Context: an optimization exercise on an open-source flow, tuned for small area. The choices shown serve that exercise and are no tape-out recipe. In this exercise RTL edits were held to simulation tests only and were not proved equivalent to the original. Not every run is shown, and edits may drop behaviour that the tests do not exercise. Treat power and IR drop as tool artefacts here; the default activity estimate runs too high for this design.

### IR drop over the die, run 1

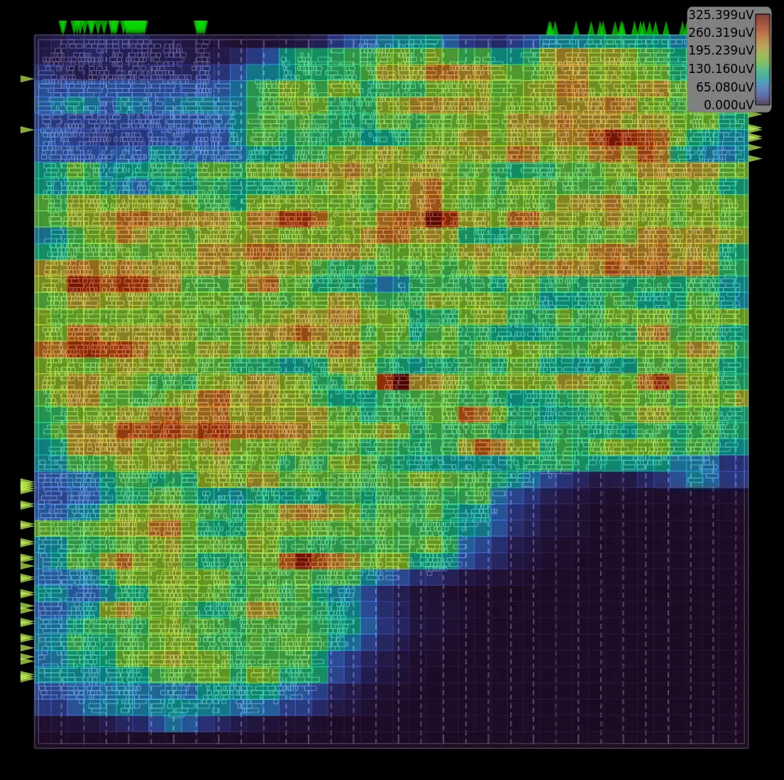
### The metal 1 layer, run 1

Drawn at 1 px/µm.
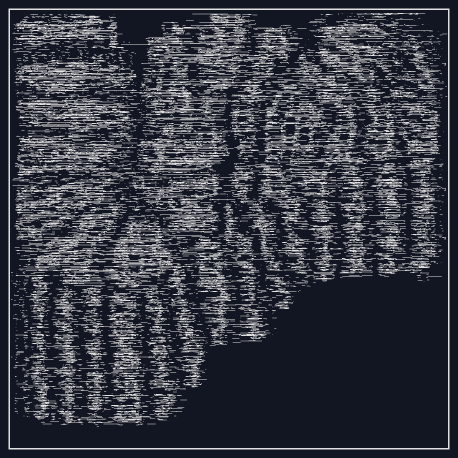
### Gate-type map, run 1

Drawn at 1.5 px/µm.
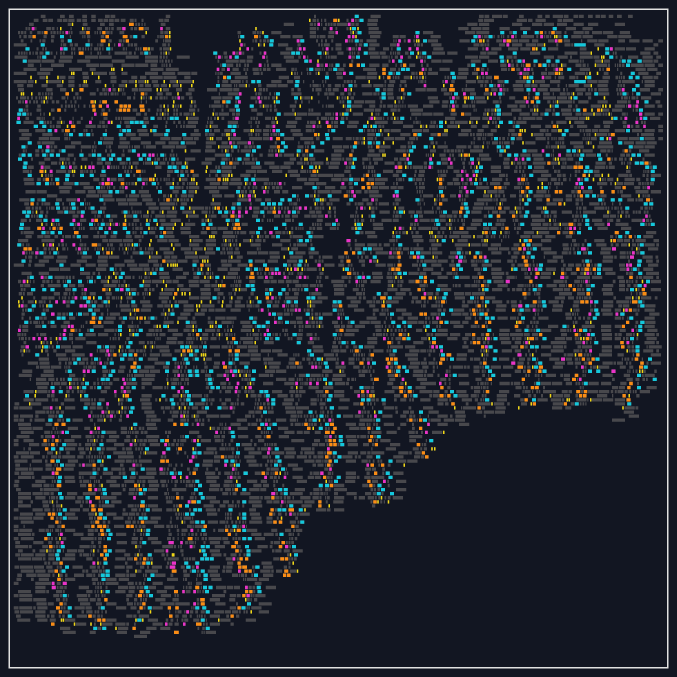
==> design/flow/design.v <==
`timescale 1ns / 1ps
`default_nettype none
module cordic #(
    parameter INPUT_DATA_WIDTH = 16,
    parameter ITERATIONS = 16
)(
    input wire i_clk,
    input wire i_resetn,
    input wire signed [INPUT_DATA_WIDTH - 1:0] i_xIn,
    input wire signed [INPUT_DATA_WIDTH - 1:0] i_yIn,
    input wire signed [31:0] i_angle,
    output reg signed [INPUT_DATA_WIDTH:0] o_xOut, 
    output reg signed [INPUT_DATA_WIDTH:0] o_yOut
);
localparam ANGLE_WIDTH = 32;  
reg signed [INPUT_DATA_WIDTH:0] r_x [ITERATIONS:0];
reg signed [INPUT_DATA_WIDTH:0] r_y [ITERATIONS:0];
reg signed [ANGLE_WIDTH - 1:0] r_angleErrors [ITERATIONS:0];
wire signed[30:0] w_cordicAngles [ANGLE_WIDTH - 1:0];
assign w_cordicAngles[00] = 32'b00100000000000000000000000000000;
assign w_cordicAngles[01] = 32'b00010010111001000000010100011110;
assign w_cordicAngles[02] = 32'b00001001111110110011100001011011;
assign w_cordicAngles[03] = 32'b00000101000100010001000111010100;
assign w_cordicAngles[04] = 32'b00000010100010110000110101000011;
assign w_cordicAngles[05] = 32'b00000001010001011101011111100001;
assign w_cordicAngles[06] = 32'b00000000101000101111011000011110;
assign w_cordicAngles[07] = 32'b00000000010100010111110001010101;
assign w_cordicAngles[08] = 32'b00000000001010001011111001010011;
assign w_cordicAngles[09] = 32'b00000000000101000101111100101111;
assign w_cordicAngles[10] = 32'b00000000000010100010111110011000;
assign w_cordicAngles[11] = 32'b00000000000001010001011111001100;
assign w_cordicAngles[12] = 32'b00000000000000101000101111100110;
assign w_cordicAngles[13] = 32'b00000000000000010100010111110011;
assign w_cordicAngles[14] = 32'b00000000000000001010001011111010;
assign w_cordicAngles[15] = 32'b00000000000000000101000101111101;
assign w_cordicAngles[16] = 32'b00000000000000000010100010111110;
assign w_cordicAngles[17] = 32'b00000000000000000001010001011111;
assign w_cordicAngles[18] = 32'b00000000000000000000101000110000;
assign w_cordicAngles[19] = 32'b00000000000000000000010100011000;
assign w_cordicAngles[20] = 32'b00000000000000000000001010001100;
assign w_cordicAngles[21] = 32'b00000000000000000000000101000110;
assign w_cordicAngles[22] = 32'b00000000000000000000000010100011;
assign w_cordicAngles[23] = 32'b00000000000000000000000001010001;
assign w_cordicAngles[24] = 32'b00000000000000000000000000101001;
assign w_cordicAngles[25] = 32'b00000000000000000000000000010100;
assign w_cordicAngles[26] = 32'b00000000000000000000000000001010;
assign w_cordicAngles[27] = 32'b00000000000000000000000000000101;
assign w_cordicAngles[28] = 32'b00000000000000000000000000000011;
assign w_cordicAngles[29] = 32'b00000000000000000000000000000001;
assign w_cordicAngles[30] = 32'b00000000000000000000000000000001;
always @(posedge i_clk or negedge i_resetn) begin
    if(~i_resetn) begin
        r_x[0] <= 0;
        r_y[0] <= 0;
        r_angleErrors[0] <= 0;
    end else begin
        case(i_angle[ANGLE_WIDTH - 1 -: 2])
            2'b00: begin
                r_x[0] <= i_xIn;
                r_y[0] <= i_yIn;
                r_angleErrors[0] <= i_angle;
            end
            2'b11: begin
                r_x[0] <= i_xIn;
                r_y[0] <= i_yIn;
                r_angleErrors[0] <= i_angle;
            end  
            2'b01: begin
                r_x[0] <= -i_yIn;
                r_y[0] <= i_xIn;
                r_angleErrors[0] <= {2'b00, i_angle[ANGLE_WIDTH - 3:0]};
            end
            2'b10: begin
                r_x[0] <= i_yIn;
                r_y[0] <= -i_xIn; 
                r_angleErrors[0] <= {2'b11, i_angle[ANGLE_WIDTH - 3:0]};
            end
        endcase
    end
end
genvar i;
generate
    for(i = 0; i < ITERATIONS; i = i + 1) begin
        always @(posedge i_clk) begin
            if(r_angleErrors[i] > 0) begin
                r_x[i+1] <= r_x[i] - (r_y[i] >>> i);
                r_y[i+1] <= r_y[i] + (r_x[i] >>> i);
                r_angleErrors[i+1] <= r_angleErrors[i] - w_cordicAngles[i];
            end else begin
                r_x[i+1] <= r_x[i] + (r_y[i] >>> i);
                r_y[i+1] <= r_y[i] - (r_x[i] >>> i);
                r_angleErrors[i+1] <= r_angleErrors[i] + w_cordicAngles[i];
            end
        end
    end
endgenerate
always @(posedge i_clk) begin
    o_xOut <= r_x[ITERATIONS];
    o_yOut <= r_y[ITERATIONS];
end
endmodule
==> design/flow/run.sh <==
#!/bin/bash
# synth_recipe.tcl (not shown) runs the flow's synth.tcl, then flattens the netlist and writes it again
# the make line also repeats each setting of config.mk as NAME=value (left out here)
make -C /OpenROAD-flow-scripts/flow DESIGN_CONFIG=/design/flow/config.mk WORK_HOME=/design/flow/orfs CLKGATE_MAP_FILE= SYNTH_SCRIPT=/design/flow/synth_recipe.tcl finish
==> design/flow/config.mk <==
export PLATFORM = sky130hd
export DESIGN_NAME = cordic
export DESIGN_NICKNAME = cordic
export VERILOG_FILES = /design/flow/design.v
export SDC_FILE = /design/flow/constraint.sdc
export NUM_CORES = 4
export LEC_CHECK = 0
export CAP_MARGIN = 20
export CORE_MARGIN = 2
export CORE_UTILIZATION = 40
export SLEW_MARGIN = 20
==> design/flow/constraint.sdc <==
create_clock -name core_clock -period 5.5 [get_ports {i_clk}]
set_input_delay 1.1000 -clock core_clock [delete_from_list [all_inputs] [get_ports {i_clk}]]
set_output_delay 1.1000 -clock core_clock [all_outputs]
set_load 0.01 [all_outputs]
==> results.py, run 1 <==
metrics = {
    "status": {
        "status": "complete, no violations",
    },
    "floorplan": {
        "num_io_pins": 100,
        "die_w_um": 438,
        "fp.coreArea_um2": 187000,
        "die_area_um2": 192000,
        "num_rows": 159,
    },
    "sta": {
        "worstMarginPinSlew_ps": 950,
        "clock_skew_ps": 42.7,
        "rsz0062_at_grt": "no",
        "fmax_mhz": 202,
        "hold_viol": 0,
    },
    "hold_path": {
        "hp-start": "r_x[16][9]$_DFF_P_",
        "hp-class": "flop to flop",
    },
    "clock_network": {
        "clockBufferDepth": 3,
        "path_clk_slew_ps": 60,
        "cts_max_level": 4,
        "cts_tree": "yes",
        "cts_made_buffers": 134,
    },
    "yosys": {
        "yosysWarningCount": 4,
        "synth.lib_cells_used.distinct": 108,
        "synth.top_cells.by_area": "dfxtp_1 (28%), ha_1 (16%), xnor2_1 (8.8%), a21oi_1 (4.2%), o21ai_0 (3.2%)",
        "synth-edff-count": 0,
        "yosysSeqAreaShare": 0.303,
        "synthArstFlopShare": 0.0588,
        "ys_seq_elements": 1123,
        "ys.flop_type": "dfxtp_1",
        "synth_nets": 9831,
        "syn_area_per_cell_um2": 8.60,
        "yosysMostFrequentCell": "dfxtp_1",
    },
    "worst_setup_path": {
        "end_kind": "flop",
        "crit_chain": "nor4_1 > nand4_1 > nor2_1 > or2_2 > inv_1 > buf_4 > fa_1 > a21o_1 > a21oi_1 > o21a_1 > o31ai_1 > a311oi_1 > o211ai_1 > o41ai_2 > o21ai_1 > o41ai_1 > xnor2_1",
        "cp.arrival_ps": 5640,
        "reg2reg_to": "r_angleErrors[6][30]$_DFF_P_",
        "worstReg2RegStart": "r_angleErrors[5][0]$_DFF_P_",
    },
    "run": {
        "max_cap_violations": 0,
    },
    "drt": {
        "routed_wl_um": 175000,
        "drt_iter0_drc": 2842,
        "ant_nets": 0,
        "wl_met2_um": 87200,
        "drc_errors": 0,
        "wl_per_cell_um": 15.2,
    },
    "global_route": {
        "grt.overflow.total": 0,
        "grt_max_degree": 67,
        "grt_pass1_wl_um": 291000,
        "antenna_found_initial": 0,
    },
    "placement": {
        "dp.cells": 11300,
        "gp_congestion": 0.863,
    },
}
Back to the opening pictures, 'IR drop over the die':

Back to the opening pictures, 'The metal 1 layer':
The wires run mostly horizontal. The layer holds 45% of the routed length. The longest straight run is 63.9 µm. 9,575 nets have wire on it.

Back to the opening pictures, 'Gate-type map':
Key: non-inverting ao/oa cells = orange [cells 493, most used a21o_1, where spread over the die]; xor and xnor cells = cyan [cells 1,010, most used xnor2_1, where spread over the die]; and/or cells = magenta [cells 414, most used or3_1, where spread over the die]; inv cells = yellow [cells 648, most used inv_1]
Layout Cells excl Fill: 11,500
multi-input combinational area share: 0.590
most common cell after layout, fill and taps aside: dfxtp_1

## run 1: cell type report
cell class / count / area (µm²)
flip-flops and latches: 1123 / 22800
well taps: 2495 / 3120
repair buffers: 148 / 1350
fillers: 18500 / 104000
multi-input cells: 6845 / 49500
inverters: 648 / 2430
clock inverters: 65 / 882
clock buffers: 178 / 3750
## run 1: per-layer routing
layer | track usage | up-vias
li1 | - | 31700
met5 | 0 | -
met1 | 0.215 | 28300
met3 | 0.0219 | 257
met2 | 0.327 | 869
met4 | 0.0553 | 0
## run 1: cell usage in the layout (no fill, tap or decap), types with 25 or more instances in the layout
cell                n
dfxtp_1          1057
ha_1              954
xnor2_1           753
inv_1             639
a21oi_1           633
nor2_1            612
nand2_1           531
o21ai_0           487
xor2_1            255
a21o_1            252
nor3_1            238
nand3_1           229
nor4_1            151
or3_1             146
and3_1            137
clkbuf_16         136
o21a_1            110
o31ai_1           108
a211oi_1          108
nor2b_1           104
clkdlybuf4s50_1    98
nand2b_1           97
o21bai_1           90
a31oi_1            69
dfrtp_1            66
a21boi_0           58
and2_1             57
nand4_1            54
buf_4              49
fa_1               47
o211ai_1           40
o41ai_1            34
or2_2              32
mux2i_1            32
a311oi_1           29
a211o_1            28
nand3b_1           25
o2111ai_1          25
## run 1: flip-flops by register name, indices dropped and copies added, names as in the netlist
signal         cells
r_angleErrors    512
r_y              289
r_x              288
o_xOut            17
o_yOut            17
## run 1: per-stage QoR
step	instance area [µm²]	setup slack (ps)
final	83900	548
after global routing	83900	122
after CTS	83900	394
after detailed placement	79200	562
after global placement	79200	627
after floorplan	75400	820
## run 1: timing repair
item,in CTS,in global routing
setup endpoints to repair,0,1
resized for setup,0,1
hold endpoints to repair,0,0
## run 1: cells by family after synthesis
kind of cell | share of synthesized area
and+or+nand+nor | 0.165
xor gates and xnor gates | 0.118
DFF | 0.303
muxes | 0.00586
AOI/OAI and AO/OA | 0.197
buffers and inverters | 0.0407
adders and majority gates | 0.171
### Metal layers overlaid, run 1

Drawn at 1 px/µm.
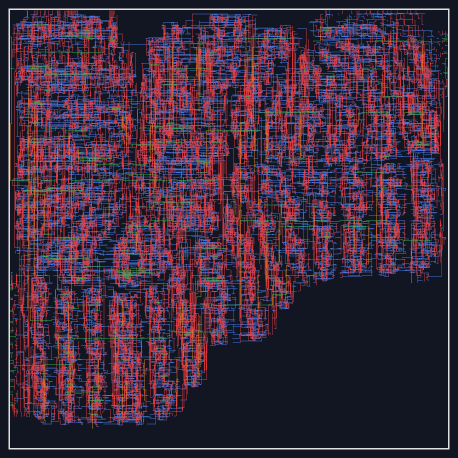

==> run 2: a larger rewrite; changed files in full <==
==> design/flow/design.v <==
`timescale 1ns / 1ps
`default_nettype none
module cordic #(
    parameter INPUT_DATA_WIDTH = 16,
    parameter ITERATIONS = 16
)(
    input wire i_clk,
    input wire i_resetn,
    input wire signed [INPUT_DATA_WIDTH - 1:0] i_xIn,
    input wire signed [INPUT_DATA_WIDTH - 1:0] i_yIn,
    input wire signed [31:0] i_angle,
    output reg signed [INPUT_DATA_WIDTH:0] o_xOut,
    output reg signed [INPUT_DATA_WIDTH:0] o_yOut
);
reg signed [15:0] r_xin, r_yin;
reg [31:0] r_ang;
always @(posedge i_clk or negedge i_resetn)
    if (~i_resetn) begin r_xin <= 0; r_yin <= 0; end
    else begin r_xin <= i_xIn; r_yin <= i_yIn; end
always @(posedge i_clk) r_ang <= i_angle;
wire [1:0] q = r_ang[31:30];
wire signed [16:0] xs = r_xin, ys = r_yin;
wire signed [16:0] x0 = (q == 2'b01) ? -ys : (q == 2'b10) ? ys : xs;
wire signed [16:0] y0 = (q == 2'b01) ? xs : (q == 2'b10) ? -xs : ys;
wire signed [30:0] a0 = {q[1], r_ang[29:0]};
reg signed [16:0] r_x1, r_y1;
reg signed [30:0] r_a1;
reg signed [16:0] r_x2, r_y2;
reg signed [29:0] r_a2;
reg signed [16:0] r_x3, r_y3;
reg signed [28:0] r_a3;
reg signed [16:0] r_x4, r_y4;
reg signed [27:0] r_a4;
reg signed [16:0] r_x5, r_y5;
reg signed [26:0] r_a5;
reg signed [16:0] r_x6, r_y6;
reg signed [25:0] r_a6;
reg signed [16:0] r_x7, r_y7;
reg signed [24:0] r_a7;
reg signed [16:0] r_x8, r_y8;
reg signed [23:0] r_a8;
reg signed [16:0] r_x9, r_y9;
reg signed [22:0] r_a9;
reg signed [16:0] r_x10, r_y10;
reg signed [21:0] r_a10;
reg signed [16:0] r_x11, r_y11;
reg signed [20:0] r_a11;
reg signed [16:0] r_x12, r_y12;
reg signed [19:0] r_a12;
reg signed [16:0] r_x13, r_y13;
reg signed [18:0] r_a13;
reg signed [16:0] r_x14, r_y14;
reg signed [17:0] r_a14;
reg signed [16:0] r_x15, r_y15;
reg signed [16:0] r_a15;
reg signed [16:0] r_x16, r_y16;
wire d0 = (a0 > 0);
always @(posedge i_clk) begin
    r_x1 <= d0 ? x0 - (y0 >>> 0) : x0 + (y0 >>> 0);
    r_y1 <= d0 ? y0 + (x0 >>> 0) : y0 - (x0 >>> 0);
    r_a1 <= d0 ? a0 - 31'sd536870912 : a0 + 31'sd536870912;
end
wire d1 = (r_a1 > 0);
always @(posedge i_clk) begin
    r_x2 <= d1 ? r_x1 - (r_y1 >>> 1) : r_x1 + (r_y1 >>> 1);
    r_y2 <= d1 ? r_y1 + (r_x1 >>> 1) : r_y1 - (r_x1 >>> 1);
    r_a2 <= d1 ? r_a1 - 31'sd316933406 : r_a1 + 31'sd316933406;
end
wire d2 = (r_a2 > 0);
always @(posedge i_clk) begin
    r_x3 <= d2 ? r_x2 - (r_y2 >>> 2) : r_x2 + (r_y2 >>> 2);
    r_y3 <= d2 ? r_y2 + (r_x2 >>> 2) : r_y2 - (r_x2 >>> 2);
    r_a3 <= d2 ? r_a2 - 30'sd167458907 : r_a2 + 30'sd167458907;
end
wire d3 = (r_a3 > 0);
always @(posedge i_clk) begin
    r_x4 <= d3 ? r_x3 - (r_y3 >>> 3) : r_x3 + (r_y3 >>> 3);
    r_y4 <= d3 ? r_y3 + (r_x3 >>> 3) : r_y3 - (r_x3 >>> 3);
    r_a4 <= d3 ? r_a3 - 29'sd85004756 : r_a3 + 29'sd85004756;
end
wire d4 = (r_a4 > 0);
always @(posedge i_clk) begin
    r_x5 <= d4 ? r_x4 - (r_y4 >>> 4) : r_x4 + (r_y4 >>> 4);
    r_y5 <= d4 ? r_y4 + (r_x4 >>> 4) : r_y4 - (r_x4 >>> 4);
    r_a5 <= d4 ? r_a4 - 28'sd42667331 : r_a4 + 28'sd42667331;
end
wire d5 = (r_a5 > 0);
always @(posedge i_clk) begin
    r_x6 <= d5 ? r_x5 - (r_y5 >>> 5) : r_x5 + (r_y5 >>> 5);
    r_y6 <= d5 ? r_y5 + (r_x5 >>> 5) : r_y5 - (r_x5 >>> 5);
    r_a6 <= d5 ? r_a5 - 27'sd21354465 : r_a5 + 27'sd21354465;
end
wire d6 = (r_a6 > 0);
always @(posedge i_clk) begin
    r_x7 <= d6 ? r_x6 - (r_y6 >>> 6) : r_x6 + (r_y6 >>> 6);
    r_y7 <= d6 ? r_y6 + (r_x6 >>> 6) : r_y6 - (r_x6 >>> 6);
    r_a7 <= d6 ? r_a6 - 26'sd10679838 : r_a6 + 26'sd10679838;
end
wire d7 = (r_a7 > 0);
always @(posedge i_clk) begin
    r_x8 <= d7 ? r_x7 - (r_y7 >>> 7) : r_x7 + (r_y7 >>> 7);
    r_y8 <= d7 ? r_y7 + (r_x7 >>> 7) : r_y7 - (r_x7 >>> 7);
    r_a8 <= d7 ? r_a7 - 25'sd5340245 : r_a7 + 25'sd5340245;
end
wire d8 = (r_a8 > 0);
always @(posedge i_clk) begin
    r_x9 <= d8 ? r_x8 - (r_y8 >>> 8) : r_x8 + (r_y8 >>> 8);
    r_y9 <= d8 ? r_y8 + (r_x8 >>> 8) : r_y8 - (r_x8 >>> 8);
    r_a9 <= d8 ? r_a8 - 24'sd2670163 : r_a8 + 24'sd2670163;
end
wire d9 = (r_a9 > 0);
always @(posedge i_clk) begin
    r_x10 <= d9 ? r_x9 - (r_y9 >>> 9) : r_x9 + (r_y9 >>> 9);
    r_y10 <= d9 ? r_y9 + (r_x9 >>> 9) : r_y9 - (r_x9 >>> 9);
    r_a10 <= d9 ? r_a9 - 23'sd1335087 : r_a9 + 23'sd1335087;
end
wire d10 = (r_a10 > 0);
always @(posedge i_clk) begin
    r_x11 <= d10 ? r_x10 - (r_y10 >>> 10) : r_x10 + (r_y10 >>> 10);
    r_y11 <= d10 ? r_y10 + (r_x10 >>> 10) : r_y10 - (r_x10 >>> 10);
    r_a11 <= d10 ? r_a10 - 22'sd667544 : r_a10 + 22'sd667544;
end
wire d11 = (r_a11 > 0);
always @(posedge i_clk) begin
    r_x12 <= d11 ? r_x11 - (r_y11 >>> 11) : r_x11 + (r_y11 >>> 11);
    r_y12 <= d11 ? r_y11 + (r_x11 >>> 11) : r_y11 - (r_x11 >>> 11);
    r_a12 <= d11 ? r_a11 - 21'sd333772 : r_a11 + 21'sd333772;
end
wire d12 = (r_a12 > 0);
always @(posedge i_clk) begin
    r_x13 <= d12 ? r_x12 - (r_y12 >>> 12) : r_x12 + (r_y12 >>> 12);
    r_y13 <= d12 ? r_y12 + (r_x12 >>> 12) : r_y12 - (r_x12 >>> 12);
    r_a13 <= d12 ? r_a12 - 20'sd166886 : r_a12 + 20'sd166886;
end
wire d13 = (r_a13 > 0);
always @(posedge i_clk) begin
    r_x14 <= d13 ? r_x13 - (r_y13 >>> 13) : r_x13 + (r_y13 >>> 13);
    r_y14 <= d13 ? r_y13 + (r_x13 >>> 13) : r_y13 - (r_x13 >>> 13);
    r_a14 <= d13 ? r_a13 - 19'sd83443 : r_a13 + 19'sd83443;
end
wire d14 = (r_a14 > 0);
always @(posedge i_clk) begin
    r_x15 <= d14 ? r_x14 - (r_y14 >>> 14) : r_x14 + (r_y14 >>> 14);
    r_y15 <= d14 ? r_y14 + (r_x14 >>> 14) : r_y14 - (r_x14 >>> 14);
    r_a15 <= d14 ? r_a14 - 18'sd41722 : r_a14 + 18'sd41722;
end
wire d15 = (r_a15 > 0);
always @(posedge i_clk) begin
    r_x16 <= d15 ? r_x15 - (r_y15 >>> 15) : r_x15 + (r_y15 >>> 15);
    r_y16 <= d15 ? r_y15 + (r_x15 >>> 15) : r_y15 - (r_x15 >>> 15);
end
always @(posedge i_clk) begin o_xOut <= r_x16; o_yOut <= r_y16; end
endmodule
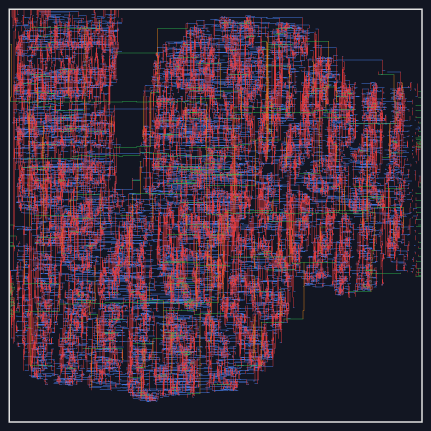
*Metal layers overlaid, run 2*
Drawn at 1 px/µm.
Key: M1 = blue [wire length 66.6 mm]; M2 = red [wire length 78.1 mm]; M3 = green [wire length 4,700 µm]; M4 = orange [wire length 3,650 µm]

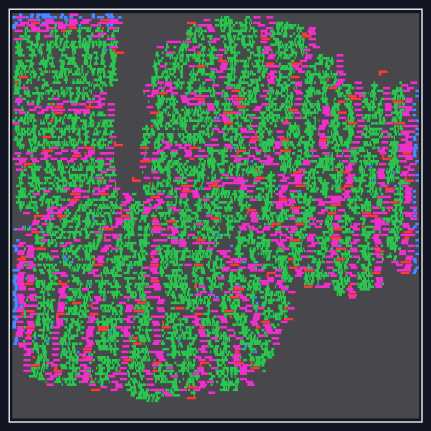
*Cell classes on the final placement, run 2*
Drawn at 1 px/µm. Fill, decap, tap and diode cells in gray.
Key: sequential cells = magenta [cells 1,001, share of their area 28%]; remaining buffers and delay cells = blue [cells 141, share of their area 1.8%]; remaining logic cells = green [cells 6,591, share of their area 64%]; clock drivers and dummy loads = red [cells 216, share of their area 5.8%]
Rows: 149
area of the core: 165,000 µm²
Layout Utilization: 0.450
Design Area, Final: 74,100 µm²
fraction of area in registers: 0.273

==> run 2 against run 1 <==
Effect of this change: worst hold slack barely moved; highest routed layer unchanged; sequential share of layout area rose by 0.059 points; worst setup slack improved by 36 ps; die area fell by 12%; wire length fell by 13%; fmax rose by 0.74%; area after synthesis fell by 12%; global-route usage fell by 0.12 points; still clean on timing, DRC and antenna; critical path type unchanged; core utilization rose by 0.22 points.
==> results.py, run 2 <==
metrics = {
    "status": {
        "status": "complete, no violations",
    },
    "yosys": {
        "synth_nets": 8687,
        "yosysMostFrequentCell": "dfxtp_1",
        "syn_area_per_cell_um2": 8.60,
        "synth.top_cells.by_area": "dfxtp_1 (29%), ha_1 (16%), xnor2_1 (8.7%), a21oi_1 (4.1%), inv_1 (3.4%)",
        "synthArstFlopShare": 0.0320,
        "yosysSeqAreaShare": 0.304,
        "synth.lib_cells_used.distinct": 96,
        "synth-edff-count": 0,
        "yosysWarningCount": 1,
        "ys_seq_elements": 1001,
        "ys.flop_type": "dfxtp_1",
    },
    "clock_network": {
        "clockBufferDepth": 3,
        "cts_max_level": 3,
        "path_clk_slew_ps": 60,
        "ctsResizeCount": 0,
        "cts_tree": "yes",
        "cts_made_buffers": 115,
    },
    "sta": {
        "rsz0062_at_grt": "no",
        "clock_skew_ps": 44.8,
        "fmax_mhz": 203,
        "layout_setup_ws_ps": 585,
        "hold_viol": 0,
    },
    "drt": {
        "drc_errors": 0,
        "wl_per_cell_um": 15.1,
        "routed_wl_um": 153000,
        "ant_nets": 0,
        "drt_iter0_drc": 2686,
    },
    "finish": {
        "fill_cells": 16100,
        "largest_register": "r_ang",
        "layout_commonest_cell": "dfxtp_1",
        "largest_reg_flops": 32,
        "multi_input_area_um2": 43400,
        "layoutNonFillerInstCount": 10100,
        "top_regs": "r_ang (32), r_a1 (31), r_a2 (30)",
        "regArea_um2": 20200,
        "final_cell_mix": "dfxtp_1 (967), ha_1 (859), xnor2_1 (659)",
    },
    "global_route": {
        "grt_pass1_wl_um": 254000,
        "grt_max_degree": 66,
        "antenna_found_initial": 0,
    },
    "floorplan": {
        "die_w_um": 411,
        "die_area_um2": 169000,
        "num_io_pins": 100,
    },
    "worst_setup_path": {
        "end_kind": "flop",
        "worstReg2RegStart": "r_a5[8]$_DFF_P_",
        "cp.arrival_ps": 5590,
    },
    "placement": {
        "gp_congestion": 0.880,
        "place_area_um2": 70000,
        "place_ws_ps": 657,
    },
}
run 2: changes by cell type after synthesis, moves of 36 or more:
cell | previous run | this run
ha_1 | 954 | 859
and3_1 | 137 | 101
xnor2_1 | 753 | 659
nor4_1 | 151 | 115
o21a_1 | 110 | 74
dfxtp_1 | 1057 | 969
nand3_1 | 229 | 193
a21oi_1 | 634 | 539
a21o_1 | 252 | 201
nand2_1 | 531 | 467
o21ai_0 | 489 | 419
run 2: path summary, 6_finish.rpt:
check	to	slack, ps	cells after the start
worst max-delay path	r_a6[24]$_DFF_P_	580	16
worst min-delay path	o_yOut[3]$_DFF_P_	320	0
worst max register to register	r_a6[24]$_DFF_P_	580	16
worst min register to register	o_yOut[3]$_DFF_P_	320	0
max in group asynchronous	r_xin[0]$_DFF_PN0_	4460	2
min in group asynchronous	r_xin[15]$_DFF_PN0_	730	2
run 2: final cells by class:
| cell class | instances | share of cell area |
|---|---|---|
| tap | 2189 | 0.0370 |
| multi-input combinational | 5979 | 0.586 |
| inverter | 612 | 0.0310 |
| timing repair buffer | 141 | 0.0176 |
| clock buffer | 138 | 0.0419 |
| sequential | 1001 | 0.273 |
| clock inverter | 78 | 0.0139 |
run 2: logic make-up after synthesis:
kind of cell,Yosys count,synth area share
compound gates,1922,0.187
xor+xnor,911,0.121
fa+ha+maj,912,0.177
buf+inv,736,0.0420
flops,1001,0.304
mux,44,0.00736
simple gates,2190,0.161
run 2: layer usage:
layer,global-route usage,up-vias,wire length [µm]
met5,0,-,0
met4,0.0472,0,3650
met3,0.0231,223,4700
met2,0.335,828,78100
met1,0.208,25000,66600
li1,-,27600,-
run 2: worst max-delay path, stage by stage, from the launching register on:
cell and delay (ps):
dfxtp_1 600, nor4_1 120, and4_1 290, a21oi_4 430, clkinv_1 510, xnor2_1 270, ha_1 240, nor2_1 160
nand2_1 110, a2111oi_4 390, o31ai_2 190, o41a_1 340, o21ai_1 210, o31ai_1 170, a221o_1 340, a311oi_1 310
xnor2_1 150
### The metal 1 layer, run 2

Drawn at 1 px/µm.
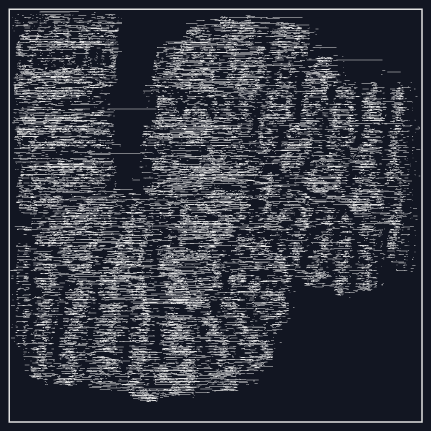

--- run 3: outline of the changes from run 2 ---
design/flow/design.v: 153 -> 2468 lines; modules unchanged: 0
  cordic: edited, 151 -> 2466 lines
--- a/design/flow/config.mk
+++ b/design/flow/config.mk
@@ -8,4 +8,5 @@
 export CAP_MARGIN = 20
 export CORE_MARGIN = 2
-export CORE_UTILIZATION = 40
+export CORE_UTILIZATION = 55
+export CTS_BUF_LIST = sky130_fd_sc_hd__clkbuf_8
 export SLEW_MARGIN = 20
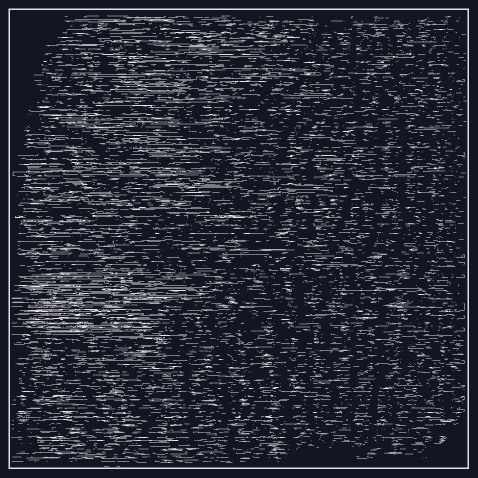
*The metal 1 layer, run 3*
Drawn at 1.5 px/µm.
The layer holds 41% of the routed length. The wires run mostly horizontal.
GR Util met1: 0.199
final WL: 75,600 µm
vias: 26,300

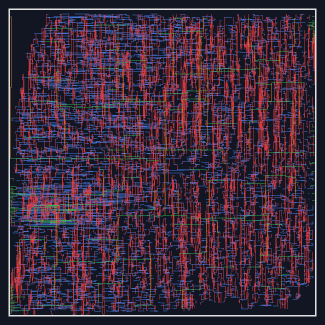
*Metal layers overlaid, run 3*
Drawn at 1 px/µm.
Key: M2 = red [wire length 40.0 mm]; M3 = green [wire length 2,760 µm]; M4 = orange [wire length 1,840 µm]; M1 = blue [wire length 30.9 mm]

==> run 3 against run 2 <==
Effect of this change: critical path depth down 2; fmax is 3.0% lower; area after synthesis is 25% lower; via count shrank 51%; cell area shrank 25%; register-to-register slack worse by 150 ps; largest cell class unchanged; worst hold slack better by 28 ps; critical path type unchanged.
==> results.py, run 3 <==
metrics = {
    "global_route": {
        "antenna_found_initial": 1,
        "grt.overflow.total": 0,
    },
    "yosys": {
        "ys_seq_elements": 971,
        "synth_nets": 5109,
        "synth.top_cells.by_area": "dfxtp_1 (38%), fa_1 (26%), xnor2_1 (8.6%), xor2_1 (5.6%), inv_1 (5.2%)",
        "synth.lib_cells_used.distinct": 75,
    },
    "sta": {
        "worstMarginPinSlew_ps": 1030,
        "fmax_mhz": 197,
        "rsz0062_at_grt": "no",
        "clock_skew_ps": 35.4,
    },
    "hold_path": {
        "hp-class": "flop to flop",
        "whs_path_depth": 1,
    },
    "finish": {
        "finalCoreUtilization": 0.622,
        "regArea_um2": 19600,
        "final_cell_mix": "dfxtp_1 (934), inv_1 (749), fa_1 (658)",
    },
    "worst_setup_path": {
        "crit_family": "adder cells",
        "reg2regPathDepth": 14,
    },
    "status": {
        "status": "complete, no violations",
    },
    "clock_network": {
        "cts_made_buffers": 169,
        "path_clk_slew_ps": 60,
    },
    "floorplan": {
        "num_io_pins": 100,
        "num_rows": 110,
    },
}
run 3: cell types whose count changed after synthesis, moves of 133 or more:
cell | before | now
nand3_1 | 193 | 60
xnor2_1 | 659 | 490
ha_1 | 859 | 200
nor3_1 | 214 | 65
o21ai_0 | 419 | 84
a21oi_1 | 539 | 31
a21o_1 | 201 | 3
nand2_1 | 467 | 97
fa_1 | 46 | 658
nor2_1 | 594 | 120
run 3: per-layer routing:
layer  GRT usage  wire [µm]  up-vias
met3      0.0343       2760      151
li1            -          -    13300
met5           0          0        -
met4      0.0601       1840        0
met1       0.199      30900    12500
met2       0.333      40000      347
run 3: cells by family (layout without fill, tap and decap cells):
logic type	count (synthesis)	in the layout	share of synthesized area
flip-flops	971	971	0.393
adder cells (fa/ha/maj)	858	858	0.315
XOR/XNOR	809	809	0.142
buffers and inverters	769	1142	0.0579
AND/OR/NAND/NOR	561	561	0.0596
AO/OA/AOI/OAI	174	174	0.0230
multiplexers	43	43	0.00916
other	0	1	0
run 3: layout make-up:
class	count	share of cell area
well taps	1176	0.0263
clock inverters	91	0.0103
flip-flops and latches	971	0.351
repair buffers	146	0.0240
inverters	692	0.0465
diodes	1	0.0000448
multi-input cells	2445	0.489
clock buffers	213	0.0525
run 3: worst max path at each step:
stage | startpoint | depth (start not counted) | to
after CTS | r_xn15[15]$_DFF_P_ | 14 | r_yn16[16]$_DFF_P_
final | r_xn15[15]$_DFF_P_ | 14 | r_yn16[16]$_DFF_P_
after detailed placement | r_xn15[15]$_DFF_P_ | 14 | r_yn16[16]$_DFF_P_
after global routing | r_xn15[15]$_DFF_P_ | 14 | r_yn16[16]$_DFF_P_
after floorplan | r_dd2$_DFF_P_ | 18 | r_xn3[16]$_DFF_P_
after global placement | r_xn15[15]$_DFF_P_ | 14 | r_yn16[16]$_DFF_P_
run 3: per-stage QoR:
step / area, µm² / std cells
2_1_floorplan: 49800 / 4185
3_3_place_gp: 52400 / 5430
3_5_place_dp: 52400 / 5430
4_1_cts: 55900 / 5734
5_1_grt: 55900 / 5735
6_report: 55900 / 5735
### Cell classes on the final placement, run 3

Drawn at 1.5 px/µm. Fill, decap, tap and diode cells in gray.
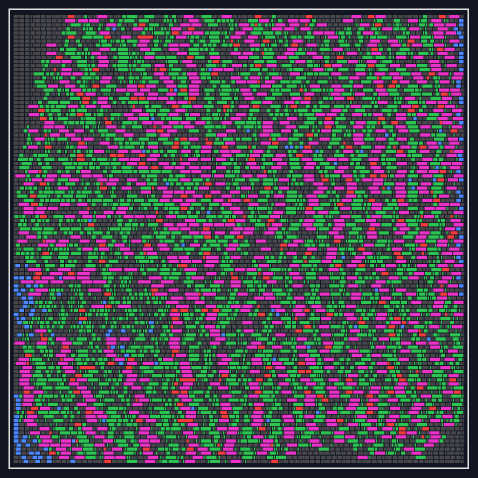

--- run 4 (diff from run 3) ---
--- a/design/flow/config.mk
+++ b/design/flow/config.mk
@@ -9,4 +9,4 @@
 export CORE_MARGIN = 2
-export CORE_UTILIZATION = 55
-export CTS_BUF_LIST = sky130_fd_sc_hd__clkbuf_8
+export CORE_UTILIZATION = 65
+export CTS_BUF_LIST = sky130_fd_sc_hd__clkbuf_4
 export SLEW_MARGIN = 20
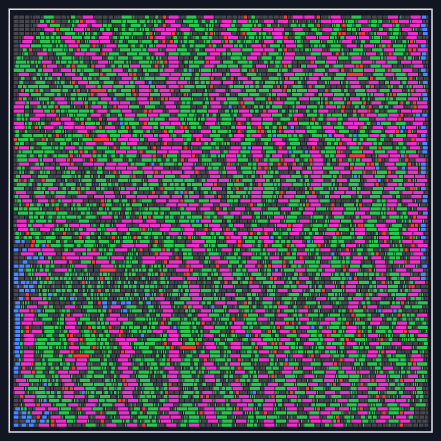
*Cell classes on the final placement, run 4*
Drawn at 1.5 px/µm. Fill, decap, tap and diode cells in gray.
Key: remaining buffers and delay cells = blue [cells 144, share of their area 2.4%]; remaining logic cells = green [cells 3,137, share of their area 55%]; clock drivers and dummy loads = red [cells 444, share of their area 6.1%]; sequential cells = magenta [cells 971, share of their area 36%]
Design Area, Final: 55,500 µm²
fraction of area in registers: 0.353
Layout Utilization: 0.731
area of the core: 75,900 µm²
Rows: 101

==> run 4 against run 3 <==
Effect of this change: still clean; worst setup slack got worse by 35 ps; non-clock buffer count fell by 2; cell count barely moved; synthesized cell count did not move; global-route usage rose by 3.1 points; sequential cell count did not move; first-iteration DRC count rose by 9.9%.
==> results.py, run 4 <==
metrics = {
    "worst_setup_path": {
        "crit_path_end": "r_yn16[16]$_DFF_P_",
        "reg2regPathDepth": 14,
        "startpoint": "r_xn15[15]$_DFF_P_",
        "worstReg2RegStart": "r_xn15[15]$_DFF_P_",
    },
    "yosys": {
        "synth-edff-count": 0,
        "syn_area_per_cell_um2": 11.9,
        "yosysSeqAreaShare": 0.393,
        "synth.top_cells.by_area": "dfxtp_1 (38%), fa_1 (26%), xnor2_1 (8.6%), xor2_1 (5.6%), inv_1 (5.2%)",
        "synth_nets": 5109,
        "yosysMostFrequentCell": "dfxtp_1",
        "yosysWarningCount": 1,
        "synth.lib_cells_used.distinct": 75,
    },
    "floorplan": {
        "num_io_pins": 100,
        "die_area_um2": 78900,
        "die_w_um": 281,
    },
    "clock_network": {
        "path_clk_slew_ps": 70,
        "cts_max_level": 5,
        "cts_made_buffers": 277,
    },
    "drt": {
        "routed_wl_um": 74300,
        "wl_met1_um": 30200,
        "top_layer_used": "met4",
        "wl_met2_um": 39800,
        "wl_per_cell_um": 13.0,
        "drc_errors": 0,
        "dr_wl_met3_um": 2480,
        "vias": 27200,
        "drt_iter0_drc": 821,
        "ant_nets": 0,
    },
    "finish": {
        "layout_commonest_cell": "dfxtp_1",
        "layoutNonFillerInstCount": 5731,
        "fill_cells": 5566,
        "top_regs": "r_a1 (30), r_bn2 (30), r_bn3 (29)",
        "final_cell_mix": "dfxtp_1 (934), inv_1 (691), fa_1 (658)",
    },
    "sta": {
        "clock_skew_ps": 92.9,
        "worstMarginPinSlew_ps": 1040,
        "rsz0062_at_grt": "no",
        "fmax_mhz": 196,
    },
    "placement": {
        "place_ws_ps": 389,
        "gp_congestion": 0.828,
    },
    "global_route": {
        "grt_pass1_wl_um": 133000,
        "grt.overflow.total": 0,
        "grt_max_degree": 54,
    },
    "status": {
        "status": "complete, no violations",
    },
    "hold_path": {
        "hp-class": "flop to flop",
    },
}
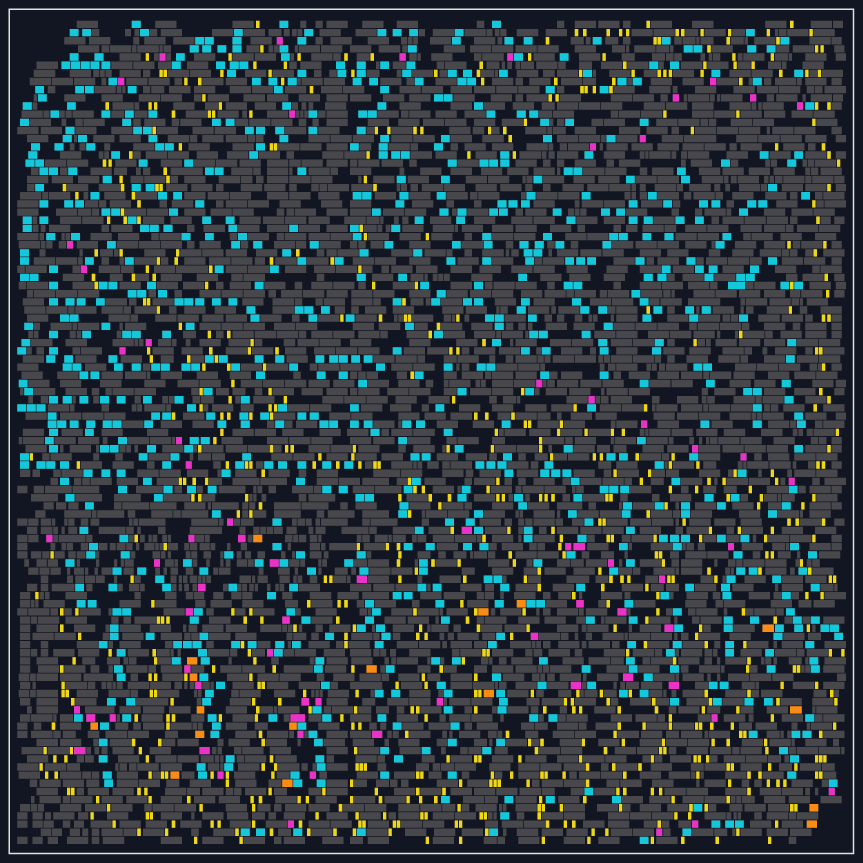
*Gate-type map, run 4*
Drawn at 3 px/µm.
Key: and/or cells = magenta [cells 68, most used or3_1, where spread over the die]; non-inverting ao/oa cells = orange [cells 17, most used a41o_1]; xor and xnor cells = cyan [cells 809, most used xnor2_1, where spread over the die]; inv cells = yellow [cells 692, most used inv_1, where spread over the die]

run 4: cells by family (layout without fill, tap and decap cells):
| group | Yosys count | count (layout) | share of synthesized area |
|---|---|---|---|
| AOI/OAI and AO/OA | 174 | 174 | 0.0230 |
| and+or+nand+nor | 561 | 561 | 0.0596 |
| buffers and inverters | 769 | 1280 | 0.0579 |
| DFF | 971 | 971 | 0.393 |
| other | 0 | 5 | 0 |
| muxes | 43 | 43 | 0.00916 |
| xor gates and xnor gates | 809 | 809 | 0.142 |
| adders and majority gates | 858 | 858 | 0.315 |
run 4: critical path, cell delays in order, from the launching register on:
cell and delay, ps:
dfxtp_1 420, mux2_2 380, fa_1 420, fa_1 430, fa_1 430, fa_1 430
fa_1 420, fa_1 450, fa_1 410, inv_1 80, fa_1 200, nand3_1 120
or3_1 410, nor4_1 260, xnor2_1 110
run 4: final cells by class:
class                      instances  share of cell area
multi-input combinational       2445               0.493
inverter                         692              0.0468
antenna                            5            0.000225
tap                             1030              0.0232
timing repair buffer             144              0.0239
sequential                       971               0.353
clock buffer                     387              0.0524
clock inverter                    57             0.00737
run 4: worst min path at each step:
stage	from	end	slack, ps	cells past startpoint
after floorplan	r_bn15[16]$_DFF_P_	r_dd15$_DFF_P_	310	0
after global placement	r_xn16[4]$_DFF_P_	o_xOut[4]$_DFF_P_	340	1
after detailed placement	r_yn16[11]$_DFF_P_	o_yOut[11]$_DFF_P_	340	1
after CTS	r_yn16[0]$_DFF_P_	o_yOut[0]$_DFF_P_	340	1
after global routing	r_yn16[0]$_DFF_P_	o_yOut[0]$_DFF_P_	360	1
final	r_yn16[0]$_DFF_P_	o_yOut[0]$_DFF_P_	330	1
run 4: per-layer routing:
metal	GRT usage	vias up
met1	0.235	13000
met2	0.386	383
li1	-	13700
met4	0.0835	0
met3	0.0394	157
met5	0	-
### The metal 1 layer, run 4

Drawn at 1.5 px/µm.
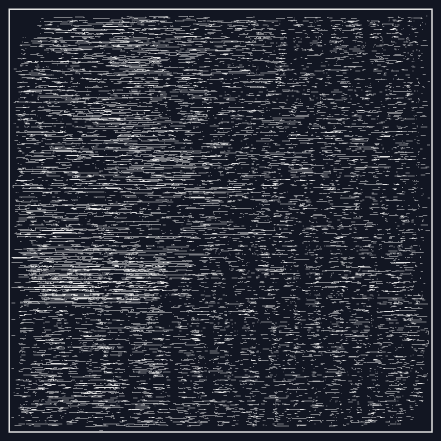

--- run 5 (diff from run 4) ---
--- a/design/flow/config.mk
+++ b/design/flow/config.mk
@@ -9,4 +9,5 @@
 export CORE_MARGIN = 2
-export CORE_UTILIZATION = 65
-export CTS_BUF_LIST = sky130_fd_sc_hd__clkbuf_4
+export CORE_UTILIZATION = 60
+export CTS_CLUSTER_DIAMETER = 60
+export CTS_CLUSTER_SIZE = 20
 export SLEW_MARGIN = 20
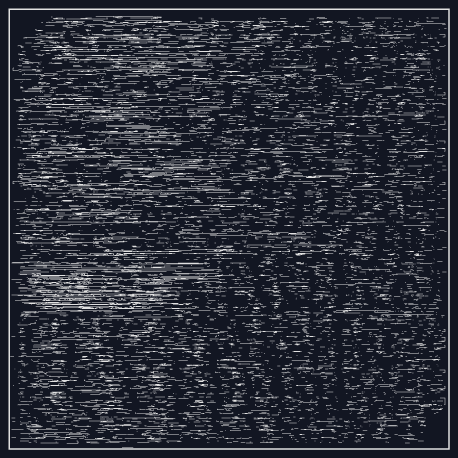
*The metal 1 layer, run 5*
Drawn at 1.5 px/µm.
The layer carries 30.2 mm of wire. The wires run mostly horizontal.
final WL: 74,200 µm
vias: 26,000
GR Util met1: 0.220

==> run 5 against run 4 <==
Effect of this change: still clean on timing, DRC and antenna; count of clock-buffer cells in the layout down 300; register-to-register slack improved by 20 ps; critical path depth unchanged; die area increased by 8.2%; clock skew shrank 73 ps; fmax rose by 0.34%; via count fell by 4.5%; cell area down 1.0%; sequential share of layout area up 0.37 points; largest cell class unchanged.
==> results.py, run 5 <==
metrics = {
    "yosys": {
        "yosysMostFrequentCell": "dfxtp_1",
    },
    "clock_network": {
        "cts_max_level": 3,
    },
    "floorplan": {
        "die_area_um2": 85400,
        "die_w_um": 292,
    },
    "run": {
        "max_cap_violations": 0,
    },
    "drt": {
        "drc_errors": 0,
        "drt_iter0_drc": 664,
        "top_layer_used": "met4",
        "wl_met2_um": 39600,
        "dr_wl_met3_um": 2590,
    },
    "finish": {
        "antennaDiodeCount": 0,
        "top_regs": "r_a1 (30), r_bn2 (30), r_bn3 (29)",
    },
    "status": {
        "status": "complete, no violations",
    },
    "sta": {
        "fmax_mhz": 197,
        "worstMarginPinSlew_ps": 1030,
    },
    "worst_setup_path": {
        "cp.arrival_ps": 5590,
        "end_kind": "flop",
        "worstReg2RegStart": "r_xn15[15]$_DFF_P_",
    },
    "global_route": {
        "grt_max_degree": 44,
        "use_met3": 0.0299,
        "grt.overflow.total": 0,
        "grt-busiest-layer": "met2",
    },
    "hold_path": {
        "hp-class": "flop to flop",
    },
}
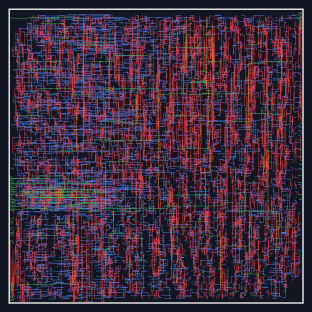
*Metal layers overlaid, run 5*
Drawn at 1 px/µm.
Key: M1 = blue [wire length 30.2 mm]; M3 = green [wire length 2,590 µm]; M4 = orange [wire length 1,760 µm]; M2 = red [wire length 39.6 mm]
WL per Instance: 13.6 µm
Total GRT Usage: 0.189

## run 5: cell counts after synthesis
Identical to the previous run, type by type.
## run 5: critical path: stages, from the launching register on
cell     delay [ps]
dfxtp_1         410
mux2_2          370
fa_1            430
fa_1            440
fa_1            440
fa_1            430
fa_1            420
fa_1            450
fa_1            400
inv_1            80
fa_1            200
nand3_1         120
or3_1           410
nor4_1          260
xnor2_1         110
## run 5: worst max-delay path by stage
stage | to | slack (ps) | cells after the start | from
2_1_floorplan | r_xn3[16]$_DFF_P_ | 160 | 18 | r_dd2$_DFF_P_
3_3_place_gp | r_yn16[16]$_DFF_P_ | 430 | 14 | r_xn15[15]$_DFF_P_
3_5_place_dp | r_yn16[16]$_DFF_P_ | 380 | 14 | r_xn15[15]$_DFF_P_
4_1_cts | r_yn16[16]$_DFF_P_ | 350 | 14 | r_xn15[15]$_DFF_P_
5_1_grt | r_yn16[16]$_DFF_P_ | 80 | 14 | r_xn15[15]$_DFF_P_
6_report | r_yn16[16]$_DFF_P_ | 420 | 14 | r_xn15[15]$_DFF_P_
## run 5: metrics by stage
step,util,hold WS (ps),instances,setup slack (ps)
finish,0.669,358,5460,415
global route,0.669,370,5460,84.1
CTS,0.669,360,5460,351
detailed placement,0.636,342,5323,381
global placement,0.636,338,5323,428
floorplan,-,310,4185,164
## run 5: layout make-up
type,count,area [µm²],area share
Clock buffer,87,2070,0.0377
Inverter,692,2600,0.0473
Sequential cell,971,19600,0.357
Multi-Input combinational cell,2445,27300,0.498
Tap cell,1070,1340,0.0244
Clock inverter,50,621,0.0113
Timing Repair Buffer,145,1330,0.0242
## run 5: cell families (layout without fill, tap and decap cells)
| kind of cell | count (synthesis) | count (layout) | synth area share |
|---|---|---|---|
| and+or+nand+nor | 561 | 561 | 0.0596 |
| buffers and inverters | 769 | 974 | 0.0579 |
| DFF | 971 | 971 | 0.393 |
| muxes | 43 | 43 | 0.00916 |
| adders and majority gates | 858 | 858 | 0.315 |
| xor gates and xnor gates | 809 | 809 | 0.142 |
| AOI/OAI and AO/OA | 174 | 174 | 0.0230 |
### Cell classes on the final placement, run 5

Drawn at 1.5 px/µm. Fill, decap, tap and diode cells in gray.
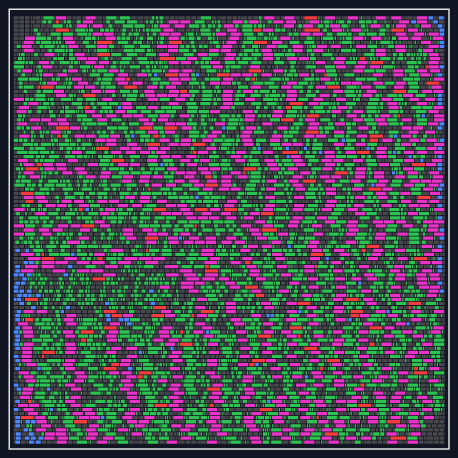

--- run 6 (diff from run 5) ---
--- a/design/flow/config.mk
+++ b/design/flow/config.mk
@@ -10,4 +10,4 @@
 export CORE_UTILIZATION = 60
-export CTS_CLUSTER_DIAMETER = 60
-export CTS_CLUSTER_SIZE = 20
+export CTS_CLUSTER_DIAMETER = 80
+export CTS_CLUSTER_SIZE = 25
 export SLEW_MARGIN = 20
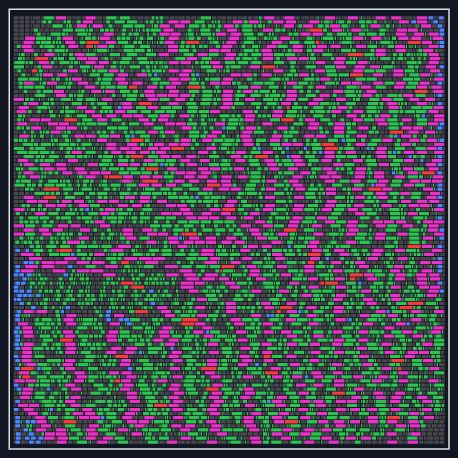
*Cell classes on the final placement, run 6*
Drawn at 1.5 px/µm. Fill, decap, tap and diode cells in gray.
Key: remaining buffers and delay cells = blue [cells 145, share of their area 2.5%]; clock drivers and dummy loads = red [cells 75, share of their area 3.1%]; remaining logic cells = green [cells 3,137, share of their area 57%]; sequential cells = magenta [cells 971, share of their area 37%]
Layout Utilization: 0.656
area of the core: 82,100 µm²
Design Area, Final: 53,900 µm²

==> run 6 against run 5 <==
Effect of this change: cell count fell by 1.1%; cell area fell by 1.9%; count of clock-buffer cells in the layout is 31 lower; worst hold slack got worse by 0.83 ps; sequential share of layout area increased by 0.69 points; first-iteration DRC count grew 1.7%; fmax is 0.21% lower; worst setup slack got worse by 11 ps; critical path depth did not move; critical path type unchanged; highest routed layer unchanged.
==> results.py, run 6 <==
metrics = {
    "drt": {
        "wl_per_cell_um": 13.6,
        "vias": 25700,
        "routed_wl_um": 73200,
        "ant_nets": 0,
        "drc_errors": 0,
    },
    "finish": {
        "final_cell_mix": "dfxtp_1 (934), inv_1 (691), fa_1 (658)",
        "multi_input_area_um2": 27300,
        "layout_commonest_cell": "dfxtp_1",
        "antennaDiodeCount": 0,
        "regArea_um2": 19600,
        "nets": 5228,
        "fill_cells": 6531,
        "top_regs": "r_a1 (30), r_bn2 (30), r_bn3 (29)",
    },
    "global_route": {
        "antenna_found_initial": 0,
        "grt.overflow.total": 0,
        "grt_pass1_wl_um": 129000,
        "grt.total_usage": 0.186,
        "grt_max_degree": 44,
    },
    "yosys": {
        "ys_seq_elements": 971,
        "synthArstFlopShare": 0.0350,
        "synth_nets": 5109,
        "yosysMostFrequentCell": "dfxtp_1",
        "yosysSeqAreaShare": 0.393,
        "synth-edff-count": 0,
        "synth.lib_cells_used.distinct": 75,
        "ys.flop_type": "dfxtp_1",
    },
    "worst_setup_path": {
        "rrSetupSlack_ps": 400,
        "reg2reg_to": "r_yn16[16]$_DFF_P_",
        "worstReg2RegStart": "r_xn15[15]$_DFF_P_",
        "cp.arrival_ps": 5610,
        "slowest_delay_ps": 450,
        "cp_common_cell": "fa_1",
        "worst_path_max_delay_cell": "fa_1",
        "crit_chain": "mux2_2 > fa_1 > fa_1 > fa_1 > fa_1 > fa_1 > fa_1 > fa_1 > inv_1 > fa_1 > nand3_1 > or3_1 > nor4_1 > xnor2_1",
        "end_kind": "flop",
        "reg2regPathDepth": 14,
    },
    "sta": {
        "rsz0062_at_grt": "no",
        "fmax_mhz": 196,
        "clock_skew_ps": 26.2,
        "worstMarginPinSlew_ps": 1010,
        "layout_setup_ws_ps": 404,
        "hold_viol": 0,
    },
    "clock_network": {
        "cts_tree": "yes",
        "clockBufferDepth": 3,
        "cts_made_buffers": 49,
        "cts_max_level": 2,
    },
    "placement": {
        "place_area_um2": 52200,
        "place_ws_ps": 381,
        "gp_congestion": 0.831,
    },
    "floorplan": {
        "num_io_pins": 100,
        "die_w_um": 292,
    },
    "hold_path": {
        "holdPathEnd": "o_yOut[14]$_DFF_P_",
        "hp-start": "r_yn16[14]$_DFF_P_",
        "whs_path_depth": 1,
        "hp-class": "flop to flop",
    },
    "status": {
        "status": "complete, no violations",
    },
}
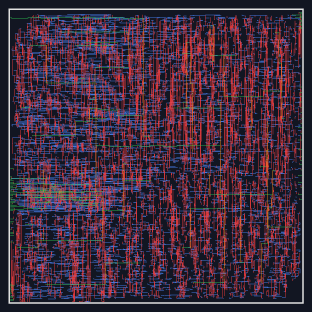
*Metal layers overlaid, run 6*
Drawn at 1 px/µm.
Key: M3 = green [wire length 2,090 µm]; M2 = red [wire length 39.2 mm]; M1 = blue [wire length 30.5 mm]; M4 = orange [wire length 1,450 µm]

-- run 6: cell counts after synthesis --
Identical to the previous run, type by type.
-- run 6: worst max-delay path: cells and delay by family, from the launching register on --
kind	cells	cell delay (ps)
flip-flops	1	410
adder cells (fa/ha/maj)	8	3220
XOR/XNOR	1	110
buffers and inverters	1	80
AND/OR/NAND/NOR	3	790
multiplexers	1	370
-- run 6: worst max path at each step --
stage | start | to | cells after the start
after floorplan | r_dd2$_DFF_P_ | r_xn3[16]$_DFF_P_ | 18
after global placement | r_xn15[15]$_DFF_P_ | r_yn16[16]$_DFF_P_ | 14
after detailed placement | r_xn15[15]$_DFF_P_ | r_yn16[16]$_DFF_P_ | 14
after CTS | r_xn15[15]$_DFF_P_ | r_yn16[16]$_DFF_P_ | 14
after global routing | r_xn15[15]$_DFF_P_ | r_yn16[16]$_DFF_P_ | 14
final | r_xn15[15]$_DFF_P_ | r_yn16[16]$_DFF_P_ | 14
-- run 6: per-stage QoR --
step                hold slack, ps  std cells
floorplan                      310       4185
global placement               338       5323
detailed placement             342       5323
CTS                            360       5398
global route                   371       5398
finish                         357       5398
-- run 6: cell type report --
| cell class | count | share of cell area |
|---|---|---|
| multi-input cells | 2445 | 0.508 |
| flip-flops and latches | 971 | 0.364 |
| inverters | 692 | 0.0482 |
| well taps | 1070 | 0.0249 |
| repair buffers | 145 | 0.0247 |
| clock buffers | 56 | 0.0246 |
| clock inverters | 19 | 0.00590 |
-- run 6: logic make-up after synthesis --
group           Yosys count  share of synthesized area
flops                   971                      0.393
fa+ha+maj               858                      0.315
xor+xnor                809                      0.142
buf+inv                 769                     0.0579
simple gates            561                     0.0596
compound gates          174                     0.0230
mux                      43                    0.00916
-- run 6: routing by layer --
metal  share of wire  vias up  GRT usage
met4           0.020        0     0.0417
met3           0.029       83     0.0215
met1            0.42    12400      0.221
li1                -    13000          -
met2            0.54      233      0.357
met5               0        -          0
### IR drop over the die, run 6

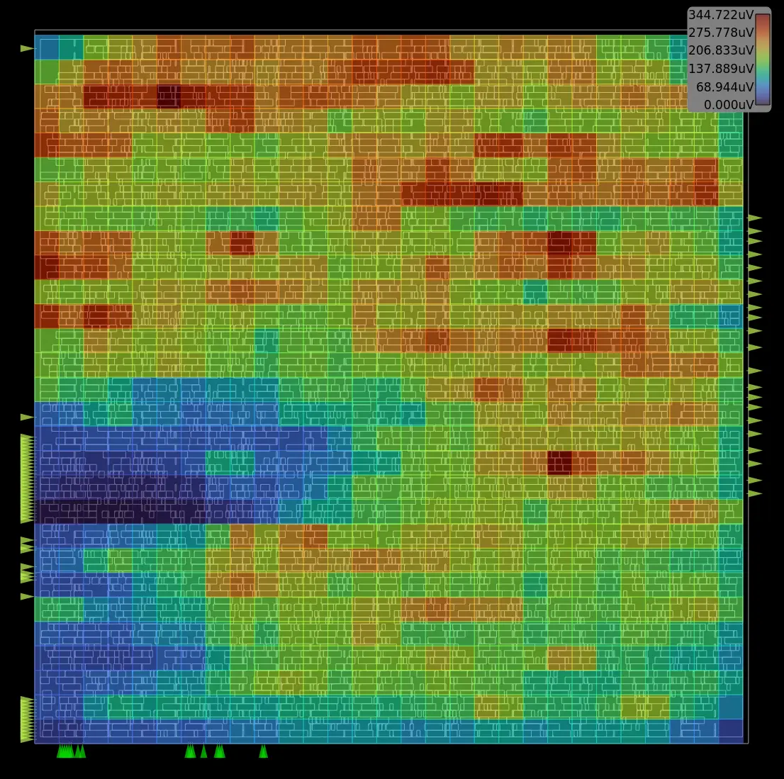

--- run 7 (diff from run 6) ---
--- a/design/flow/config.mk
+++ b/design/flow/config.mk
@@ -10,4 +10,4 @@
 export CORE_UTILIZATION = 60
-export CTS_CLUSTER_DIAMETER = 80
-export CTS_CLUSTER_SIZE = 25
+export CTS_CLUSTER_DIAMETER = 100
+export CTS_CLUSTER_SIZE = 32
 export SLEW_MARGIN = 20
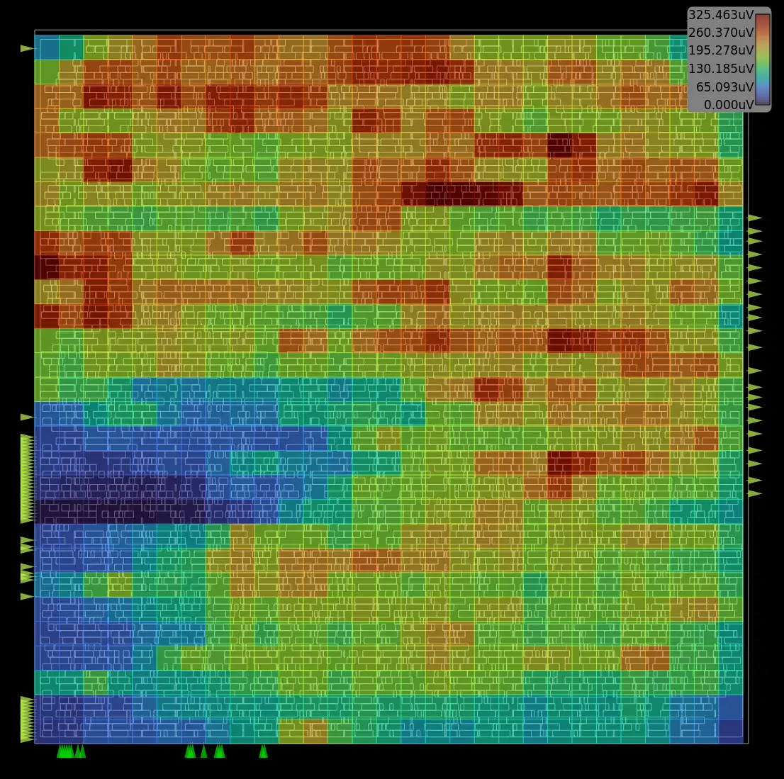
*IR drop over the die, run 7*

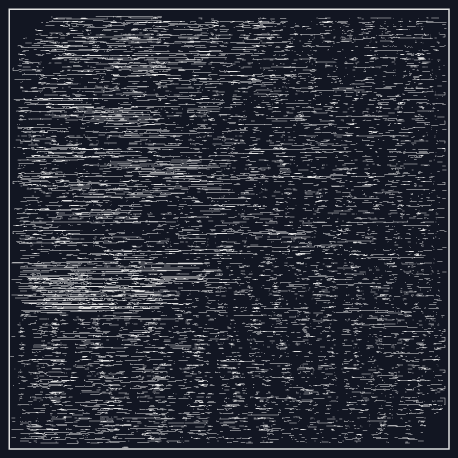
*The metal 1 layer, run 7*
Drawn at 1.5 px/µm.
The longest straight run is 48.8 µm. The layer carries 30.5 mm of wire. The layer holds 42% of the routed length. 4,958 nets have wire on it. The wires run mostly horizontal.

==> run 7 against run 6 <==
Effect of this change: register-to-register slack about the same; core utilization decreased by 0.59 points; cell count is 0.35% lower.
==> results.py, run 7 <==
metrics = {
    "floorplan": {
        "die_area_um2": 85400,
        "fp.coreArea_um2": 82100,
        "die_w_um": 292,
        "num_rows": 105,
    },
    "drt": {
        "drc_errors": 0,
        "wl_per_cell_um": 13.5,
        "vias": 25600,
        "ant_nets": 0,
    },
    "sta": {
        "clock_skew_ps": 29.2,
        "hold_viol": 0,
        "rsz0062_at_grt": "no",
        "fmax_mhz": 197,
    },
    "worst_setup_path": {
        "reg2reg_to": "r_xn16[15]$_DFF_P_",
        "rrSetupSlack_ps": 410,
        "startpoint": "r_dd15$_DFF_P_",
        "end_kind": "flop",
        "crit_path_end": "r_xn16[15]$_DFF_P_",
    },
    "yosys": {
        "synth-edff-count": 0,
        "ys.flop_type": "dfxtp_1",
        "synth_nets": 5109,
        "syn_area_per_cell_um2": 11.9,
        "ys_seq_elements": 971,
        "synth_adder_area_share": 0.315,
    },
    "clock_network": {
        "cts_tree": "yes",
        "clockBufferDepth": 3,
        "path_clk_slew_ps": 110,
        "ctsResizeCount": 0,
        "cts_made_buffers": 38,
    },
    "global_route": {
        "grt_pass1_wl_um": 128000,
        "grt.total_usage": 0.184,
    },
    "finish": {
        "fill_cells": 6585,
        "nets": 5217,
        "antennaDiodeCount": 0,
        "top_regs": "r_a1 (30), r_bn2 (30), r_bn3 (29)",
    },
    "status": {
        "status": "complete, no violations",
    },
    "placement": {
        "gp_congestion": 0.831,
        "place_area_um2": 52200,
    },
}
-- run 7: cell types whose count changed in the layout (fill, tap and decap cells not counted), moves of 2 or more --
cell,change
inv_8,-3
inv_12,+2
clkbuf_8,-2
bufinv_16,-6
clkinvlp_4,-2
clkbuf_16,-10
clkbuf_1,+2
clkinv_8,-2
-- run 7: worst max-delay path, stage by stage (launching register included) --
cell	delay (ps)
dfxtp_1	370
xnor2_1	460
inv_1	170
fa_1	460
fa_1	410
fa_1	390
fa_1	390
fa_1	400
fa_1	390
fa_1	360
inv_1	80
fa_1	180
nand3_1	120
or3_1	410
nor3_1	270
xor2_1	170
-- run 7: layout make-up --
type,instances,area (µm²),area share
Tap cell,1070,1340,0.0251
Multi-Input combinational cell,2445,27300,0.512
Timing Repair Buffer,145,1330,0.0249
Inverter,692,2600,0.0487
Clock buffer,46,1050,0.0198
Sequential cell,971,19600,0.367
Clock inverter,10,103,0.00192
-- run 7: kinds of logic after synthesis --
| family | count (synthesis) |
|---|---|
| flops | 971 |
| fa+ha+maj | 858 |
| xor+xnor | 809 |
| buf+inv | 769 |
| simple gates | 561 |
| compound gates | 174 |
| mux | 43 |
-- run 7: per-layer routing --
layer  global-route usage  share of wire
met1                0.220           0.42
met2                0.356           0.54
met5                    0              0
met3               0.0206          0.027
met4               0.0386          0.018
-- run 7: per-stage QoR --
step	worst slack, ps	instances	hold WS (ps)	util
finish	415	5379	357	0.650
global route	96.2	5379	351	0.650
CTS	352	5379	354	0.650
detailed placement	381	5323	342	0.636
global placement	428	5323	338	0.636
floorplan	164	4185	310	-
### Gate-type map, run 7

Drawn at 2 px/µm.
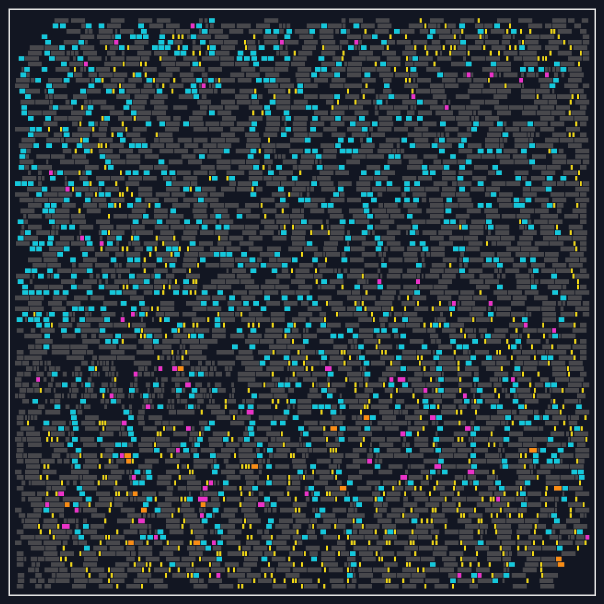

--- run 8 (diff from run 7) ---
--- a/design/flow/config.mk
+++ b/design/flow/config.mk
@@ -10,4 +10,5 @@
 export CORE_UTILIZATION = 60
-export CTS_CLUSTER_DIAMETER = 100
-export CTS_CLUSTER_SIZE = 32
+export CTS_CLUSTER_DIAMETER = 90
+export CTS_CLUSTER_SIZE = 28
+export GPL_TIMING_DRIVEN = 0
 export SLEW_MARGIN = 20
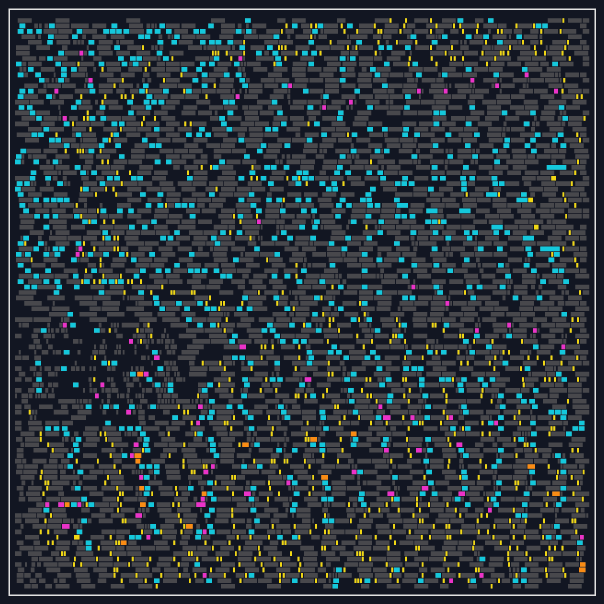
*Gate-type map, run 8*
Drawn at 2 px/µm.
Key: non-inverting ao/oa cells = orange [cells 17, most used a41o_1]; inv cells = yellow [cells 692, most used inv_1, where spread over the die]; xor and xnor cells = cyan [cells 809, most used xnor2_1, where spread over the die]; and/or cells = magenta [cells 68, most used or3_1, where spread over the die]

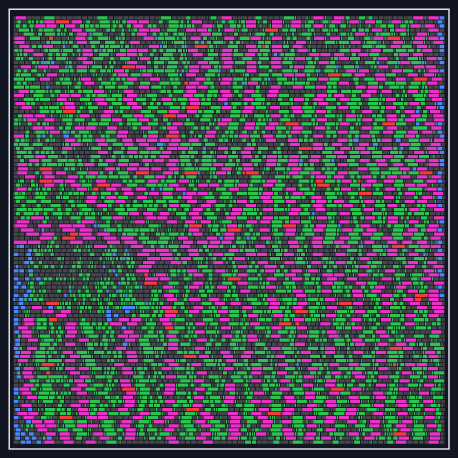
*Cell classes on the final placement, run 8*
Drawn at 1.5 px/µm. Fill, decap, tap and diode cells in gray.
Key: clock drivers and dummy loads = red [cells 61, share of their area 2.5%]; remaining logic cells = green [cells 3,137, share of their area 57%]; sequential cells = magenta [cells 971, share of their area 38%]; remaining buffers and delay cells = blue [cells 169, share of their area 2.6%]
fraction of area in registers: 0.366
Rows: 105
Design Area, Final: 53,700 µm²
Layout Utilization: 0.654

==> run 8 against run 7 <==
Effect of this change: still clean; clock skew about the same; die area unchanged; wire length up 0.27%; worst hold slack worse by 22 ps; cell area up 0.62%; area after synthesis unchanged; critical path type unchanged; critical endpoint is now r_xn3[15]$_DFF_P_; highest routed layer unchanged.
==> results.py, run 8 <==
metrics = {
    "drt": {
        "wl_met2_um": 42000,
        "wl_per_cell_um": 13.5,
        "drc_errors": 0,
        "vias": 25800,
        "routed_wl_um": 73000,
        "drt_iter0_drc": 614,
        "dr_wl_met3_um": 1830,
        "ant_nets": 0,
    },
    "global_route": {
        "grt_pass1_wl_um": 127000,
        "antenna_found_initial": 0,
        "grt.total_usage": 0.184,
        "grt.overflow.total": 0,
        "grt_max_degree": 35,
    },
    "worst_setup_path": {
        "slowest_delay_ps": 430,
        "cp_common_cell": "fa_1",
        "worst_path_max_delay_cell": "dfxtp_1",
    },
    "yosys": {
        "syn_area_per_cell_um2": 11.9,
        "ys.flop_type": "dfxtp_1",
        "synth-edff-count": 0,
        "synthArstFlopShare": 0.0350,
        "synth.top_cells.by_area": "dfxtp_1 (38%), fa_1 (26%), xnor2_1 (8.6%), xor2_1 (5.6%), inv_1 (5.2%)",
        "yosysSeqAreaShare": 0.393,
        "yosysMostFrequentCell": "dfxtp_1",
        "synth_nets": 5109,
    },
    "finish": {
        "antennaDiodeCount": 0,
        "final_cell_mix": "dfxtp_1 (918), inv_1 (687), fa_1 (658)",
        "top_regs": "r_a1 (30), r_bn2 (30), r_bn3 (29)",
        "layout_commonest_cell": "dfxtp_1",
        "layoutNonFillerInstCount": 5408,
        "nets": 5246,
    },
    "floorplan": {
        "num_io_pins": 100,
        "die_area_um2": 85400,
        "die_w_um": 292,
    },
    "placement": {
        "place_ws_ps": -828,
        "place_area_um2": 52200,
        "gp_congestion": 0.827,
        "dp.cells": 5353,
    },
    "status": {
        "status": "complete, no violations",
    },
    "clock_network": {
        "clockBufferDepth": 3,
        "cts_tree": "yes",
        "cts_made_buffers": 43,
        "cts_max_level": 2,
        "path_clk_slew_ps": 100,
    },
    "sta": {
        "rsz0062_at_grt": "no",
        "worstMarginPinSlew_ps": 996,
        "fmax_mhz": 190,
        "clock_skew_ps": 29.1,
        "hold_ws_ps": 335,
    },
    "hold_path": {
        "hp-class": "flop to flop",
    },
    "run": {
        "max_cap_violations": 0,
    },
}
-- run 8: worst max-delay path, delay by kind of cell (launching register included) --
family,cells,cell delay [ps]
adder cells (fa/ha/maj),8,2980
buffers and inverters,5,890
AND/OR/NAND/NOR,3,640
flip-flops,1,430
XOR/XNOR,1,160
multiplexers,1,110
-- run 8: worst paths after layout --
check / from / end / slack [ps] / cells past startpoint
worst max register to register: r_dd2$_DFF_P_ / r_xn3[15]$_DFF_P_ / 230 / 18
max in group asynchronous: i_resetn / r_x0[5]$_DFF_PN0_ / 4490 / 1
min in group asynchronous: i_resetn / r_x0[12]$_DFF_PN0_ / 520 / 1
worst max-delay path: r_dd2$_DFF_P_ / r_xn3[15]$_DFF_P_ / 230 / 18
worst min register to register: r_bn15[16]$_DFF_P_ / r_dd15$_DFF_P_ / 330 / 0
worst min-delay path: r_bn15[16]$_DFF_P_ / r_dd15$_DFF_P_ / 330 / 0
-- run 8: cells by family after synthesis --
logic type,Yosys count,synth area share
flip-flops,971,0.393
adder cells (fa/ha/maj),858,0.315
XOR/XNOR,809,0.142
buffers and inverters,769,0.0579
AND/OR/NAND/NOR,561,0.0596
AO/OA/AOI/OAI,174,0.0230
multiplexers,43,0.00916
-- run 8: repair_timing --
action,4_1_cts,5_1_grt
endpoints found under the setup margin,124,77
buffers inserted,4,1
pin swaps,1,0
gates resized for setup,41,33
-- run 8: layer usage --
metal | global-route usage | vias to the layer above
met5 | 0 | -
met1 | 0.194 | 12400
met3 | 0.0197 | 84
met4 | 0.0453 | 0
met2 | 0.382 | 226
li1 | - | 13000
-- run 8: final cells by class --
cell class	count	area, µm²
Inverter	692	2610
Clock buffer	49	1150
Buffer	66	315
Tap cell	1070	1340
Sequential cell	971	19600
Multi-Input combinational cell	2445	27500
Clock inverter	12	133
Fill cell	6476	28400
Timing Repair Buffer	103	1030
### The metal 1 layer, run 8

Drawn at 1.5 px/µm.
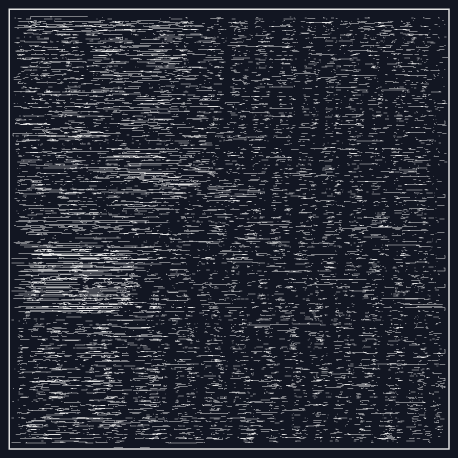

--- run 9 (diff from run 8) ---
--- a/design/flow/config.mk
+++ b/design/flow/config.mk
@@ -9,6 +9,3 @@
 export CORE_MARGIN = 2
-export CORE_UTILIZATION = 60
-export CTS_CLUSTER_DIAMETER = 90
-export CTS_CLUSTER_SIZE = 28
-export GPL_TIMING_DRIVEN = 0
+export CORE_UTILIZATION = 40
 export SLEW_MARGIN = 20
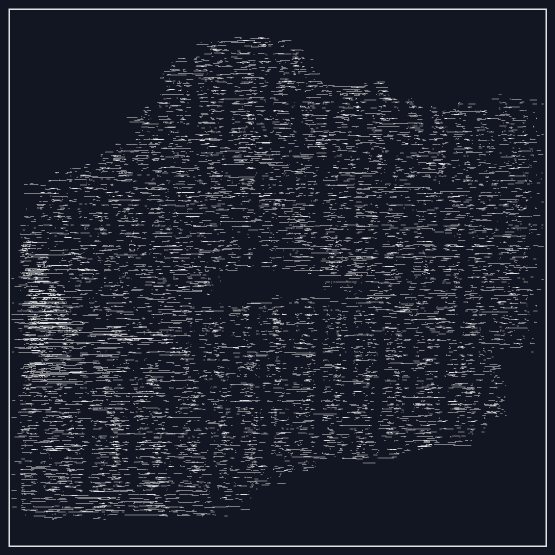
*The metal 1 layer, run 9*
Drawn at 1.5 px/µm.
The layer carries 25.5 mm of wire. The layer holds 37% of the routed length. The longest straight run is 34.0 µm. The wires run mostly horizontal. 4,981 nets have wire on it.

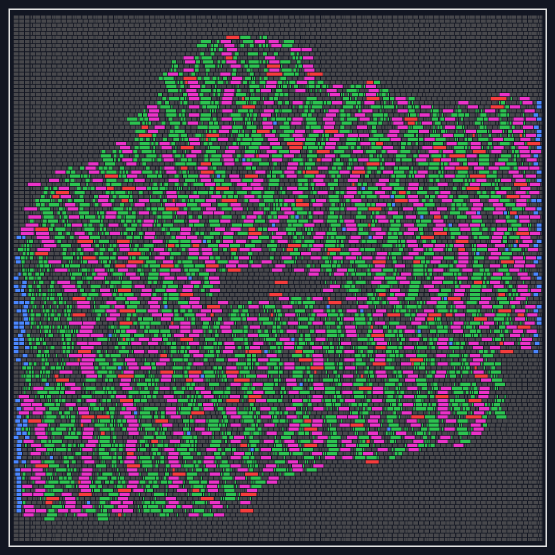
*Cell classes on the final placement, run 9*
Drawn at 1.5 px/µm. Fill, decap, tap and diode cells in gray.
Key: remaining logic cells = green [cells 3,137, share of their area 55%]; remaining buffers and delay cells = blue [cells 140, share of their area 2.4%]; sequential cells = magenta [cells 971, share of their area 36%]; clock drivers and dummy loads = red [cells 194, share of their area 6.9%]
area of the core: 124,000 µm²
Rows: 129

==> run 9 against run 8 <==
Effect of this change: count of clock-buffer cells in the layout up 112; critical path type unchanged; via count about the same; synthesized cell count unchanged; global-route usage down 6.7 points; still clean; register-to-register slack better by 240 ps; critical path depth down 4; sequential share of layout area down 2.0 points; die area up 49%; first-iteration DRC count up 14%.
==> results.py, run 9 <==
metrics = {
    "worst_setup_path": {
        "slowest_delay_ps": 440,
        "cp.arrival_ps": 5590,
        "crit_chain": "mux2_2 > fa_1 > fa_1 > fa_1 > fa_1 > fa_1 > fa_1 > fa_1 > inv_1 > fa_1 > nand3_1 > or3_1 > nor4_1 > xnor2_1",
        "end_kind": "flop",
        "worst_path_max_delay_cell": "fa_1",
        "crit_family": "adder cells",
    },
    "finish": {
        "top_regs": "r_a1 (30), r_bn2 (30), r_bn3 (29)",
        "finalCoreUtilization": 0.458,
        "antennaDiodeCount": 0,
    },
    "clock_network": {
        "ctsResizeCount": 0,
        "cts_setup_buffers": 0,
        "cts_made_buffers": 104,
        "cts_max_level": 3,
        "path_clk_slew_ps": 60,
        "cts_tree": "yes",
    },
    "run": {
        "max_cap_violations": 0,
    },
    "yosys": {
        "ys.flop_type": "dfxtp_1",
        "synth.lib_cells_used.distinct": 75,
        "synth_nets": 5109,
        "synth_adder_area_share": 0.315,
        "synth.top_cells.by_area": "dfxtp_1 (38%), fa_1 (26%), xnor2_1 (8.6%), xor2_1 (5.6%), inv_1 (5.2%)",
        "synthSimpleGateAreaFrac": 0.0596,
        "synth_compound_area_frac": 0.0230,
        "synth-edff-count": 0,
        "yosysWarningCount": 1,
        "yosysSeqAreaShare": 0.393,
        "synthMuxAreaShare": 0.00916,
    },
    "hold_path": {
        "hp-class": "flop to flop",
    },
    "sta": {
        "hold_viol": 0,
        "fmax_mhz": 199,
        "clock_skew_ps": 25.3,
    },
    "drt": {
        "drt_iter0_drc": 701,
        "routed_wl_um": 69600,
    },
    "placement": {
        "gp_congestion": 0.854,
    },
    "global_route": {
        "grt.overflow.total": 0,
        "antenna_found_initial": 0,
    },
    "status": {
        "status": "complete, no violations",
    },
    "floorplan": {
        "num_io_pins": 100,
    },
}
[run 9: stage by stage]
| stage | hold WS (ps) | instance area [µm²] | cells | worst slack, ps |
|---|---|---|---|---|
| 4_1_cts | 354 | 56700 | 6079 | 389 |
| 3_5_place_dp | 341 | 52900 | 5885 | 388 |
| 3_3_place_gp | 339 | 52900 | 5885 | 409 |
| 6_report | 347 | 56700 | 6079 | 473 |
| 5_1_grt | 367 | 56700 | 6079 | 143 |
| 2_1_floorplan | 310 | 49800 | 4185 | 164 |
[run 9: cell families (layout without fill, tap and decap cells)]
group | after synthesis | after routing
AOI/OAI and AO/OA | 174 | 174
muxes | 43 | 43
buffers and inverters | 769 | 1026
adders and majority gates | 858 | 858
and+or+nand+nor | 561 | 561
xor gates and xnor gates | 809 | 809
DFF | 971 | 971
[run 9: path summary, 6_finish.rpt]
check | startpoint | to | slack, ps | cells after the start
worst max-delay path | r_xn15[15]$_DFF_P_ | r_yn16[16]$_DFF_P_ | 470 | 14
worst min-delay path | r_xn16[2]$_DFF_P_ | o_xOut[2]$_DFF_P_ | 350 | 1
worst max register to register | r_xn15[15]$_DFF_P_ | r_yn16[16]$_DFF_P_ | 470 | 14
worst min register to register | r_xn16[2]$_DFF_P_ | o_xOut[2]$_DFF_P_ | 350 | 1
max in group asynchronous | i_resetn | r_y0[1]$_DFF_PN0_ | 4400 | 2
min in group asynchronous | i_resetn | r_y0[14]$_DFF_PN0_ | 800 | 2
[run 9: layout make-up]
| class | instances | area [µm²] |
|---|---|---|
| Fill cell | 11400 | 67000 |
| Multi-Input combinational cell | 2445 | 27300 |
| Sequential cell | 971 | 19600 |
| Clock buffer | 161 | 3220 |
| Inverter | 692 | 2600 |
| Tap cell | 1637 | 2050 |
| Timing Repair Buffer | 140 | 1290 |
| Clock inverter | 33 | 568 |
[run 9: metal layers]
layer	GRT usage	up-vias	wire [µm]	part of all wire
li1	-	13200	-	-
met1	0.112	12100	25500	0.37
met2	0.239	302	39200	0.56
met3	0.0243	159	2460	0.035
met4	0.0458	0	2460	0.035
met5	0	-	0	0
### Metal layers overlaid, run 9

Drawn at 1 px/µm.
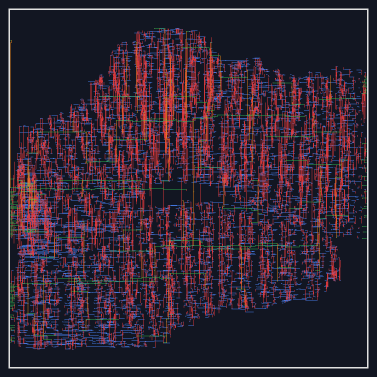

## Run 10: large edit since run 9, in outline
design/flow/design.v: 2468 -> 2101 lines; modules unchanged: 0
  cordic: edited, 2466 -> 2099 lines
--- a/design/flow/config.mk
+++ b/design/flow/config.mk
@@ -8,4 +8,6 @@
 export CAP_MARGIN = 20
 export CORE_MARGIN = 2
-export CORE_UTILIZATION = 40
+export CORE_UTILIZATION = 60
+export CTS_CLUSTER_DIAMETER = 80
+export CTS_CLUSTER_SIZE = 25
 export SLEW_MARGIN = 20
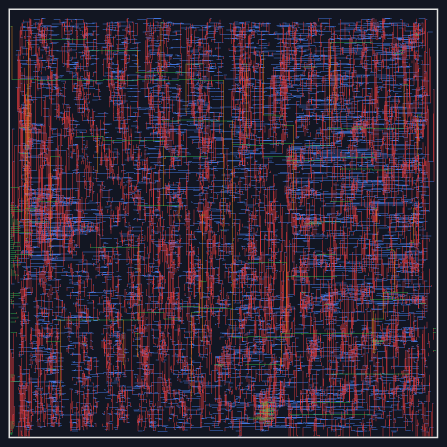
*Metal layers overlaid, run 10*
Drawn at 1.5 px/µm.
Key: M2 = red [wire length 43.3 mm]; M1 = blue [wire length 29.9 mm]; M3 = green [wire length 1,770 µm]; M4 = orange [wire length 1,630 µm]

==> run 10 against run 9 <==
Effect of this change: cell count shrank 15%; synthesized cell count shrank 4.9%; register-to-register slack lost 310 ps; die area shrank 36%; sequential cell count shrank 15; area after synthesis shrank 5.3%; clock skew grew 3.2 ps; critical path depth is the same.
==> results.py, run 10 <==
metrics = {
    "hold_path": {
        "hp-class": "flop to flop",
    },
    "global_route": {
        "grt.overflow.total": 0,
        "grt_pass1_wl_um": 133000,
        "antenna_found_initial": 0,
    },
    "clock_network": {
        "clockBufferDepth": 3,
        "cts_tree": "yes",
    },
    "yosys": {
        "synth_adder_area_share": 0.275,
        "synthSimpleGateAreaFrac": 0.0762,
        "synthMuxAreaShare": 0.0146,
        "synth-edff-count": 0,
        "syn_area_per_cell_um2": 11.9,
    },
    "finish": {
        "antennaDiodeCount": 0,
        "top_regs": "r_a1 (30), r_bn2 (30), r_bn3 (29)",
        "layout_commonest_cell": "dfxtp_1",
        "nets": 4859,
    },
    "worst_setup_path": {
        "slowest_delay_ps": 450,
        "rrSetupSlack_ps": 160,
        "cp.arrival_ps": 5900,
    },
    "drt": {
        "drt_iter0_drc": 757,
        "wl_per_cell_um": 14.8,
        "ant_nets": 0,
    },
    "status": {
        "status": "complete, no violations",
    },
    "run": {
        "max_cap_violations": 0,
    },
    "placement": {
        "gp_congestion": 0.888,
    },
    "sta": {
        "hold_viol": 0,
        "worstMarginPinSlew_ps": 1080,
    },
}
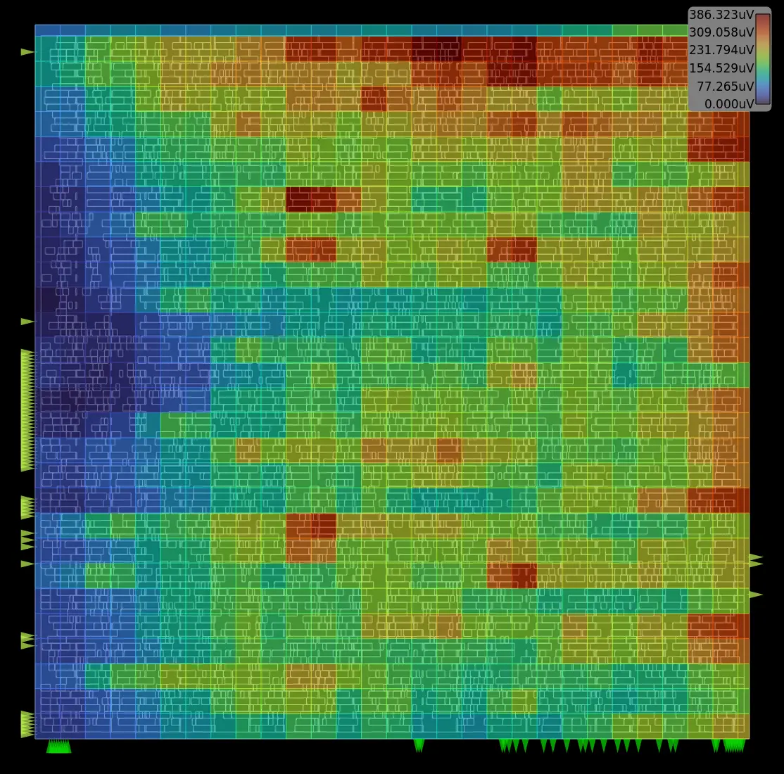
*IR drop over the die, run 10*

-- run 10: repair_timing --
action / in CTS / in global routing
gates resized for setup: 0 / 7
hold endpoints to repair: 0 / 0
setup endpoints to repair: 0 / 8
-- run 10: critical path, delay by kind of cell, from the launching register on --
family | cells | cell delay, ps
muxes | 1 | 350
xor gates and xnor gates | 1 | 160
buffers and inverters | 1 | 170
adders and majority gates | 8 | 3440
AOI/OAI and AO/OA | 1 | 180
and+or+nand+nor | 2 | 620
DFF | 1 | 350
-- run 10: stage by stage --
stage / worst slack [ps] / area [µm²] / util
global placement: 214 / 49600 / 0.638
finish: 163 / 51100 / 0.657
detailed placement: 159 / 49600 / 0.638
global route: 9.65 / 51100 / 0.657
floorplan: 11.8 / 47200 / -
CTS: 116 / 51000 / 0.657
-- run 10: routing by layer --
metal | track usage | vias to the layer above | routed length (µm)
met5 | 0 | - | 0
met4 | 0.0482 | 0 | 1630
met3 | 0.0225 | 97 | 1770
met2 | 0.393 | 266 | 43300
met1 | 0.226 | 12600 | 29900
li1 | - | 12600 | -
-- run 10: cell type report --
| class | count | area (µm²) |
|---|---|---|
| clock inverters | 18 | 213 |
| repair buffers | 151 | 1380 |
| flip-flops and latches | 956 | 19300 |
| inverters | 583 | 2190 |
| clock buffers | 56 | 1250 |
| fillers | 5948 | 26700 |
| multi-input cells | 2367 | 25400 |
| well taps | 1040 | 1300 |
-- run 10: final timing paths --
check                                endpoint  depth (start not counted)
min                          r_t15_13$_DFF_P_                          0
max                        r_yn15[12]$_DFF_P_                         14
max reg2reg                r_yn15[12]$_DFF_P_                         14
min in group asynchronous   r_x0[4]$_DFF_PN0_                          2
max in group asynchronous  r_x0[14]$_DFF_PN0_                          2
min reg2reg                  r_t15_13$_DFF_P_                          0
-- run 10: cells by family after synthesis --
logic type,count (synthesis)
adders and majority gates,687
xor gates and xnor gates,778
DFF,956
and+or+nand+nor,637
muxes,66
AOI/OAI and AO/OA,199
buffers and inverters,659
### The metal 1 layer, run 10

Drawn at 1.5 px/µm.
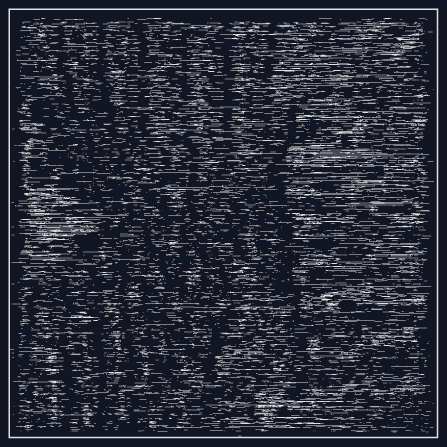

==> run 11: too many edits to list; what changed since run 10 <==
design/flow/design.v: 2101 -> 2590 lines; modules unchanged: 0
  cordic: edited, 2099 -> 2588 lines
--- a/design/flow/config.mk
+++ b/design/flow/config.mk
@@ -9,5 +9,5 @@
 export CORE_MARGIN = 2
 export CORE_UTILIZATION = 60
-export CTS_CLUSTER_DIAMETER = 80
-export CTS_CLUSTER_SIZE = 25
+export CTS_CLUSTER_DIAMETER = 90
+export CTS_CLUSTER_SIZE = 28
 export SLEW_MARGIN = 20
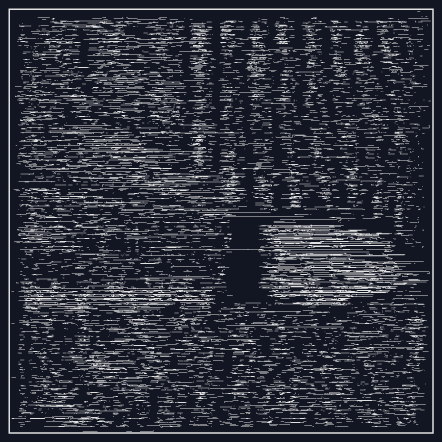
*The metal 1 layer, run 11*
Drawn at 1.5 px/µm.
4,607 nets have wire on it. The layer carries 33.6 mm of wire. The wires run mostly horizontal.

==> run 11 against run 10 <==
Effect of this change: still clean on timing, DRC and antenna; count of clock-buffer cells in the layout decreased by 6; via count rose by 0.61%; cell count about the same; worst setup slack improved by 75 ps; sequential share of layout area decreased by 0.45 points; fmax is 1.4% higher; worst hold slack lost 44 ps; register-to-register slack better by 70 ps; critical path type unchanged; critical endpoint is now r_yn14[16]$_DFF_P_; highest routed layer is now met5.
==> results.py, run 11 <==
metrics = {
    "status": {
        "status": "complete, no violations",
    },
    "sta": {
        "worstMarginPinSlew_ps": 940,
        "hold_viol": 0,
        "rsz0062_at_grt": "no",
        "fmax_mhz": 190,
        "clock_skew_ps": 30.9,
    },
    "yosys": {
        "synthArstFlopShare": 0.0368,
        "synth_nets": 4736,
        "synth.top_cells.by_area": "dfxtp_1 (39%), fa_1 (24%), xnor2_1 (9.2%), xor2_1 (5.3%), inv_1 (4.4%)",
        "synth-edff-count": 0,
        "yosysWarningCount": 1,
        "syn_area_per_cell_um2": 11.5,
        "yosysSeqAreaShare": 0.404,
        "yosysMostFrequentCell": "dfxtp_1",
        "synth.lib_cells_used.distinct": 79,
    },
    "floorplan": {
        "die_w_um": 281,
        "die_area_um2": 79200,
        "num_rows": 101,
        "die_h_um": 281,
        "fp.coreArea_um2": 76100,
        "num_io_pins": 100,
    },
    "drt": {
        "vias": 25700,
        "ant_nets": 0,
        "routed_wl_um": 78700,
        "drc_errors": 0,
        "drt_iter0_drc": 1041,
    },
    "clock_network": {
        "clockBufferDepth": 3,
        "path_clk_slew_ps": 100,
        "cts_tree": "yes",
        "cts_made_buffers": 42,
        "clk_latency_ps": 610,
    },
    "worst_setup_path": {
        "rrSetupSlack_ps": 240,
        "worst_path_max_delay_cell": "fa_1",
        "end_kind": "flop",
        "startpoint": "r_xn13[13]$_DFF_P_",
        "slowest_delay_ps": 460,
        "reg2reg_to": "r_yn14[16]$_DFF_P_",
        "cp_common_cell": "fa_1",
        "startpoint_type": "flop",
        "reg2regPathDepth": 13,
        "crit_chain": "mux2_2 > fa_1 > fa_1 > fa_1 > fa_1 > fa_1 > fa_1 > fa_1 > fa_1 > or3_1 > a21boi_0 > o21ai_0 > xnor2_1",
        "worstPathRequired_ps": 6000,
        "worstReg2RegStart": "r_xn13[13]$_DFF_P_",
        "cp.arrival_ps": 5760,
    },
    "finish": {
        "nets": 4836,
        "final_cell_mix": "dfxtp_1 (877), fa_1 (546), inv_1 (541)",
        "top_regs": "r_a1 (30), r_bn2 (30), r_bn3 (29)",
        "layout_commonest_cell": "dfxtp_1",
        "finalCoreUtilization": 0.657,
    },
    "hold_path": {
        "holdPathEnd": "r_t15_11$_DFF_P_",
        "whs_path_depth": 0,
        "hp-start": "r_t15_0$_DFF_P_",
    },
    "global_route": {
        "grt_pass1_wl_um": 135000,
        "antenna_found_initial": 4,
        "grt.overflow.total": 0,
    },
    "placement": {
        "gp_congestion": 0.866,
    },
    "run": {
        "max_cap_violations": 0,
    },
}
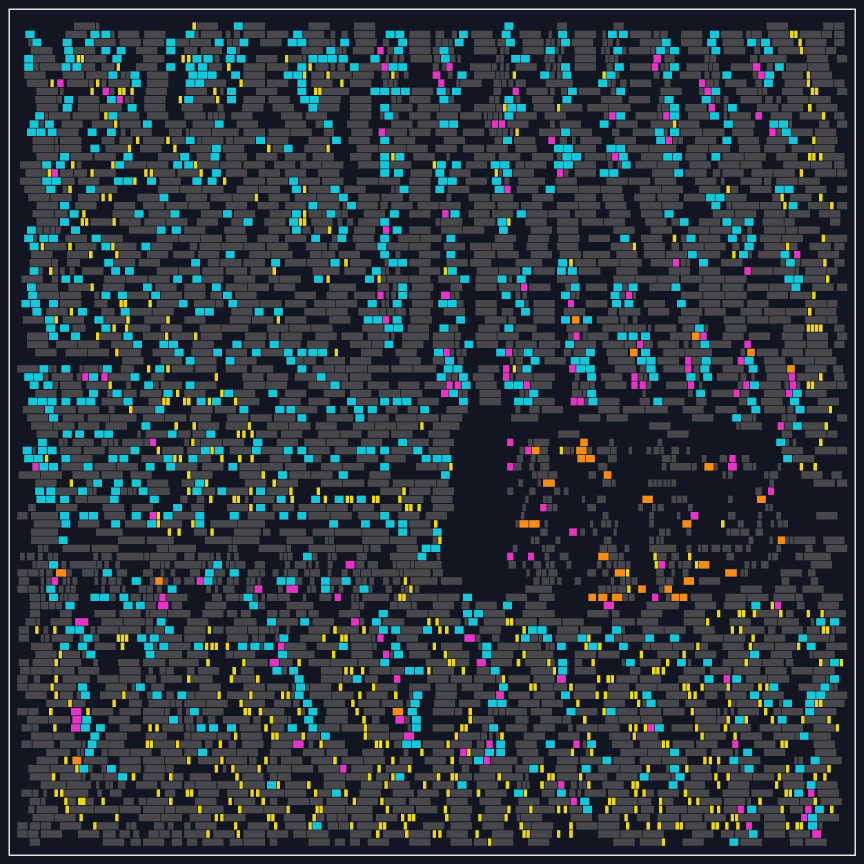
*Gate-type map, run 11*
Drawn at 3 px/µm.
Key: and/or cells = magenta [cells 129, most used or3_1, where spread over the die]; non-inverting ao/oa cells = orange [cells 35, most used a21o_1]; xor and xnor cells = cyan [cells 765, most used xnor2_1, where spread over the die]; inv cells = yellow [cells 542, most used inv_1, where spread over the die]

-- run 11: timing repair --
item,CTS,global route
setup buffers,0,15
resized for setup,0,23
setup endpoints to repair,0,23
-- run 11: worst max path at each step --
stage	end	slack [ps]	cells past startpoint
final	r_yn14[16]$_DFF_P_	240	13
after global routing	r_bn3[26]$_DFF_P_	0.5	19
after CTS	r_bn3[28]$_DFF_P_	40	19
after detailed placement	r_bn3[28]$_DFF_P_	70	19
after global placement	r_yn15[16]$_DFF_P_	210	15
after floorplan	r_bn2[29]$_DFF_P_	20	19
-- run 11: kinds of logic after synthesis --
logic type	count (synthesis)	synth area share
flip-flops	924	0.404
XOR/XNOR	765	0.145
AND/OR/NAND/NOR	671	0.0750
buffers and inverters	653	0.0540
adder cells (fa/ha/maj)	648	0.266
AO/OA/AOI/OAI	295	0.0408
multiplexers	66	0.0151
-- run 11: critical path, delay by kind of cell (launching register included) --
| kind | cells | cell delay [ps] |
|---|---|---|
| multiplexers | 1 | 380 |
| flip-flops | 1 | 450 |
| AND/OR/NAND/NOR | 1 | 360 |
| XOR/XNOR | 1 | 160 |
| adder cells (fa/ha/maj) | 8 | 3240 |
| AO/OA/AOI/OAI | 2 | 550 |
-- run 11: cell type report --
type	count	area, µm²
diodes	2	5.00
clock buffers	50	1130
clock inverters	12	204
fillers	5872	26100
inverters	542	2040
multi-input cells	2445	25100
flip-flops and latches	924	18700
well taps	1030	1290
repair buffers	167	1500
-- run 11: layer usage --
| layer | global-route usage | part of all wire | vias to the layer above |
|---|---|---|---|
| met5 | 0 | 0.00032 | - |
| met4 | 0.0420 | 0.018 | 4 |
| met3 | 0.0250 | 0.032 | 101 |
| met2 | 0.395 | 0.52 | 326 |
| met1 | 0.258 | 0.43 | 12600 |
| li1 | - | - | 12700 |
-- run 11: metrics by stage --
stage | setup slack (ps) | cells | instance area [µm²] | hold slack, ps
3_5_place_dp | 71.8 | 5093 | 48400 | 312
2_1_floorplan | 20.1 | 4022 | 46200 | 310
3_3_place_gp | 210 | 5093 | 48400 | 313
6_report | 238 | 5172 | 50000 | 312
5_1_grt | 0.497 | 5172 | 50000 | 313
4_1_cts | 35.4 | 5155 | 49800 | 312
### IR drop over the die, run 11

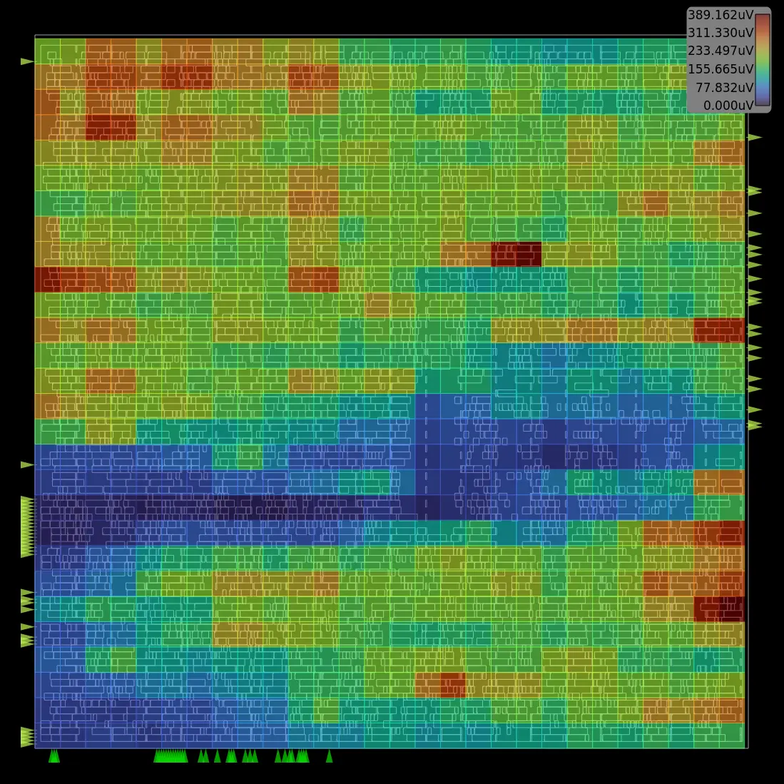

--- run 12: outline of the changes from run 11 ---
design/flow/design.v: 2590 -> 2502 lines; modules unchanged: 0
  cordic: edited, 2588 -> 2500 lines
==> design/flow/flow/run.sh (new file) <==
#!/bin/bash
set -euo pipefail
export BUFFER_PORTS_ARGS="-buffer_cell sky130_fd_sc_hd__buf_1"
bash standard.sh > standard_flow.log 2>&1
==> design/flow/standard.sh (new file) <==
#!/bin/bash
# synth_recipe.tcl (not shown) runs the flow's synth.tcl, then flattens the netlist and writes it again
# the make line also repeats each setting of config.mk as NAME=value (left out here)
make -C /OpenROAD-flow-scripts/flow DESIGN_CONFIG=/design/flow/config.mk WORK_HOME=/design/flow/orfs CLKGATE_MAP_FILE= SYNTH_SCRIPT=/design/flow/synth_recipe.tcl "${@:-finish}"
removed: design/flow/run.sh
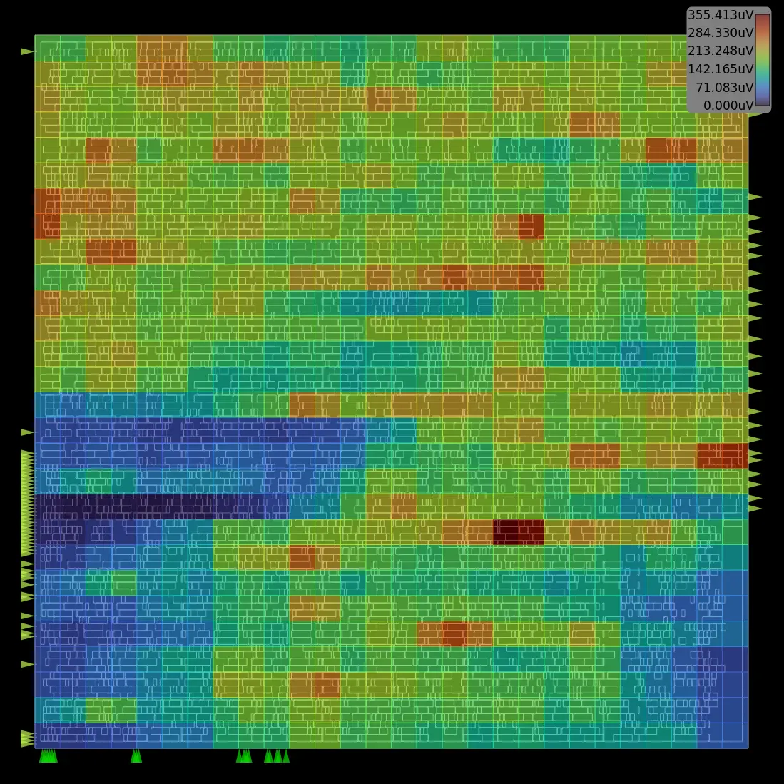
*IR drop over the die, run 12*

==> run 12 against run 11 <==
Effect of this change: worst hold slack better by 14 ps; first-iteration DRC count fell by 7.0%; sequential cell count is the same; cell count down 1.0%; sequential share of layout area increased by 0.91 points.
==> results.py, run 12 <==
metrics = {
    "worst_setup_path": {
        "cp_common_cell": "fa_1",
        "worst_path_max_delay_cell": "or4_1",
        "slowest_delay_ps": 510,
        "end_kind": "flop",
        "crit_family": "adder cells",
    },
    "sta": {
        "worstMarginPinSlew_ps": 988,
        "hold_ws_ps": 326,
        "fmax_mhz": 188,
        "hold_viol": 0,
        "clock_skew_ps": 25.9,
    },
    "drt": {
        "top_layer_used": "met5",
        "wl_met1_um": 30300,
        "ant_nets": 0,
        "wl_met2_um": 39400,
        "dr_wl_met3_um": 2210,
    },
    "clock_network": {
        "cts_tree": "yes",
        "clockBufferDepth": 3,
        "cts_made_buffers": 41,
    },
    "finish": {
        "top_regs": "r_a1 (30), r_bn2 (30), r_bn3 (29)",
        "nets": 4808,
        "layoutNonFillerInstCount": 5119,
        "final_cell_mix": "dfxtp_1 (876), fa_1 (532), inv_1 (529)",
    },
    "yosys": {
        "synthArstFlopShare": 0.0368,
        "yosysMostFrequentCell": "dfxtp_1",
        "synth.lib_cells_used.distinct": 90,
        "syn_area_per_cell_um2": 11.4,
        "yosysWarningCount": 1,
        "synth.top_cells.by_area": "dfxtp_1 (39%), fa_1 (24%), xnor2_1 (9.3%), xor2_1 (4.7%), inv_1 (4.3%)",
        "synth_nets": 4712,
        "ys_seq_elements": 924,
        "yosysSeqAreaShare": 0.408,
        "ys.flop_type": "dfxtp_1",
        "synth-edff-count": 0,
    },
    "placement": {
        "dp.cells": 5058,
        "gp_congestion": 0.858,
    },
    "floorplan": {
        "num_rows": 101,
        "die_h_um": 280,
        "num_io_pins": 100,
    },
    "hold_path": {
        "hp-class": "flop to flop",
    },
    "status": {
        "status": "complete, no violations",
    },
    "global_route": {
        "antenna_found_initial": 5,
        "grt.overflow.total": 0,
    },
    "run": {
        "max_cap_violations": 0,
    },
}
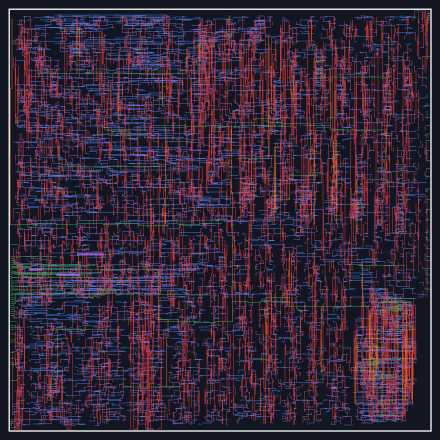
*Metal layers overlaid, run 12*
Drawn at 1.5 px/µm.
Key: M2 = red [wire length 39.4 mm]; M5 = purple [wire length 37.7 µm]; M4 = orange [wire length 1,910 µm]; M3 = green [wire length 2,210 µm]; M1 = blue [wire length 30.3 mm]
final WL: 73,900 µm
WL per Instance: 14.4 µm
vias: 25,400
Total GRT Usage: 0.199

## run 12: cell types whose count changed in the layout (fill, tap and decap cells not counted), sizes merged, moves of 19 or more
cell,delta
nand3,-23
buf,+111
xor2,-31
nand2,+39
clkdlybuf4s50,-97
or3,-19
## run 12: through the flow
step / cell area [µm²] / util / worst slack (ps)
2_1_floorplan: 45800 / - / 19.5
3_3_place_gp: 47500 / 0.627 / 138
6_report: 48800 / 0.645 / 183
4_1_cts: 48700 / 0.643 / 22.9
5_1_grt: 48800 / 0.645 / -17.9
3_5_place_dp: 47500 / 0.627 / 65.9
## run 12: logic make-up (layout without fill, tap and decap cells)
group | after synthesis | after routing | share of synthesized area
flops | 924 | 924 | 0.408
xor+xnor | 734 | 734 | 0.140
simple gates | 712 | 712 | 0.0805
buf+inv | 660 | 771 | 0.0554
fa+ha+maj | 618 | 618 | 0.257
compound gates | 318 | 318 | 0.0444
mux | 62 | 62 | 0.0142
other cells | 0 | 2 | 0
## run 12: cell type report
class                   count  area, µm²
diodes                      2       5.00
clock buffers              46       1070
clock inverters            12        116
fillers                  6139      26900
inverters                 530       1990
multi-input cells        2444      24700
flip-flops and latches    924      18700
well taps                 978       1220
repair buffers            183       1010
## run 12: final timing paths
path | slack, ps | cells past startpoint | end | from
max | 180 | 14 | r_yn13[14]$_DFF_P_ | r_xn12[12]$_DFF_P_
min | 330 | 0 | r_t15_13$_DFF_P_ | r_t15_12$_DFF_P_
max reg2reg | 180 | 14 | r_yn13[14]$_DFF_P_ | r_xn12[12]$_DFF_P_
min reg2reg | 330 | 0 | r_t15_13$_DFF_P_ | r_t15_12$_DFF_P_
max in group asynchronous | 4420 | 1 | r_y0[11]$_DFF_PN0_ | i_resetn
min in group asynchronous | 580 | 1 | r_x0[10]$_DFF_PN0_ | i_resetn
## run 12: per-layer routing
layer,track usage,vias up
met5,0,-
met4,0.0516,6
met3,0.0265,119
met2,0.376,310
met1,0.235,12200
li1,-,12800
## run 12: timing repair
action	in CTS	in global routing
endpoints found under the setup margin	0	35
setup buffers	0	1
hold buffers	0	0
endpoints found under the hold margin	0	0
gates resized for setup	0	33
### Cell classes on the final placement, run 12

Drawn at 1.5 px/µm. Fill, decap, tap and diode cells in gray.
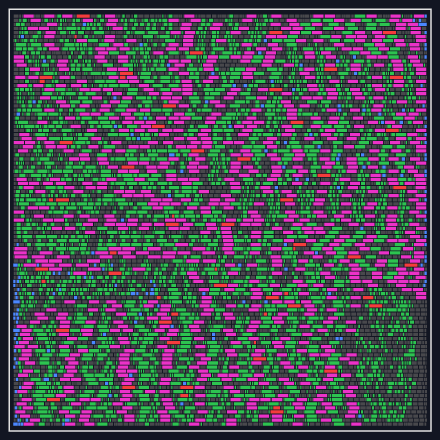

--- run 13 (diff from run 12) ---
==> design/flow/run.sh (new file) <==
#!/bin/bash
# synth_recipe.tcl (not shown) runs the flow's synth.tcl, then flattens the netlist and writes it again
# the make line also repeats each setting of config.mk as NAME=value (left out here)
make -C /OpenROAD-flow-scripts/flow DESIGN_CONFIG=/design/flow/config.mk WORK_HOME=/design/flow/orfs CLKGATE_MAP_FILE= SYNTH_SCRIPT=/design/flow/synth_recipe.tcl finish
removed: design/flow/flow/run.sh
removed: design/flow/standard.sh
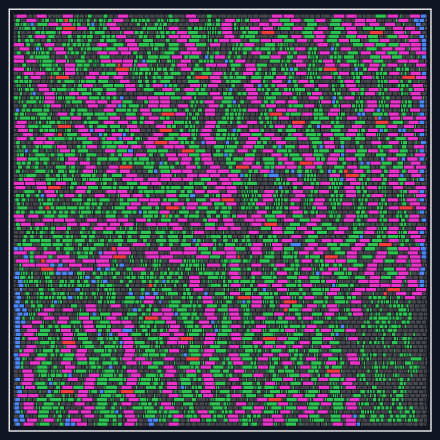
*Cell classes on the final placement, run 13*
Drawn at 1.5 px/µm. Fill, decap, tap and diode cells in gray.
Key: remaining buffers and delay cells = blue [cells 191, share of their area 3.6%]; clock drivers and dummy loads = red [cells 55, share of their area 2.3%]; remaining logic cells = green [cells 2,974, share of their area 55%]; sequential cells = magenta [cells 924, share of their area 39%]

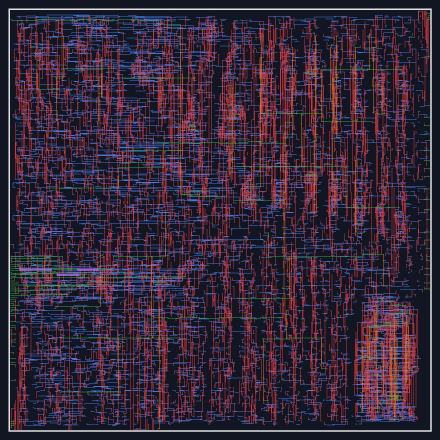
*Metal layers overlaid, run 13*
Drawn at 1.5 px/µm.
Key: M5 = purple [wire length 46.9 µm]; M3 = green [wire length 2,420 µm]; M1 = blue [wire length 30.4 mm]; M4 = orange [wire length 2,350 µm]; M2 = red [wire length 38.7 mm]
Total GRT Usage: 0.200
vias: 25,400

==> run 13 against run 12 <==
Effect of this change: still clean; clock skew increased by 0.85 ps; sequential share of layout area decreased by 0.52 points; synthesized cell count unchanged; fmax grew 0.40%; worst hold slack improved by 7.2 ps; register-to-register slack better by 20 ps; cell area is 1.4% higher; largest cell class unchanged.
==> results.py, run 13 <==
metrics = {
    "status": {
        "status": "complete, no violations",
    },
    "yosys": {
        "synth.lib_cells_used.distinct": 90,
        "yosysWarningCount": 1,
        "synth.top_cells.by_area": "dfxtp_1 (39%), fa_1 (24%), xnor2_1 (9.3%), xor2_1 (4.7%), inv_1 (4.3%)",
        "yosysMostFrequentCell": "dfxtp_1",
        "yosysSeqAreaShare": 0.408,
        "ys_seq_elements": 924,
        "synthArstFlopShare": 0.0368,
    },
    "clock_network": {
        "cts_hold_buffers": 0,
        "cts_max_level": 2,
        "clockBufferDepth": 3,
        "cts_made_buffers": 40,
        "cts_tree": "yes",
    },
    "drt": {
        "drc_errors": 0,
        "drt_iter0_drc": 1110,
    },
    "floorplan": {
        "die_area_um2": 78500,
        "num_rows": 101,
    },
    "finish": {
        "layout_commonest_cell": "dfxtp_1",
        "multi_input_area_um2": 24700,
        "fill_cells": 6050,
        "finalCoreUtilization": 0.654,
        "nets": 4815,
    },
    "worst_setup_path": {
        "crit_family": "adder cells",
        "worstPathRequired_ps": 6050,
        "end_kind": "flop",
        "worstReg2RegStart": "r_dd10$_DFF_P_",
        "cp_num_cells": 16,
        "reg2reg_to": "r_xn11[16]$_DFF_P_",
        "rrSetupSlack_ps": 200,
        "crit_path_end": "r_xn11[16]$_DFF_P_",
        "slowest_delay_ps": 430,
    },
    "sta": {
        "fmax_mhz": 189,
        "hold_viol": 0,
        "layout_setup_ws_ps": 204,
    },
    "global_route": {
        "grt.overflow.total": 0,
        "antenna_found_initial": 5,
    },
    "placement": {
        "place_ws_ps": 95.3,
    },
}
[run 13: how the worst min path moves through the flow]
stage                           from               end  slack, ps  depth (start not counted)
floorplan            r_t12_0$_DFF_P_    r_dd12$_DFF_P_        310                          0
global placement     r_t15_0$_DFF_P_  r_t15_11$_DFF_P_        310                          0
detailed placement  r_t14_11$_DFF_P_  r_t14_12$_DFF_P_        310                          0
CTS                 r_t14_11$_DFF_P_  r_t14_12$_DFF_P_        330                          0
global route        r_t15_12$_DFF_P_  r_t15_13$_DFF_P_        340                          0
finish              r_t15_11$_DFF_P_  r_t15_12$_DFF_P_        330                          0
[run 13: kinds of logic (layout without fill, tap and decap cells)]
| family | Yosys count | after routing | share of synthesized area |
|---|---|---|---|
| AO/OA/AOI/OAI | 318 | 318 | 0.0444 |
| XOR/XNOR | 734 | 734 | 0.140 |
| adder cells (fa/ha/maj) | 618 | 618 | 0.257 |
| buffers and inverters | 660 | 776 | 0.0554 |
| flip-flops | 924 | 924 | 0.408 |
| multiplexers | 62 | 62 | 0.0142 |
| other | 0 | 3 | 0 |
| AND/OR/NAND/NOR | 712 | 712 | 0.0805 |
[run 13: final cells by class]
cell class | instances | area share
repair buffers | 191 | 0.0347
clock buffers | 44 | 0.0210
diodes | 3 | 0.000152
clock inverters | 11 | 0.00177
flip-flops and latches | 924 | 0.378
inverters | 530 | 0.0403
multi-input cells | 2444 | 0.500
well taps | 978 | 0.0247
[run 13: through the flow]
step,cells,hold slack [ps],setup TNS (ps),instance area [µm²]
finish,5125,334,0,49500
detailed placement,5064,312,0,48200
global route,5123,344,-8.71,49500
global placement,5064,310,0,48200
CTS,5119,335,0,49300
floorplan,4028,310,0,45800
[run 13: per-layer routing]
| metal | track usage | vias to the layer above | share of wire |
|---|---|---|---|
| li1 | - | 12800 | - |
| met1 | 0.235 | 12200 | 0.41 |
| met4 | 0.0628 | 6 | 0.032 |
| met2 | 0.375 | 321 | 0.52 |
| met3 | 0.0306 | 133 | 0.033 |
| met5 | 0 | - | 0.00062 |
[run 13: timing repair]
item	in CTS	in global routing
endpoints found under the setup margin	0	40
gates resized for setup	0	44
setup buffers	0	3

==> notes/layouts.md <==
Pictures saved along the way, in no particular order.

The metal 1 layer.
Drawn at 1.5 px/µm.
image #1
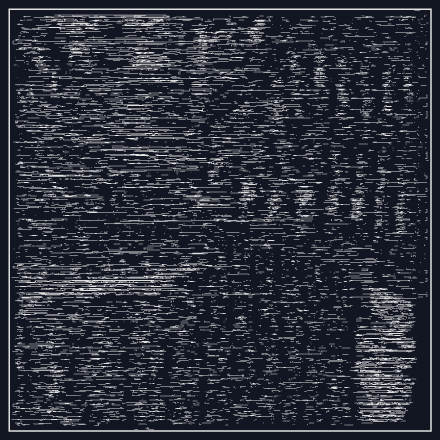
image #2
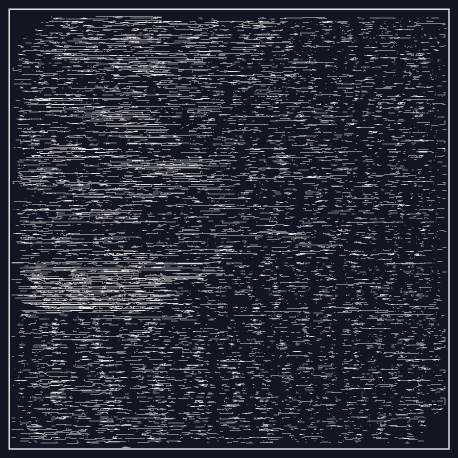
run 6 -> image #2
run 12 -> image #1


==> notes/layouts.md <==
Pictures saved along the way, in no particular order.

Cell classes on the final placement.
shot_01.png
Drawn at 1.5 px/µm. Fill, decap, tap and diode cells in gray.
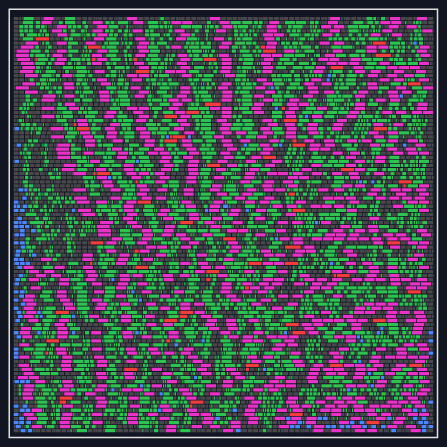
shot_02.png
Drawn at 1.5 px/µm. Fill, decap, tap and diode cells in gray.
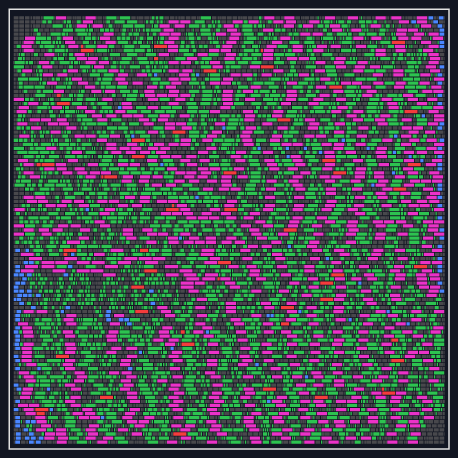
shot_03.png
Drawn at 1 px/µm. Fill, decap, tap and diode cells in gray.
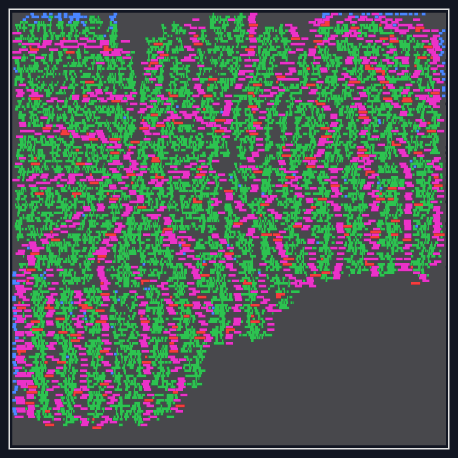
shot_02.png: run 7
shot_01.png: run 10
shot_03.png: run 1
- lowest utilization: shot_03.png

Key to shot_01.png:
Key: sequential cells = magenta [cells 956, share of their area 39%]; clock drivers and dummy loads = red [cells 74, share of their area 2.9%]; remaining logic cells = green [cells 2,950, share of their area 55%]; remaining buffers and delay cells = blue [cells 151, share of their area 2.8%]

-- what the ideal ports hide --
In the flow no input, the clock included, has a driving cell. The finished layouts below were timed again as built, in two steps. Step 1 sets driving cells, clkbuf_16 on the clock port and buf_2 on the other inputs (assumed; they add their load-dependent delay and slew). Step 2 moves the port delays by t, midway between the first and last clock arrival at a register: inputs arrive t later, outputs are due t later. That takes back most of the time a late clock gives input paths. a / b / c = ideal ports / drivers / drivers and shift; a / b = the first two.
run	t, ns	setup WS [ns]	worst hold slack (ns)	worst setup path at the end	worst slew at a driven data input, ns
run 1	0.841	0.548 / 0.548 / 0.548	0.324 / 0.324 / 0.324	register to register	0.04
run 2	0.823	0.585 / 0.585 / 0.585	0.325 / 0.325 / 0.325	register to register	0.05
run 3	0.877	0.433 / 0.433 / 0.433	0.353 / 0.353 / 0.353	register to register	0.09
run 4	1.075	0.398 / 0.398 / 0.398	0.335 / 0.335 / 0.335	register to register	0.08
run 5	0.683	0.415 / 0.415 / 0.415	0.358 / 0.358 / 0.358	register to register	0.09
run 6	0.689	0.404 / 0.404 / 0.404	0.357 / 0.357 / 0.357	register to register	0.09
run 7	0.669	0.415 / 0.415 / 0.415	0.357 / 0.357 / 0.357	register to register	0.08
run 8	0.675	0.229 / 0.229 / 0.229	0.335 / 0.335 / 0.335	register to register	0.09
run 9	0.750	0.473 / 0.473 / 0.473	0.347 / 0.347 / 0.347	register to register	0.04
run 10	0.679	0.163 / 0.163 / 0.163	0.356 / 0.356 / 0.356	register to register	0.06
run 11	0.661	0.238 / 0.238 / 0.238	0.312 / 0.312 / 0.312	register to register	0.09
run 12	0.651	0.183 / 0.183 / 0.183	0.326 / 0.326 / 0.326	register to register	0.09
run 13	0.672	0.204 / 0.204 / 0.204	0.334 / 0.334 / 0.334	register to register	0.09
After both steps every run listed still meets setup and hold.
